Source: an optimization exercise on an open RTL-to-GDS flow (aim: small area). Production flows keep margins and buffers that such runs may drop. Function was checked by simulation only, so behaviour that the tests miss may differ from the original. Some runs may be left out. An edit can pass the tests and still lose a function that they never use. No activity file was given, so power comes from the tool's default toggle rates.

<file path="flow/constraint.sdc">
create_clock -name core_clock -period 10.0 [get_ports {clk_12}]
set_input_delay 2.0000 -clock core_clock [delete_from_list [all_inputs] [get_ports {clk_12}]]
set_output_delay 2.0000 -clock core_clock [all_outputs]
set_load 0.01 [all_outputs]
</file>
<file path="flow/design.v">
`default_nettype none
module uart_down_counter(
        input clk,
        input rst,
        input effective,
        output ready
);
localparam bauds_per_clock = 104;
reg [$clog2(bauds_per_clock)-1:0] downcounter;
always @(posedge clk) begin
        if (rst) begin
                downcounter <= 0;
        end else if (effective) begin
                downcounter <= bauds_per_clock - 1;
        end else if (downcounter != 0) begin
                downcounter <= downcounter - 1;
        end
end
assign ready = (downcounter == 0);
endmodule
module uart_put(
        input clk,
        input rst,
        input [7:0] x,
        input effective,
        output uart,
        output ready
);
reg [3:0] state;
reg [7:0] chr;
assign ready = (state == 0);
wire [10:0] choice;
assign choice = {1'b1, chr, 2'b01};
wire counter_finish;
reg transit;
uart_down_counter counter(
        .clk(clk),
        .rst(rst),
        .effective(transit),
        .ready(counter_finish)
);
reg r_uart;
always @(posedge clk) begin
        if (rst) begin
                state <= 0;
                chr <= 0;
                transit <= 0;
                r_uart <= 1;
        end else if (effective & (state == 0)) begin
                state <= 1;
                chr <= x;
                transit <= 1;
                r_uart <= 1;
        end else if ((state != 0) & counter_finish & ~transit) begin
                if(state != 4'd11) begin
                        state <= state + 1;
                        transit <= 1;
                        r_uart <= choice[state];
                end else begin
                        state <= 0;
                        r_uart <= 1;
                end
        end else begin
                transit <= 0;
        end
end
assign uart = r_uart;
endmodule
module ffmul(
        input clk,
        input rst,
        input [63:0] x,
        input [63:0] y,
        input [63:0] pol,
        input effective,
        output [63:0] result,
        output ready
);
reg [63:0] rx;
reg [63:0] ry;
reg [63:0] rpol;
assign ready = (rx == 0);
reg [63:0] rresult;
assign result = rresult;
always @(posedge clk) begin
        if (rst) begin
                rx <= 0;
                ry <= 0;
                rpol <= 0;
                rresult <= 0;
        end else if (effective) begin
                rx <= x;
                ry <= y;
                rpol <= pol;
                rresult <= 0;
        end else if (rx != 0) begin
                if (rx[0]) begin
                        rresult <= rresult ^ ry;
                end
                rx <= rx[63:1];
                if (ry[63]) begin
                        ry <= {ry[62:0],1'b0} ^ rpol;
                end else begin
                        ry <= {ry[62:0],1'b0};
                end
        end
end
endmodule
module top(
        input uart,
        input clk_12,
        input rst,
        output uart2
);
reg [7:0] my_memory [0:95];
initial begin
        $readmemb("memory.mem", my_memory);
end
wire [63:0] target1;
wire [63:0] target2;
assign target1 = {my_memory[87],my_memory[86],my_memory[85],my_memory[84],my_memory[83],my_memory[82],my_memory[81],my_memory[80]};
assign target2 = {my_memory[95],my_memory[94],my_memory[93],my_memory[92],my_memory[91],my_memory[90],my_memory[89],my_memory[88]};
wire ready1;
wire [63:0] result1;
wire ready2;
wire [63:0] result2;
wire ready3;
wire [63:0] result3;
localparam bauds_per_clock = 104;
reg [31:0] state;
wire downcounter_start;
reg [$clog2(bauds_per_clock)-1:0] downcounter;
reg [3:0] bitn;
always @(posedge clk_12) begin
        if (rst) begin
                bitn <= 0;
                state <= 32'd0;
        end else begin
                case (state)
                        32'd0: begin
                                if (uart == 0) begin
                                        state <= 32'd1;
                                end
                        end
                        32'd1: begin
                                if (downcounter == 0) begin
                                        state <= 32'd2;
                                        bitn <= 7;
                                end
                        end
                        32'd2: begin
                                if (downcounter == 0) begin
                                        if (bitn == 0) begin
                                                state <= 32'd3;
                                        end else begin
                                                bitn <= bitn - 1;
                                        end
                                end
                        end
                        32'd3: begin
                                if (downcounter == 0) begin
                                        state <= 32'd0;
                                end
                        end
                endcase
        end
end
assign downcounter_start =      (state == 32'd0 && uart == 0) ? 1 : 
                                (state == 32'd1 && downcounter == 0) ? 1 :
                                (state == 32'd2 && downcounter == 0) ? 1 : 0;
always @(posedge clk_12) begin
        if (rst) begin
                downcounter <= 0;
        end else begin
                if (downcounter_start) begin
                        downcounter <= bauds_per_clock - 1;
                end else begin
                        if (downcounter != 0) begin
                                downcounter <= downcounter - 1;
                        end
                end
        end
end
wire sample_bit = (state == 32'd2 && downcounter == bauds_per_clock / 2);
reg [7:0] cur_byte;
always @(posedge clk_12) begin
        if (sample_bit) begin
                cur_byte[7-bitn] <= uart;
        end
end
wire byte_strobe = (state == 32'd3 && downcounter == bauds_per_clock / 2);
reg unlock_flag;
reg locked;
reg [3:0] char_counter;
reg [127:0] char_buf;
integer i;
always @(posedge clk_12) begin
        if (rst) begin
                char_counter <= 0;
                locked <= 0;
                char_buf <= 0;
        end else begin
                if (byte_strobe & ~locked) begin
                        if(char_counter == 4'd15) begin
                                locked <= 1;
                        end
                        char_counter <= char_counter + 1;
                        char_buf[char_counter*8 +: 8] <= cur_byte ^ 8'd42;
                end else if (locked & unlock_flag) begin
                        locked <= 0;
                end
        end
end
reg [3:0] stage;
always @(posedge clk_12) begin
        if (rst) begin
                stage <= 0;
        end else if (stage == 0) begin
                if (locked) begin
                        stage <= 1;
                end
        end else if (stage == 1) begin
                stage <= 2;
        end else if (stage == 2) begin
                if(ready1 & ready2)
                        stage <= 3;
        end else if (stage == 3) begin
                stage <= 4;
        end else if (stage == 4) begin
                if(ready1 & ready2 & ready3) begin
                        stage <= 5;
                end
        end else if (stage == 5) begin
                if((result1 == target1)
                &  (result2 == target2)) begin
                        stage <= 6;
                end else begin
                        stage <= 7;
                end
        end else if ((stage == 6)|(stage == 7)) begin
                stage <= 8;
        end else if (stage == 8) begin
                if(unlock_flag)
                        stage <= 0;
        end
end
reg [7:0] start_off;
reg [7:0] end_off;
reg sending;
reg [7:0] chr;
reg send_signal;
wire send_finish;
reg [63:0] enc_key;
reg enc_key_gen;
reg align_bound;
always @(posedge clk_12) begin
        if (rst) begin
                start_off <= 0;
                end_off <= 0;
                sending <= 0;
                chr <= 0;
                send_signal <= 0;
                unlock_flag <= 0;
                align_bound <= 0;
        end else if (~sending&((stage == 6)|(stage == 7))) begin
                sending <= 1;
                send_signal <= 0;
                if (stage == 6) begin
                        start_off <= 0;
                        end_off <= 8'h40;
                end else if (stage == 7) begin
                        start_off <= 8'h40;
                        end_off <= 8'h50;
                end
                align_bound <= 0;
        end else if (sending & send_finish) begin
                if (start_off == end_off) begin
                        send_signal <= 0;
                        sending <= 0;
                        unlock_flag <= 1;
                        start_off <= 0;
                        end_off <= 0;
                        chr <= 0;
                        align_bound <= 0;
                end else if (send_signal == 0) begin
                        send_signal <= 1;
                        chr <= enc_key[(start_off&7)*8 +: 8]^my_memory[start_off];
                        start_off <= start_off + 1;
                        if ((start_off&7) == 7) begin
                                align_bound <= 1;
                        end else begin
                                align_bound <= 0;
                        end
                end else begin
                        align_bound <= 0;
                end
        end else if (unlock_flag) begin
                unlock_flag <= 0;
        end else begin
                send_signal <= 0;
        end
end
reg last_ready3;
always @(posedge clk_12) begin
        if (rst) begin
                enc_key <= 0;
                enc_key_gen <= 0;
        end else if(stage == 1) begin
                enc_key_gen <= 1;
                enc_key <= char_buf[127:64]+char_buf[63:0];
        end else if(stage == 7) begin
                enc_key <= 64'hc456a1adda0b49cf;
        end else if(align_bound) begin
                enc_key_gen <= 1;
        end else begin
                enc_key_gen <= 0;
                if (ready3 & ~last_ready3) begin
                        enc_key <= result3;
                end
        end
        last_ready3 <= ready3;
end
ffmul ff1(
        .clk(clk_12),
        .rst(rst),
        .x((char_buf[63:0]&{64{stage==1}})|
                (result2&{64{stage==3}})),
        .y(64'h12345678deadc32f),
        .pol(64'h30410c084000aa3),
        .effective((stage==1)|(stage==3)),
        .result(result1),
        .ready(ready1)
);
ffmul ff2(
        .clk(clk_12),
        .rst(rst),
        .x((char_buf[127:64]&{64{stage==1}})|
                (result1&{64{stage==3}})),
        .y(64'h113355770044baef),
        .pol(64'h283),
        .effective((stage==1)|(stage==3)),
        .result(result2),
        .ready(ready2)
);
ffmul ff3(
        .clk(clk_12),
        .rst(rst),
        .x(enc_key),
        .y(64'hceba1234deaf2019),
        .pol(64'h80000000001005),
        .effective(enc_key_gen),
        .result(result3),
        .ready(ready3)
);
uart_put putter(
        .clk(clk_12),
        .rst(rst),
        .x(chr),
        .effective(send_signal),
        .uart(uart2),
        .ready(send_finish)
);
endmodule
</file>
<file path="flow/run.sh">
#!/bin/bash
# synth_recipe.tcl (not shown) runs the flow's synth.tcl, then flattens the netlist and writes it again
# the make line also repeats each setting of config.mk as NAME=value (left out here)
make -C /OpenROAD-flow-scripts/flow DESIGN_CONFIG=/design/flow/config.mk WORK_HOME=/design/flow/orfs CLKGATE_MAP_FILE= SYNTH_SCRIPT=/design/flow/synth_recipe.tcl finish
</file>
<file path="flow/memory.mem">
00101001
01101101
01111101
11111010
11010110
11100011
10110000
10100000
01110111
11010111
01011000
11101110
00101110
01000001
01011110
11010100
01101101
10101010
00110010
00011010
01111000
11101111
01010101
00110011
00101000
11110100
10100101
11010010
11101010
01000110
10100100
10000010
01000011
10001111
00001000
10111011
00010000
00100100
00010101
10001000
10110100
00110010
01101011
00010000
10100100
00111000
00110101
11000101
11000110
00010110
00010011
11110101
00111001
00101000
00101111
00101001
00001010
11111010
11110010
00111100
10001000
01101111
00101101
10011000
10011011
00111011
01110010
11111010
11001100
11000110
00110111
10101101
11101000
01011100
01100100
01111001
10010011
10011011
00000111
00101110
01001110
01011000
00000110
10000001
10011110
11101100
01011011
11001011
11111011
11011001
00010101
10111000
01110011
00101000
10111010
00100110
</file>
<file path="flow/config.mk">
export PLATFORM = sky130hd
export DESIGN_NAME = top
export DESIGN_NICKNAME = top
export VERILOG_FILES = /design/flow/design.v
export SDC_FILE = /design/flow/constraint.sdc
export NUM_CORES = 4
export LEC_CHECK = 0
export CAP_MARGIN = 20
export CORE_MARGIN = 2
export CORE_UTILIZATION = 40
export SLEW_MARGIN = 20
</file>
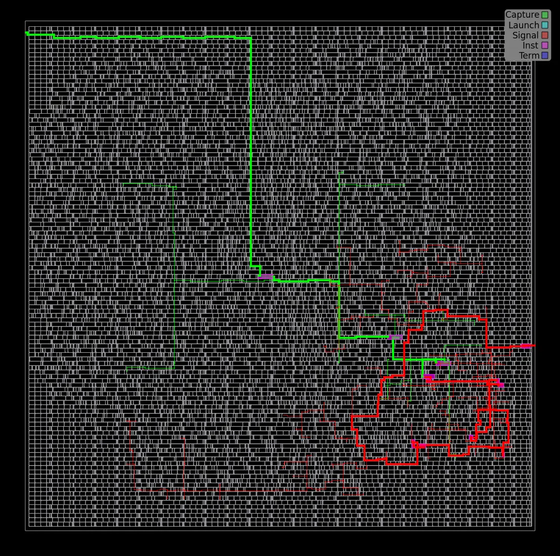
*Worst path highlighted, run 1*
Non-Filler Instances: 5697
crit path time final: 4.72 ns
PnR worst setup slack: 5.28 ns
Setup TNS: 0 ns

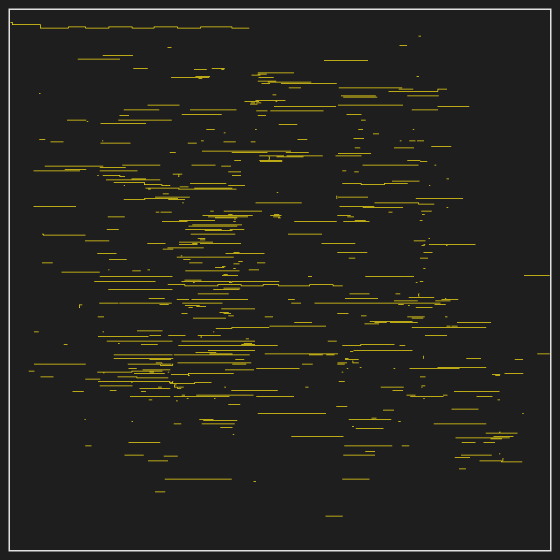
*The metal 3 layer, run 1*
The wires run mostly horizontal. 258 nets have wire on it. The layer carries 5720 um of wire. The layer holds 4.9% of the routed length. The longest straight run is 74.1 um.
via count: 31841
WL final: 117 mm
met3 global-route usage: 0.0250

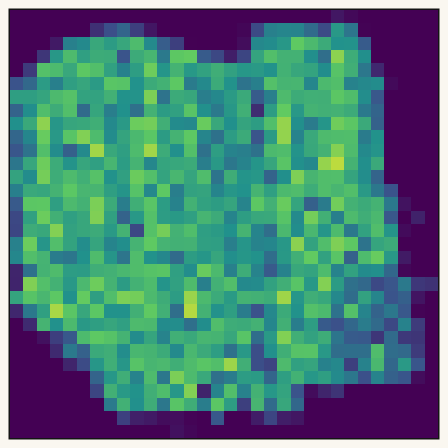
*Cell area per tile, run 1*
The die is cut into 32 by 32 equal tiles; dark purple is low, yellow is high, 0 to 100% covered.
The mean over all tiles is 41%. The emptiest ninth of the die: south-east. The fullest tile reaches 90%. 5.1% of the tiles are over 75% full. 22% of the tiles are nearly empty.
core area: 98400 um2
final core utilization: 0.442
Initial Util: 0.403

==> run_results.csv, run 1 <==
group,metric,value,unit
outcome,status,"complete, no violations",
setup_path,cpPeakStageDelay,0.60,ns
finish,nClkBuffers,132,
clock_tree,cts_tree,"yes",
setup_path,cp-startpoint,"rst",
power,p_seq,3910,uW
clock_tree,cts.sinks,853,
finish,syn2layout_area_growth,9.66,%
sta,worstMarginPinSlew,1.24,ns
placement,portBuffers,3,
placement,dpl.hpwl,81.1,mm
clock_tree,cts_resized,0,
power,p_clk,3490,uW
finish,post-route-cell-area,43500,um2
finish,inverters,55,
logic_synthesis,yosysMostFrequentCell,"nor2_1",
setup_path,crit_top_cell,"o21ai_0",
finish,largest_register_ff_count,128,
hold_path,min_path_cells,2,
floorplanning,nWellTaps,1287,
sta,setup_viol,0,
hold_path,min-delay-start,"putter.chr[4]$_SDFFE_PP0P_",
logic_synthesis,synth-edff-count,8,
job,maxCapViolCount,0,
logic_synthesis,synth-compound-area-share,0.141,
finish,regArea,17200,um2
logic_synthesis,synth_top_area_frac,0.426,
global_route,grt_pass1_vias,29314,
setup_path,crit_required,10.50,ns
finish,final_nets,4435,
drt,met3WireLength,5.72,mm
global_route,grt_overflow_total,0,
global_route,grtUsageMet2,0.348,
logic_synthesis,yosysSeqAreaShare,0.432,
finish,n_antenna_cell,1,
global_route,grt_max_degree,243,
logic_synthesis,netlist-cell-type-count,90,
global_route,track_usage,0.223,
drt,top_layer,"met4",
clock_tree,postCtsSetupBuffers,0,
drt,avgViaCountPerCell,5.59,
floorplanning,dieHeight,319,um
power,top_power_group,"registers",
clock_tree,numCtsBuffers,92,
drt,dr.first_iter.drc_count,2691,
finish,fillCellCount,9744,
logic_synthesis,async_flop_share,0,
global_route,busiest_layer,"met2",
logic_synthesis,synthAdderAreaFrac,0.0298,
clock_tree,insertion_delay,0.67,ns
logic_synthesis,ys.flop_type,"dfxtp_1",
logic_synthesis,synth_xor_area_frac,0.0631,
global_route,grt.met1_usage,0.319,
power,power_switching,2710,uW
power,vdd_drop_max,148,uV
clock_tree,clockBufferDepth,3,
finish,buf_share,0.00785,
logic_synthesis,syn_area,39700,um2
sta,relSlewSlack,0.176,
logic_synthesis,yosysWarnings,4,
### The metal 2 layer, run 1

The bar under the picture is 100 um long.
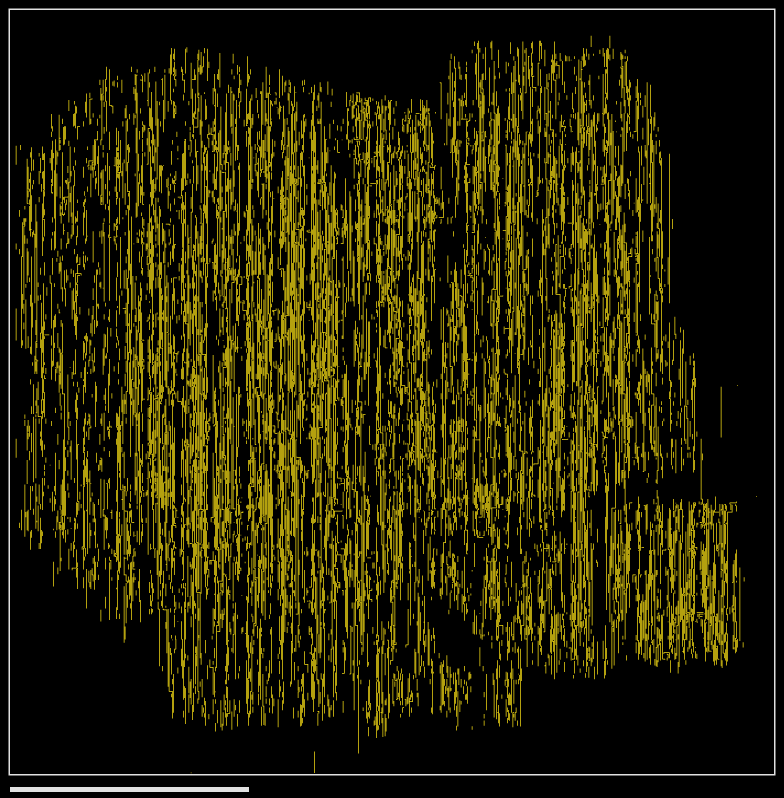

## Run 2: what changed since run 1
==> flow/design.v (replaced) <==
`default_nettype none
module top(
        input uart,
        input clk_12,
        input rst,
        output uart2
);
localparam [127:0] RXCHARS = 128'h148425168ea60d941b5f0a9c8751cb73;
localparam [511:0] FLAG = 512'h7133355f337630315f5f5f34616563643534653539643830666237363864393463346165653662356665617b67616c660a7d5f63693930315f316169376e3375;
localparam [127:0] TRY = 128'h0a2e2e7a6c70206e6961676120797254;
reg [6:0] cnt;           
reg [3:0] bitn;
reg [5:0] idx;
reg ok;                  
reg tx;                  
wire tick = (cnt == 7'd0);
wire idle = ~tx & (bitn == 4'd1);
wire start = idle & ~uart;
wire wrap = tick & (bitn == 4'd0) & (idx[3:0] == 4'd0);
wire to_tx = ~tx & wrap;
wire done = tx & wrap & (ok ? (idx[5:4] == 2'b01) : (idx[5:4] == 2'b10));
wire [7:0] rxchr = RXCHARS[idx[3:0]*8 +: 8];
wire [7:0] txchr = ok ? FLAG[idx*8 +: 8] : TRY[idx[3:0]*8 +: 8];
always @(posedge clk_12) begin
        if (start)
                cnt <= 7'd51;
        else if (tick)
                cnt <= tx ? 7'd104 : 7'd103;
        else
                cnt <= cnt - 7'd1;
end
always @(posedge clk_12) begin
        if (rst | done) begin
                bitn <= 4'd1;
                idx <= 6'd0;
                ok <= 1'b1;
                tx <= 1'b0;
        end else begin
                if (start | (tx & tick & (bitn == 4'd0)))
                        bitn <= 4'd7;
                else if (tick & ~idle) begin
                        bitn <= bitn + 4'd1;
                        if (bitn == 4'd15)
                                idx <= idx + 6'd1;
                end
                if (to_tx)
                        tx <= 1'b1;
                if (~tx & tick & bitn[3] & (uart != rxchr[bitn[2:0]]))
                        ok <= 1'b0;
        end
end
assign uart2 = ~tx | (bitn[3] ? txchr[bitn[2:0]] : (bitn != 4'd7));
endmodule
removed: flow/memory.mem
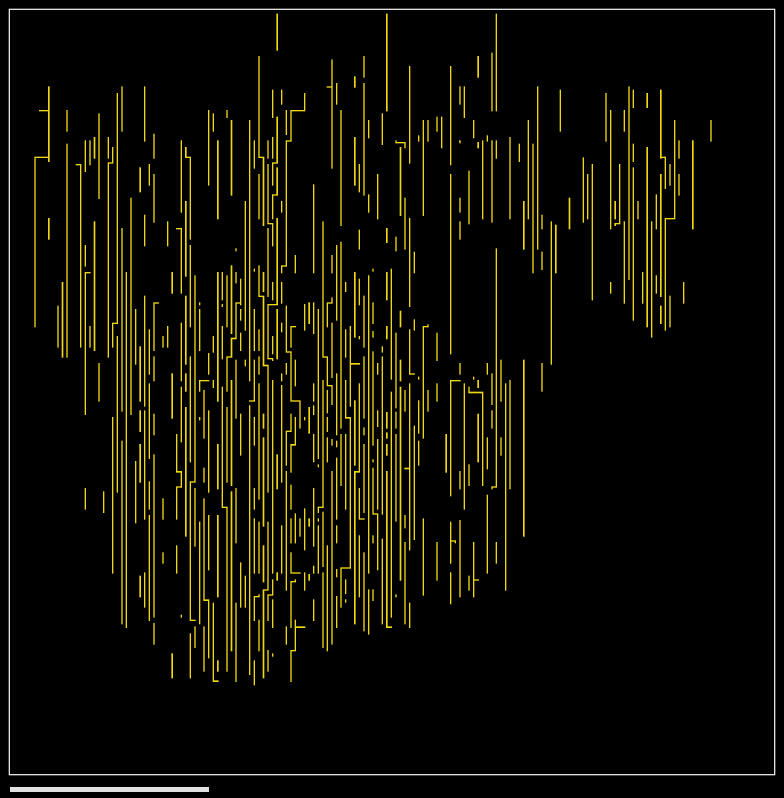
*The metal 2 layer, run 2*
The bar under the picture is 20 um long.
The longest straight run is 35.7 um. 216 nets have wire on it.
WL final: 5.39 mm
via count: 2040
routing usage on met2: 0.297

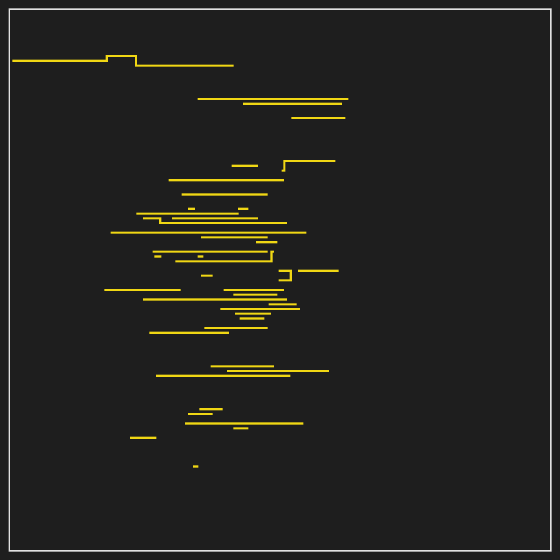
*The metal 3 layer, run 2*
The layer carries 406 um of wire. The layer holds 7.5% of the routed length. 30 nets have wire on it. The wires run mostly horizontal. The longest straight run is 27.6 um.
met3 global-route usage: 0.0353

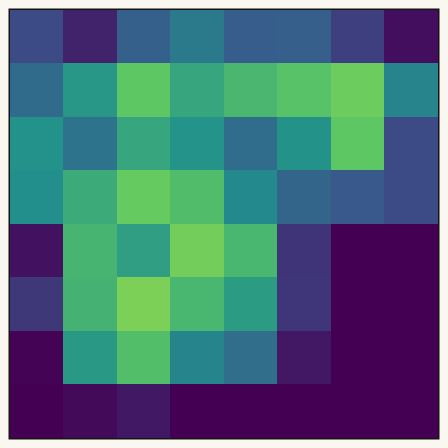
*Cell area per tile, run 2*
The die is cut into 8 by 8 equal tiles; dark purple is low, yellow is high, 0 to 100% covered.
The mean over all tiles is 35%. The fullest tile reaches 80%. The emptiest ninth of the die: south-east. The densest ninth of the die: centre. 6.2% of the tiles are over 75% full. 20% of the tiles are nearly empty.
Initial Util: 0.417
core area: 5110 um2

==> run_results.csv, run 2 <==
group,metric,value,unit
logic_synthesis,synth_top_area_frac,0.179,
sta,tns,0,ns
clock_tree,cts_tree,"yes",
drt,met3WireLength,405,um
power,top_power_group,"registers",
job,maxCapViolCount,0,
sta,finalWorstPathRequiredPeriod,5.60,ns
finish,n_antenna_cell,0,
clock_tree,cts_resized,0,
clock_tree,cts.sinks,19,
finish,largest_register_ff_count,7,
finish,inverters,12,
finish,buf_share,0.0208,
global_route,grt.met1_usage,0.257,
finish,post-route-cell-area,2160,um2
finish,utilization,0.424,
clock_tree,numCtsBuffers,3,
hold_path,min_path_cells,1,
setup_path,cp-startpoint,"idx[1]$_SDFFE_PP0P_",
power,p_clk,52.6,uW
hold_path,min-delay-start,"cnt[6]$_SDFF_PP0_",
logic_synthesis,synth_xor_area_frac,0.0494,
sta,fin_ws,4.40,ns
finish,fillCellCount,533,
global_route,grt_max_degree,58,
outcome,status,"complete, no violations",
power,power_switching,54.7,uW
logic_synthesis,yosysSeqAreaShare,0.179,
### Final layout, run 2

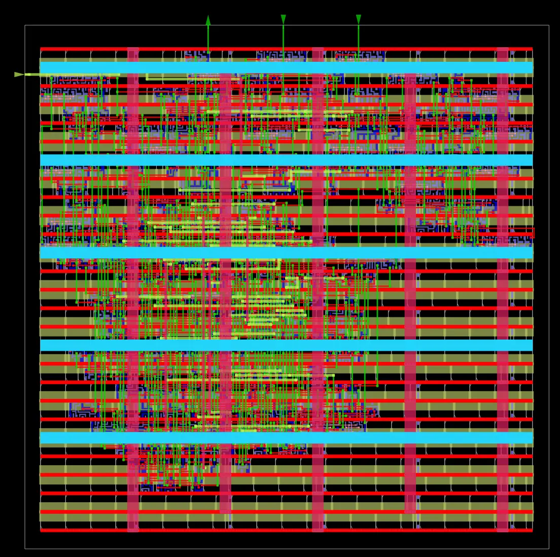

## Run 3: what changed since run 2
==> flow/flow/run.sh (new file) <==
#!/bin/bash
# Own layout flow: the standard layout, except that synthesis maps the logic with an
# area-oriented ABC script (flow/abc_area.script) and without the adder extraction step.
# Registers come out of the same Yosys passes as the standard synthesis, so they keep
# their names and cell types.
set -euo pipefail
W=$(pwd)
# ORFS's synth.tcl, with the ABC script replaced by ours
sed -e "/^source .*synth_preamble.tcl/a set abc_args [lreplace \$abc_args 1 1 {$W/flow/abc_area.script}]" \
  "$FLOW_HOME/scripts/synth.tcl" > "$W/my_synth_core.tcl"
grep -q lreplace "$W/my_synth_core.tcl"
# synth_recipe.tcl, sourcing that copy
sed -e "s#^source .*synth.tcl#source {$W/my_synth_core.tcl}#" "$W/synth_recipe.tcl" > "$W/my_synth.tcl"
grep -q my_synth_core "$W/my_synth.tcl"
# standard.sh, using that synthesis script and no adder map
sed -E "s#'?SYNTH_SCRIPT=[^ ']*'?#SYNTH_SCRIPT=$W/my_synth.tcl ADDER_MAP_FILE=#" "$W/standard.sh" > "$W/my_standard.sh"
grep -q my_synth.tcl "$W/my_standard.sh"
bash "$W/my_standard.sh" synth > "$W/synth.log" 2>&1
bash "$W/my_standard.sh" finish > "$W/layout.log" 2>&1
test -f "$W/out/final.def"
==> flow/flow/abc_area.script (new file) <==
strash
balance; rewrite; refactor; balance; rewrite; rewrite -z; balance; refactor -z; rewrite -z; balance
balance; rewrite; refactor; balance; rewrite; rewrite -z; balance; refactor -z; rewrite -z; balance
dch -f
map -a
topo
==> flow/standard.sh (new file) <==
#!/bin/bash
# synth_recipe.tcl (not shown) runs the flow's synth.tcl, then flattens the netlist and writes it again
# the make line also repeats each setting of config.mk as NAME=value (left out here)
make -C /OpenROAD-flow-scripts/flow DESIGN_CONFIG=/design/flow/config.mk WORK_HOME=/design/flow/orfs CLKGATE_MAP_FILE= SYNTH_SCRIPT=/design/flow/synth_recipe.tcl "${@:-finish}"
removed: flow/run.sh
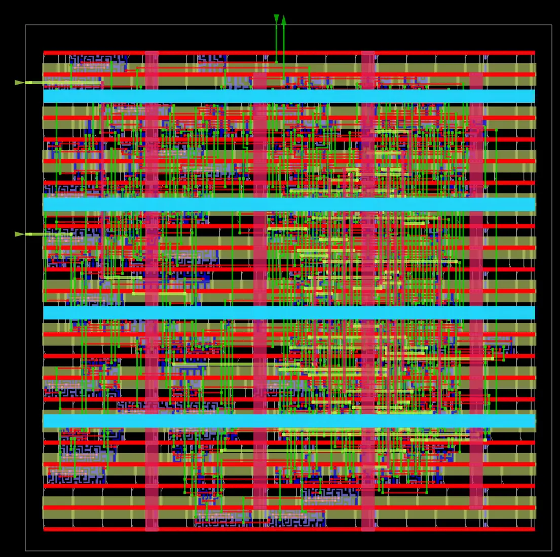
*Final layout, run 3*
Non-Filler Instances: 313
DIE AREA: 4370 um2

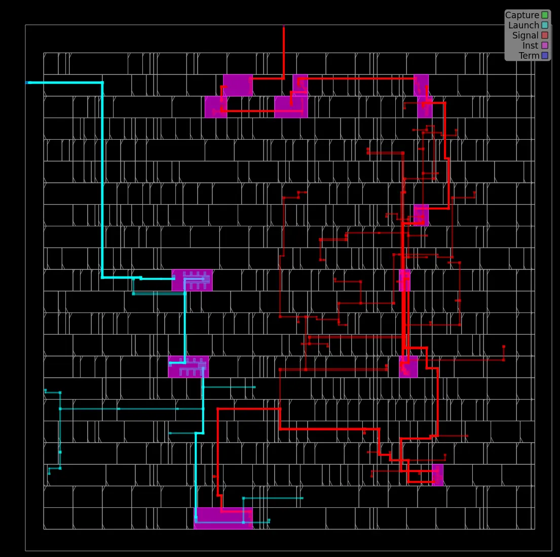
*Worst path highlighted, run 3*
final core utilization: 0.455
PnR worst setup slack: 4.02 ns
crit path time final: 5.98 ns

==> run_results.csv, run 3 <==
group,metric,value,unit
hold_path,min_path_cells,2,
clock_tree,insertion_delay,0.25,ns
finish,post-route-cell-area,1680,um2
power,power_switching,41.4,uW
global_route,grtUsageMet2,0.430,
logic_synthesis,yosysMostFrequentCell,"nor2_1",
finish,final_nets,269,
logic_synthesis,synth_top_area_frac,0.247,
logic_synthesis,yosysWarnings,1,
logic_synthesis,synth_xor_area_frac,0.0114,
global_route,grt_overflow_total,0,
drt,drt-total-wl,5.12,mm
power,top_power_group,"registers",
sta,relSlewSlack,0.559,
clock_tree,cts.sinks,19,
logic_synthesis,async_flop_share,0,
drt,top_layer,"met4",
sta,setup_viol,0,
global_route,grt_use_met3,0.0409,
clock_tree,postCtsSetupBuffers,0,
logic_synthesis,synth-edff-count,0,
finish,largest_register_ff_count,7,
logic_synthesis,synth-compound-area-share,0.372,
power,vdd_drop_max,116,uV
placement,portBuffers,3,
finish,buf_share,0.0179,
outcome,status,"complete, no violations",
global_route,busiest_layer,"met2",
global_route,grt.met1_usage,0.312,
finish,inverters,41,
power,p_clk,51.5,uW
drt,met3WireLength,355,um
setup_path,cp-startpoint,"idx[3]$_SDFFE_PP0P_",
clock_tree,clockBufferDepth,2,
global_route,grt_pass1_vias,1832,
setup_path,cpPeakStageDelay,0.73,ns
logic_synthesis,yosysSeqAreaShare,0.247,
logic_synthesis,netlist-cell-type-count,27,
logic_synthesis,syn_area,1540,um2
drt,dr.first_iter.drc_count,278,
drt,avgViaCountPerCell,6.06,
drt,via_count,1898,
finish,n_antenna_cell,0,
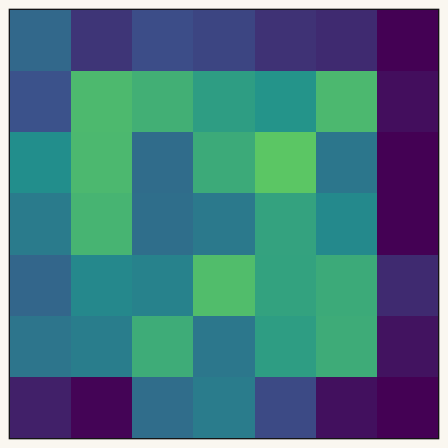
*Cell area per tile, run 3*
The die is cut into 7 by 7 equal tiles; dark purple is low, yellow is high, 0 to 100% covered.
The mean over all tiles is 37%. The fullest tile reaches 74%. 10% of the tiles are nearly empty.
core area: 3690 um2
Initial Util: 0.418

### Port wiring, run 3

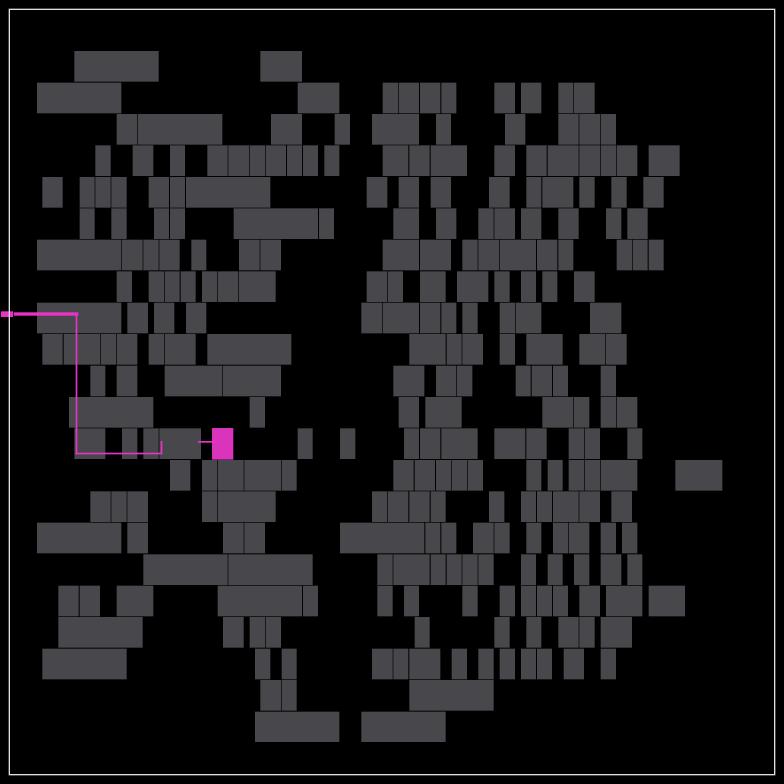

## Run 4: what changed since run 3
==> flow/design.v (replaced) <==
`default_nettype none
module top(
        input uart,
        input clk_12,
        input rst,
        output uart2
);
localparam [127:0] RXCHARS = 128'h148425168ea60d941b5f0a9c8751cb73;
localparam [511:0] FLAG = 512'h7133355f337630315f5f5f34616563643534653539643830666237363864393463346165653662356665617b67616c660a7d5f63693930315f316169376e3375;
localparam [127:0] TRY = 128'h0a2e2e7a6c70206e6961676120797254;
localparam [6:0] CNT_START = 7'd37;    
localparam [6:0] CNT_BIT = 7'd107;      
reg [6:0] cnt;
reg [3:0] bitn;
reg [5:0] idx;
reg ok;                  
reg tx;                  
wire tick = (cnt == 7'd0);
wire idle = ~tx & (bitn == 4'd1);
wire wrap = tick & (bitn == 4'd0) & (idx[3:0] == 4'd0);
wire to_tx = ~tx & wrap;
wire done = tx & wrap & (ok ? (idx[5:4] == 2'b01) : (idx[5:4] == 2'b10));
wire [7:0] rxchr = RXCHARS[idx[3:0]*8 +: 8];
wire [7:0] txchr = ok ? FLAG[idx*8 +: 8] : TRY[idx[3:0]*8 +: 8];
wire tab = tx ? txchr[bitn[2:0]] : rxchr[bitn[2:0]];    
always @(posedge clk_12) begin
        if (idle)
                cnt <= CNT_START;
        else if (tick)
                cnt <= CNT_BIT;
        else
                cnt <= {cnt[5:0], ~(cnt[6] ^ cnt[5])};
end
always @(posedge clk_12) begin
        if (rst | done) begin
                bitn <= 4'd1;
                idx <= 6'd0;
                ok <= 1'b1;
                tx <= 1'b0;
        end else begin
                if ((idle & ~uart) | (tx & tick & (bitn == 4'd0)))
                        bitn <= 4'd7;
                else if (tick) begin     
                        bitn <= bitn + 4'd1;
                        if (bitn == 4'd15)
                                idx <= idx + 6'd1;
                end
                if (to_tx)
                        tx <= 1'b1;
                if (~tx & tick & bitn[3] & (uart != tab))
                        ok <= 1'b0;
        end
end
assign uart2 = ~tx | (bitn[3] ? tab : (bitn != 4'd7));
endmodule
==> flow/flow/run.sh (replaced) <==
#!/bin/bash
# Own layout flow: the standard layout (standard.sh), except that
#  - synthesis maps the logic with an area-oriented ABC script (flow/abc_area.script) and
#    without the adder extraction step; registers come out of the same Yosys passes as
#    the standard synthesis, so they keep their names and cell types;
#  - the port buffers are the smallest buffer, sky130_fd_sc_hd__buf_1;
#  - clock tree synthesis uses sky130_fd_sc_hd__clkbuf_4 and adds no dummy loads.
# Each step's full output goes to a log file here (synth.log, layout.log) and ORFS's own
# logs under orfs/logs.
set -euo pipefail
W=$(pwd)
# ORFS's synth.tcl, with the ABC script replaced by ours
sed -e "/^source .*synth_preamble.tcl/a set abc_args [lreplace \$abc_args 1 1 {$W/flow/abc_area.script}]" \
  "$FLOW_HOME/scripts/synth.tcl" > "$W/my_synth_core.tcl"
grep -q lreplace "$W/my_synth_core.tcl"
# synth_recipe.tcl, sourcing that copy
sed -e "s#^source .*synth.tcl#source {$W/my_synth_core.tcl}#" "$W/synth_recipe.tcl" > "$W/my_synth.tcl"
grep -q my_synth_core "$W/my_synth.tcl"
# standard.sh with that synthesis script, no adder map and buf_1 port buffers
sed -E "s#'?SYNTH_SCRIPT=[^ ']*'?#SYNTH_SCRIPT=$W/my_synth.tcl ADDER_MAP_FILE= \"BUFFER_PORTS_ARGS=-buffer_cell sky130_fd_sc_hd__buf_1\" \"CTS_ARGS=-sink_clustering_enable -repair_clock_nets -buf_list sky130_fd_sc_hd__clkbuf_4 -dont_use_dummy_load\"#" \
  "$W/standard.sh" > "$W/my_standard.sh"
grep -q my_synth.tcl "$W/my_standard.sh"
bash "$W/my_standard.sh" synth > "$W/synth.log" 2>&1
bash "$W/my_standard.sh" finish > "$W/layout.log" 2>&1
test -f "$W/out/final.def"
==> flow/flow/abc_area.script (replaced) <==
strash
&get -n
&deepsyn -S 5 -J 1000
&put
dch -f
amap
topo
--- a/flow/config.mk
+++ b/flow/config.mk
@@ -9,3 +9,4 @@
 export CORE_MARGIN = 2
 export CORE_UTILIZATION = 40
+export GPL_TIMING_DRIVEN = 0
 export SLEW_MARGIN = 20
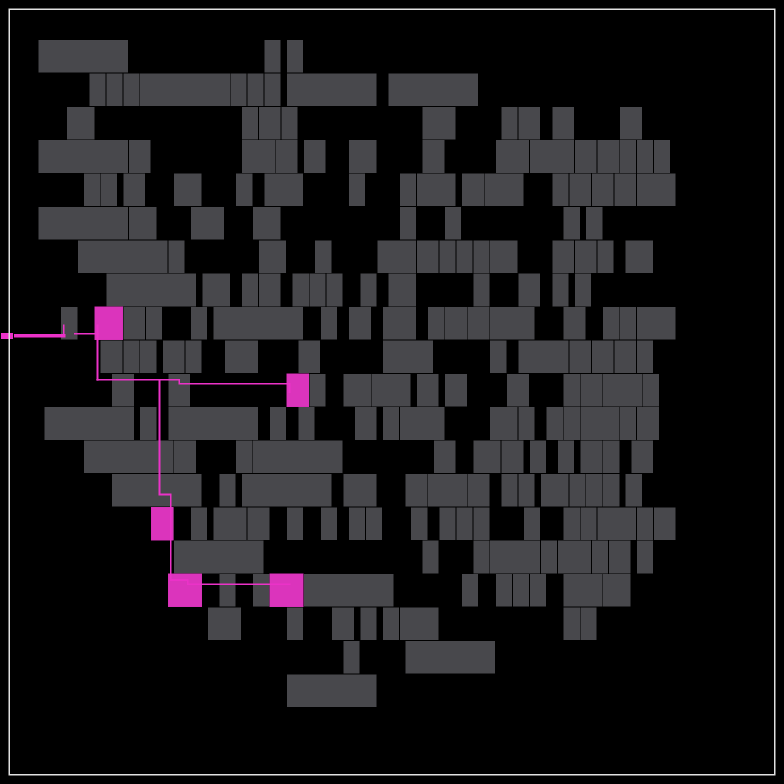
*Port wiring, run 4*
rst: marked magenta, direction input, end cells 5, buffers 1, wire 54.9 um.
I/O pin count: 4
Port Buf Inserts: 3

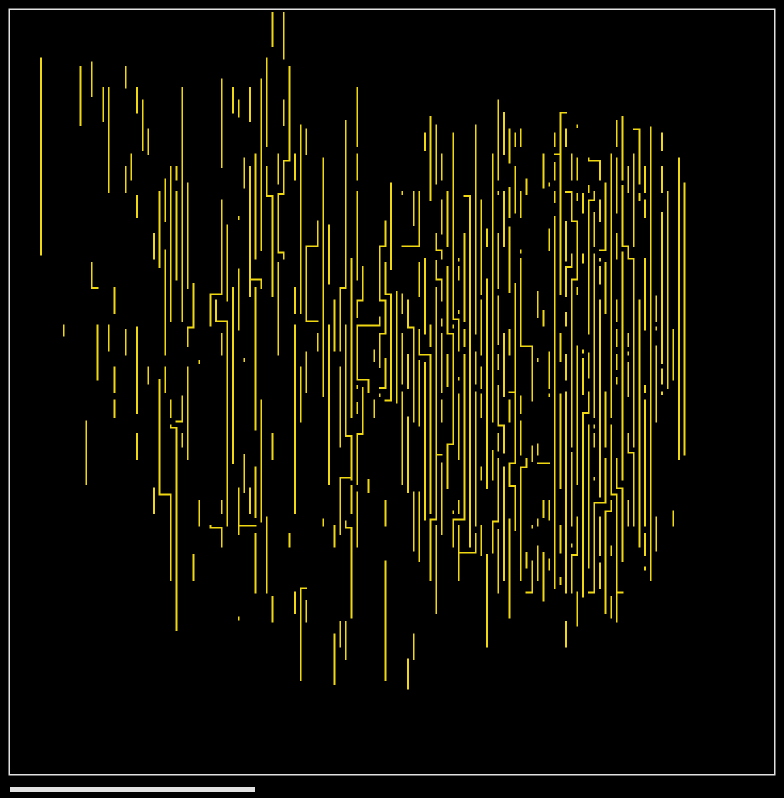
*The metal 2 layer, run 4*
The bar under the picture is 20 um long.
The layer holds 45% of the routed length. The wires run mostly vertical. The layer carries 1850 um of wire.
routing usage on met2: 0.344
WL final: 4.09 mm
via count: 1634

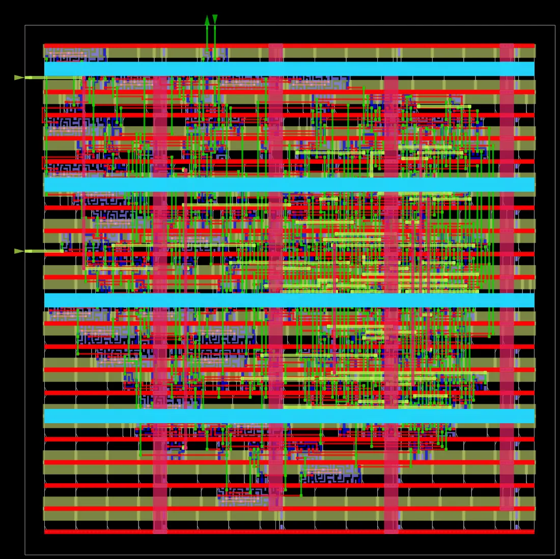
*Final layout, run 4*
# rows: 21
final core utilization: 0.441

==> run_results.csv, run 4 <==
group,metric,value,unit
outcome,status,"complete, no violations",
floorplanning,dieHeight,62.3,um
clock_tree,cts_tree,"yes",
drt,top_layer,"met4",
drt,dr.first_iter.drc_count,240,
floorplanning,core_region_area,3280,um2
sta,tns,0,ns
floorplanning,start_util,0.413,
logic_synthesis,synth_xor_area_frac,0,
setup_path,crit_required,8.00,ns
logic_synthesis,syn_area,1360,um2
logic_synthesis,async_flop_share,0,
power,p_seq,88.9,uW
power,p_clk,36.0,uW
logic_synthesis,netlist-cell-type-count,27,
setup_path,cpPeakStageDelay,0.55,ns
setup_path,cp-startpoint,"tx$_SDFFE_PP0P_",
clock_tree,numCtsBuffers,3,
sta,worstMarginPinSlew,0.527,ns
power,power_switching,39.3,uW
finish,largest_register_ff_count,7,
clock_tree,postCtsSetupBuffers,0,
hold_path,min_path_cells,1,
logic_synthesis,yosysSeqAreaShare,0.280,
finish,nClkBuffers,3,
finish,n_antenna_cell,0,
global_route,grt.met1_usage,0.285,
floorplanning,nWellTaps,46,
logic_synthesis,ys.flop_type,"dfxtp_1",
logic_synthesis,yosysMostFrequentCell,"nor2_1",
sta,setup_viol,0,
finish,buf_share,0.00777,
clock_tree,cts_resized,0,
power,vdd_drop_max,92.5,uV
global_route,track_usage,0.218,
finish,inverters,25,
finish,regArea,380,um2
drt,met3WireLength,343,um
hold_path,min-delay-start,"cnt[1]$_SDFF_PP0_",
finish,fillCellCount,347,
sta,finalWorstPathRequiredPeriod,6.70,ns
clock_tree,cts.sinks,19,
drt,avgViaCountPerCell,6.14,
sta,relSlewSlack,0.648,
finish,final_nets,225,
finish,post-route-cell-area,1450,um2
logic_synthesis,yosysWarnings,1,
logic_synthesis,synth_top_area_frac,0.280,
global_route,busiest_layer,"met2",
setup_path,crit_top_cell,"a31oi_1",
clock_tree,insertion_delay,0.29,ns
power,top_power_group,"registers",
job,maxCapViolCount,0,
### The metal 3 layer, run 4

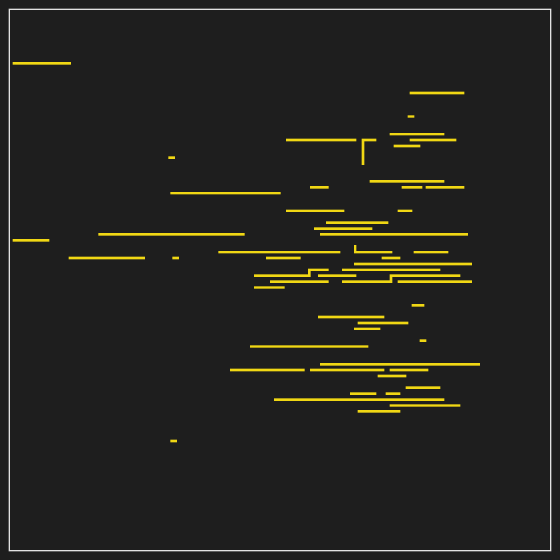

## Run 5: what changed since run 4
--- a/flow/flow/run.sh
+++ b/flow/flow/run.sh
@@ -5,5 +5,5 @@
 #    the standard synthesis, so they keep their names and cell types;
 #  - the port buffers are the smallest buffer, sky130_fd_sc_hd__buf_1;
-#  - clock tree synthesis uses sky130_fd_sc_hd__clkbuf_4 and adds no dummy loads.
+#  - clock tree synthesis uses sky130_fd_sc_hd__clkbuf_8 and adds no dummy loads.
 # Each step's full output goes to a log file here (synth.log, layout.log) and ORFS's own
 # logs under orfs/logs.
@@ -18,5 +18,5 @@
 grep -q my_synth_core "$W/my_synth.tcl"
 # standard.sh with that synthesis script, no adder map and buf_1 port buffers
-sed -E "s#'?SYNTH_SCRIPT=[^ ']*'?#SYNTH_SCRIPT=$W/my_synth.tcl ADDER_MAP_FILE= \"BUFFER_PORTS_ARGS=-buffer_cell sky130_fd_sc_hd__buf_1\" \"CTS_ARGS=-sink_clustering_enable -repair_clock_nets -buf_list sky130_fd_sc_hd__clkbuf_4 -dont_use_dummy_load\"#" \
+sed -E "s#'?SYNTH_SCRIPT=[^ ']*'?#SYNTH_SCRIPT=$W/my_synth.tcl ADDER_MAP_FILE= \"BUFFER_PORTS_ARGS=-buffer_cell sky130_fd_sc_hd__buf_1\" \"CTS_ARGS=-sink_clustering_enable -repair_clock_nets -buf_list sky130_fd_sc_hd__clkbuf_8 -dont_use_dummy_load\"#" \
   "$W/standard.sh" > "$W/my_standard.sh"
 grep -q my_synth.tcl "$W/my_standard.sh"
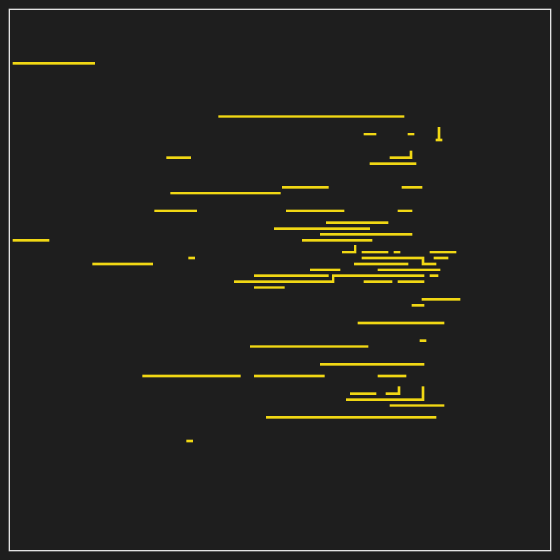
*The metal 3 layer, run 5*
The longest straight run is 21.2 um. The wires run mostly horizontal. The layer carries 299 um of wire.
via count: 1621
met3 global-route usage: 0.0236
WL final: 4.09 mm

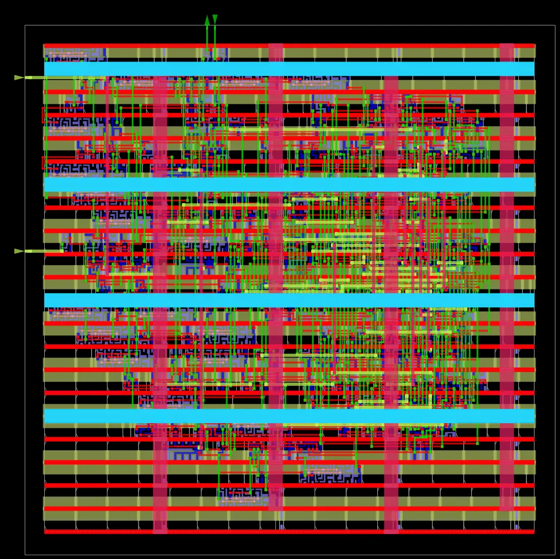
*Final layout, run 5*
Final Cell Area: 1470 um2
Non-Filler Instances: 266
die height: 62.3 um
final core utilization: 0.447

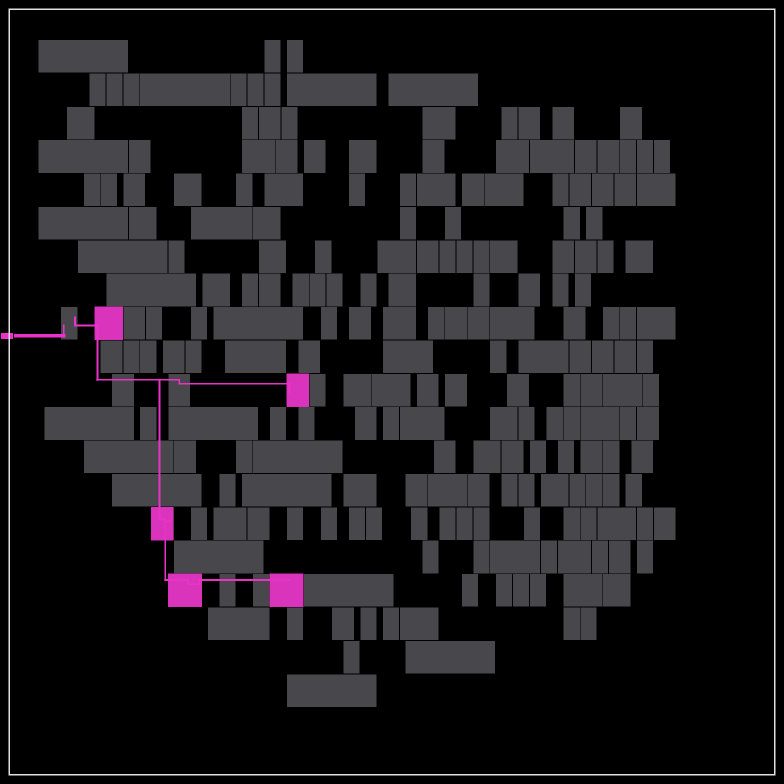
*Port wiring, run 5*
rst: marked magenta, direction input, end cells 5, buffers 1, wire 56.4 um.

==> run_results.csv, run 5 <==
group,metric,value,unit
clock_tree,numCtsBuffers,3,
sta,tns,0,ns
drt,top_layer,"met4",
power,top_power_group,"registers",
floorplanning,nWellTaps,46,
logic_synthesis,syn_area,1360,um2
clock_tree,cts.sinks,19,
logic_synthesis,synth_xor_area_frac,0,
setup_path,cp-startpoint,"tx$_SDFFE_PP0P_",
floorplanning,core_region_area,3280,um2
logic_synthesis,synth_top_area_frac,0.280,
sta,finalWorstPathRequiredPeriod,6.64,ns
finish,inverters,25,
outcome,status,"complete, no violations",
logic_synthesis,synth-edff-count,0,
drt,avgViaCountPerCell,6.09,
finish,buf_share,0.00767,
power,p_clk,50.4,uW
global_route,grt_max_degree,15,
sta,worstMarginPinSlew,0.513,ns
finish,largest_register_ff_count,7,
global_route,grt.met1_usage,0.285,
placement,dpl.hpwl,3.13,mm
logic_synthesis,netlist-cell-type-count,27,
global_route,busiest_layer,"met2",
finish,final_nets,225,
logic_synthesis,ys.flop_type,"dfxtp_1",
setup_path,crit_top_cell,"a31oi_1",
clock_tree,insertion_delay,0.26,ns
sta,setup_viol,0,
finish,regArea,380,um2
power,power_switching,40.9,uW
global_route,grt_pass1_vias,1561,
logic_synthesis,async_flop_share,0,
floorplanning,num_rows,21,
hold_path,min_path_cells,1,
drt,met3WireLength,298,um
floorplanning,io_pins,4,
logic_synthesis,yosysWarnings,1,
power,p_seq,89.0,uW
sta,fin_ws,3.36,ns
### Cell area per tile, run 5

The die is cut into 6 by 6 equal tiles; dark purple is low, yellow is high, 0 to 100% covered.
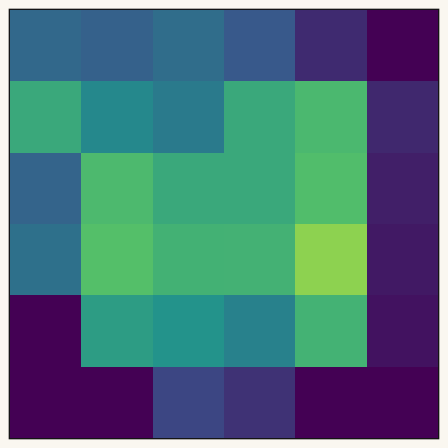

## Run 6: what changed since run 5
==> flow/flow/run.sh (replaced) <==
#!/bin/bash
# Own layout flow: the standard layout (standard.sh), except that
#  - synthesis maps the logic with an area-oriented ABC script and without the adder
#    extraction step. The script restructures the logic with ABC's &deepsyn, whose result
#    depends on its random seed: the flow tries seeds 1..8 on the logic Yosys hands to ABC
#    and synthesises with the one whose mapping is smallest. Registers come out of the
#    same Yosys passes as the standard synthesis, so they keep their names and cell types;
#  - the port buffers are the smallest buffer, sky130_fd_sc_hd__buf_1;
#  - clock tree synthesis uses sky130_fd_sc_hd__clkbuf_4 and adds no dummy loads.
# Each step's full output goes to a log file here (synth_probe.log, seed_N.log, synth.log,
# layout.log) and ORFS's own logs under orfs/logs.
set -euo pipefail
W=$(pwd)
LIB="$FLOW_HOME/platforms/sky130hd/lib/sky130_fd_sc_hd__tt_025C_1v80.lib"
DONT=$(grep -oE 'sky130_fd_sc_hd__(probe|lpflow)[a-z0-9_]+' "$FLOW_HOME/platforms/sky130hd/config.mk" | sort -u | sed 's/^/-X /' | tr '\n' ' ')
MAP="dch -f; amap; topo"
YABC="$FLOW_HOME/../tools/install/yosys/bin/yosys-abc"
[ -x "$YABC" ] || YABC=$(command -v yosys-abc)

# synthesis with ABC script $1: ORFS's synth.tcl with the ABC script replaced, sourced by
# a copy of synth_recipe.tcl, run by a copy of standard.sh without the adder map
synth_with() {
  sed -e "/^source .*synth_preamble.tcl/a set abc_args [lreplace \$abc_args 1 1 {$1}]" \
    "$FLOW_HOME/scripts/synth.tcl" > "$W/my_synth_core.tcl"
  grep -q lreplace "$W/my_synth_core.tcl"
  sed -e "s#^source .*synth.tcl#source {$W/my_synth_core.tcl}#" "$W/synth_recipe.tcl" > "$W/my_synth.tcl"
  grep -q my_synth_core "$W/my_synth.tcl"
  sed -E "s#'?SYNTH_SCRIPT=[^ ']*'?#SYNTH_SCRIPT=$W/my_synth.tcl ADDER_MAP_FILE= \"BUFFER_PORTS_ARGS=-buffer_cell sky130_fd_sc_hd__buf_1\" \"CTS_ARGS=-sink_clustering_enable -repair_clock_nets -buf_list sky130_fd_sc_hd__clkbuf_4 -dont_use_dummy_load\"#" \
    "$W/standard.sh" > "$W/my_standard.sh"
  grep -q my_synth.tcl "$W/my_standard.sh"
}

# 1. a first synthesis that saves the logic ABC is given
printf 'write_blif %s\nstrash\n%s\n' "$W/abc_in.blif" "$MAP" > "$W/abc_probe.script"
synth_with "$W/abc_probe.script"
bash "$W/my_standard.sh" synth > "$W/synth_probe.log" 2>&1
test -s "$W/abc_in.blif"

# 2. &deepsyn with seeds 1..8, NUM_CORES at a time; keep the smallest mapping
seed_area() {
  "$YABC" -c "read_lib -w $DONT $LIB; read $W/abc_in.blif; strash; &get -n; &deepsyn -S $1 -J 1000; &put; $MAP; print_stats" \
    > "$W/seed_$1.log" 2>&1 || true
}
N=${NUM_CORES:-4}
for S in 1 2 3 4 5 6 7 8; do
  seed_area $S &
  while [ "$(jobs -rp | wc -l)" -ge "$N" ]; do sleep 2; done
done
wait
BEST=1; BESTA=1e30
for S in 1 2 3 4 5 6 7 8; do
  A=$(grep -oE 'area *= *[0-9.]+' "$W/seed_$S.log" | tail -1 | grep -oE '[0-9.]+$' || true)
  echo "seed $S area ${A:-none}" >> "$W/seeds.txt"
  if [ -n "$A" ] && awk "BEGIN{exit !($A < $BESTA)}"; then BEST=$S; BESTA=$A; fi
done
echo "best seed $BEST area $BESTA" >> "$W/seeds.txt"

# 3. the synthesis for the layout, with the best seed, then the rest of the layout
printf 'strash\n&get -n\n&deepsyn -S %s -J 1000\n&put\n%s\n' "$BEST" "$MAP" > "$W/abc_area.script"
synth_with "$W/abc_area.script"
bash "$W/my_standard.sh" clean_synth > "$W/clean_synth.log" 2>&1
bash "$W/my_standard.sh" synth > "$W/synth.log" 2>&1
bash "$W/my_standard.sh" finish > "$W/layout.log" 2>&1
test -f "$W/out/final.def"
removed: flow/flow/abc_area.script
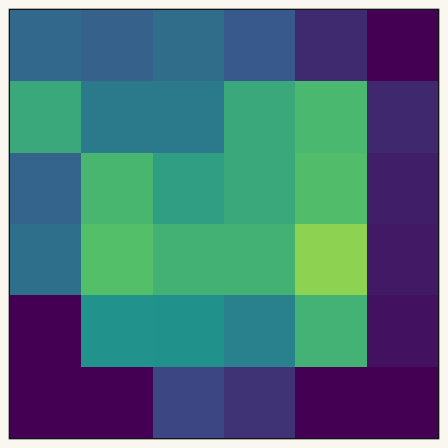
*Cell area per tile, run 6*
The die is cut into 6 by 6 equal tiles; dark purple is low, yellow is high, 0 to 100% covered.
The emptiest ninth of the die: south-west. The fullest tile reaches 82%. 17% of the tiles are nearly empty. 2.8% of the tiles are over 75% full.
core area: 3280 um2
Initial Util: 0.413
final core utilization: 0.441

==> run_results.csv, run 6 <==
group,metric,value,unit
outcome,status,"complete, no violations",
finish,n_antenna_cell,0,
floorplanning,num_rows,21,
sta,setup_viol,0,
drt,met3WireLength,343,um
placement,dpl.hpwl,3.13,mm
finish,largest_register_ff_count,7,
drt,via_count,1634,
finish,stdcell_count,266,
floorplanning,nWellTaps,46,
clock_tree,insertion_delay,0.29,ns
clock_tree,numCtsBuffers,3,
logic_synthesis,yosysSeqAreaShare,0.280,
setup_path,crit_required,8.00,ns
global_route,grt_use_met3,0.0181,
clock_tree,cts.sinks,19,
global_route,grt_overflow_total,0,
global_route,grt_pass1_vias,1558,
logic_synthesis,synth_xor_area_frac,0,
finish,nClkBuffers,3,
drt,avgViaCountPerCell,6.14,
global_route,grt_max_degree,15,
logic_synthesis,netlist-cell-type-count,27,
global_route,grt.met1_usage,0.285,
power,p_seq,88.9,uW
placement,portBuffers,3,
sta,tns,0,ns
logic_synthesis,yosysMostFrequentCell,"nor2_1",
floorplanning,io_pins,4,
power,p_clk,36.0,uW
logic_synthesis,async_flop_share,0,
hold_path,min_path_cells,1,
finish,inverters,25,
drt,dr.first_iter.drc_count,240,
logic_synthesis,yosysWarnings,1,
global_route,grtUsageMet2,0.344,
finish,post-route-cell-area,1450,um2
clock_tree,postCtsSetupBuffers,0,
logic_synthesis,synthAdderAreaFrac,0,
clock_tree,clockBufferDepth,2,
finish,regArea,380,um2
sta,worstMarginPinSlew,0.527,ns
logic_synthesis,synth_top_area_frac,0.280,
finish,syn2layout_area_growth,6.73,%
clock_tree,cts_tree,"yes",
global_route,track_usage,0.218,
floorplanning,die_area,3880,um2
drt,drt-total-wl,4.09,mm
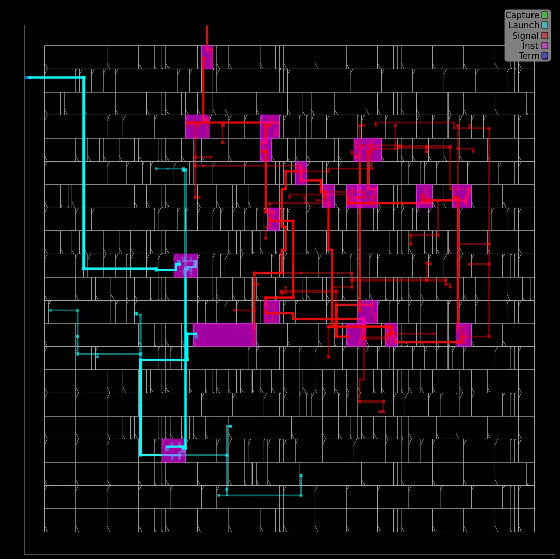
*Worst path highlighted, run 6*
crit path time final: 6.70 ns
PnR worst setup slack: 3.30 ns

## Run 7: what changed since run 6
--- a/flow/flow/run.sh
+++ b/flow/flow/run.sh
@@ -3,6 +3,7 @@
 #  - synthesis maps the logic with an area-oriented ABC script and without the adder
 #    extraction step. The script restructures the logic with ABC's &deepsyn, whose result
-#    depends on its random seed: the flow tries seeds 1..8 on the logic Yosys hands to ABC
-#    and synthesises with the one whose mapping is smallest. Registers come out of the
+#    depends on its random seed, and the cell mapping after it on the mapping commands: the
+#    flow tries seeds 1..12, each with four mapping command lists, on the logic Yosys hands
+#    to ABC, and synthesises with the pair whose mapping is smallest. Registers come out of the
 #    same Yosys passes as the standard synthesis, so they keep their names and cell types;
 #  - the port buffers are the smallest buffer, sky130_fd_sc_hd__buf_1;
@@ -37,25 +38,33 @@
 test -s "$W/abc_in.blif"
 
-# 2. &deepsyn with seeds 1..8, NUM_CORES at a time; keep the smallest mapping
+# 2. &deepsyn with seeds 1..12, NUM_CORES at a time, each mapped four ways; keep the smallest
+TAILS=("dch -f; amap" "dch; amap" "amap" "&get -n; &dch -f; &nf -R 1000; &put")
 seed_area() {
-  "$YABC" -c "read_lib -w $DONT $LIB; read $W/abc_in.blif; strash; &get -n; &deepsyn -S $1 -J 1000; &put; $MAP; print_stats" \
+  "$YABC" -c "read_lib -w $DONT $LIB; read $W/abc_in.blif; strash; &get -n; &deepsyn -S $1 -J 1000; &put; write_blif $W/seed_$1.blif" \
     > "$W/seed_$1.log" 2>&1 || true
+  for T in 0 1 2 3; do
+    "$YABC" -c "read_lib -w $DONT $LIB; read $W/seed_$1.blif; strash; ${TAILS[$T]}; topo; print_stats" \
+      > "$W/seed_$1_map_$T.log" 2>&1 || true
+  done
 }
 N=${NUM_CORES:-4}
-for S in 1 2 3 4 5 6 7 8; do
+SEEDS="1 2 3 4 5 6 7 8 9 10 11 12"
+for S in $SEEDS; do
   seed_area $S &
   while [ "$(jobs -rp | wc -l)" -ge "$N" ]; do sleep 2; done
 done
 wait
-BEST=1; BESTA=1e30
-for S in 1 2 3 4 5 6 7 8; do
-  A=$(grep -oE 'area *= *[0-9.]+' "$W/seed_$S.log" | tail -1 | grep -oE '[0-9.]+$' || true)
-  echo "seed $S area ${A:-none}" >> "$W/seeds.txt"
-  if [ -n "$A" ] && awk "BEGIN{exit !($A < $BESTA)}"; then BEST=$S; BESTA=$A; fi
+BEST=1; BESTT=0; BESTA=1e30
+for S in $SEEDS; do
+  for T in 0 1 2 3; do
+    A=$(grep -oE 'area *= *[0-9.]+' "$W/seed_${S}_map_$T.log" 2>/dev/null | tail -1 | grep -oE '[0-9.]+$' || true)
+    echo "seed $S mapping $T area ${A:-none}" >> "$W/seeds.txt"
+    if [ -n "$A" ] && awk "BEGIN{exit !($A < $BESTA)}"; then BEST=$S; BESTT=$T; BESTA=$A; fi
+  done
 done
-echo "best seed $BEST area $BESTA" >> "$W/seeds.txt"
+echo "best seed $BEST mapping $BESTT area $BESTA" >> "$W/seeds.txt"
 
-# 3. the synthesis for the layout, with the best seed, then the rest of the layout
-printf 'strash\n&get -n\n&deepsyn -S %s -J 1000\n&put\n%s\n' "$BEST" "$MAP" > "$W/abc_area.script"
+# 3. the synthesis for the layout, with the best seed and mapping, then the rest of the layout
+printf 'strash\n&get -n\n&deepsyn -S %s -J 1000\n&put\nstrash\n%s\ntopo\n' "$BEST" "${TAILS[$BESTT]}" > "$W/abc_area.script"
 synth_with "$W/abc_area.script"
 bash "$W/my_standard.sh" clean_synth > "$W/clean_synth.log" 2>&1
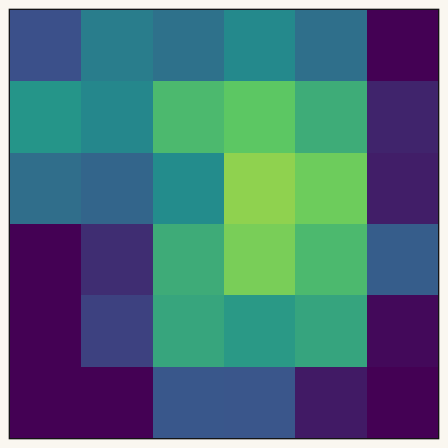
*Cell area per tile, run 7*
The die is cut into 6 by 6 equal tiles; dark purple is low, yellow is high, 0 to 100% covered.
The emptiest ninth of the die: south-west. 17% of the tiles are nearly empty. The mean over all tiles is 36%. The fullest tile reaches 83%.
Initial Util: 0.410
final core utilization: 0.438

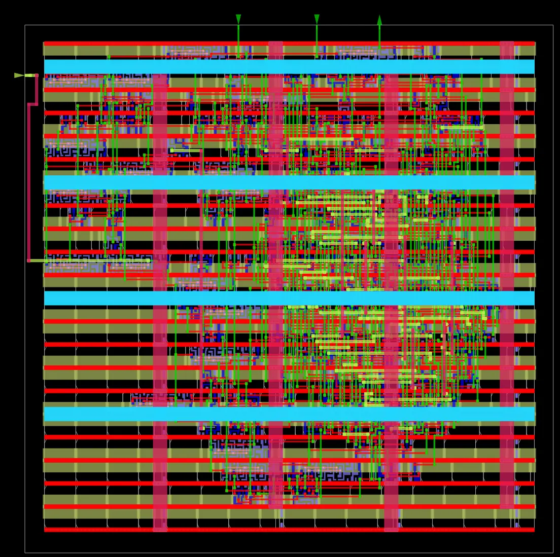
*Final layout, run 7*
chip width: 62.0 um
WL final: 3.93 mm
DIE AREA: 3850 um2
die height: 62.0 um

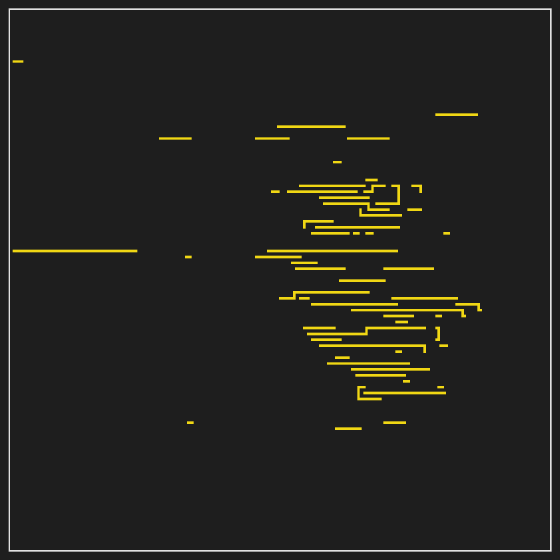
*The metal 3 layer, run 7*
The layer holds 7.0% of the routed length. The layer carries 275 um of wire. 41 nets have wire on it.
via count: 1655
met3 global-route usage: 0.0352

==> run_results.csv, run 7 <==
group,metric,value,unit
floorplanning,core_region_area,3280,um2
setup_path,cpPeakStageDelay,0.59,ns
finish,n_antenna_cell,0,
global_route,track_usage,0.219,
floorplanning,io_pins,4,
logic_synthesis,netlist-cell-type-count,27,
outcome,status,"complete, no violations",
finish,buf_share,0.00783,
finish,nClkBuffers,3,
sta,fin_ws,3.17,ns
finish,post-route-cell-area,1440,um2
sta,finalWorstPathRequiredPeriod,6.83,ns
clock_tree,insertion_delay,0.30,ns
setup_path,cp-startpoint,"tx$_SDFFE_PP0P_",
logic_synthesis,synth_xor_area_frac,0,
hold_path,min_path_cells,1,
setup_path,crit_required,8.00,ns
clock_tree,cts_resized,0,
setup_path,crit_top_cell,"clkinv_1",
power,top_power_group,"registers",
logic_synthesis,synth-compound-area-share,0.315,
clock_tree,clockBufferDepth,2,
global_route,grtUsageMet2,0.342,
power,vdd_drop_max,87.7,uV
power,p_seq,88.6,uW
floorplanning,num_rows,21,
global_route,grt_max_degree,14,
power,power_switching,38.7,uW
finish,fillCellCount,358,
logic_synthesis,ys.flop_type,"dfxtp_1",
sta,relSlewSlack,0.655,
finish,largest_register_ff_count,7,
global_route,busiest_layer,"met2",
logic_synthesis,yosysMostFrequentCell,"nor2_1",
clock_tree,cts_tree,"yes",
drt,dr.first_iter.drc_count,210,
floorplanning,nWellTaps,46,
logic_synthesis,yosysWarnings,1,
clock_tree,numCtsBuffers,3,
clock_tree,postCtsSetupBuffers,0,
logic_synthesis,async_flop_share,0,
logic_synthesis,syn_area,1350,um2
finish,syn2layout_area_growth,6.78,%
logic_synthesis,synth_top_area_frac,0.283,

re-timing with driven ports:
The results above use ideal ports. As a check the final layouts listed here were re-extracted and re-timed, cells and wires unchanged.
Step 1 assumes that a clkbuf_16 drives the clock port and a buf_2 every other input.
Step 2 adds t to the input delays and takes it off the output delays; t is the mean of the earliest and latest rising clock arrival at the registers after step 1. Input paths then give back, and output paths get back, about the clock's delay inside the block.
Slacks: ideal ports / drivers / drivers and shift; pairs: ideal ports / drivers.
run | shift t [ns] | setup slack, ns | worst setup path at the end | worst register clock-pin slew, ns | worst slew at a driven data input, ns
run 1 | 0.723 | 5.279 / 5.296 / 4.573 | input to register | 0.07 / 0.07 | 0.05
run 2 | 0.277 | 4.398 / 4.373 / 4.649 | register to output | 0.07 / 0.07 | 0.03
run 3 | 0.271 | 4.025 / 4.001 / 4.272 | register to output | 0.07 / 0.07 | 0.04
run 4 | 0.315 | 3.304 / 3.283 / 3.598 | register to output | 0.10 / 0.10 | 0.03
run 5 | 0.278 | 3.363 / 3.339 / 3.617 | register to output | 0.07 / 0.07 | 0.03
run 6 | 0.315 | 3.304 / 3.283 / 3.598 | register to output | 0.10 / 0.10 | 0.03
run 7 | 0.310 | 3.171 / 3.152 / 3.462 | register to output | 0.11 / 0.11 | 0.03
After both steps every run listed still meets setup and hold. The setup slack of run 1, which loses most, moves by +0.017 ns with the drivers and by -0.706 ns with both steps.
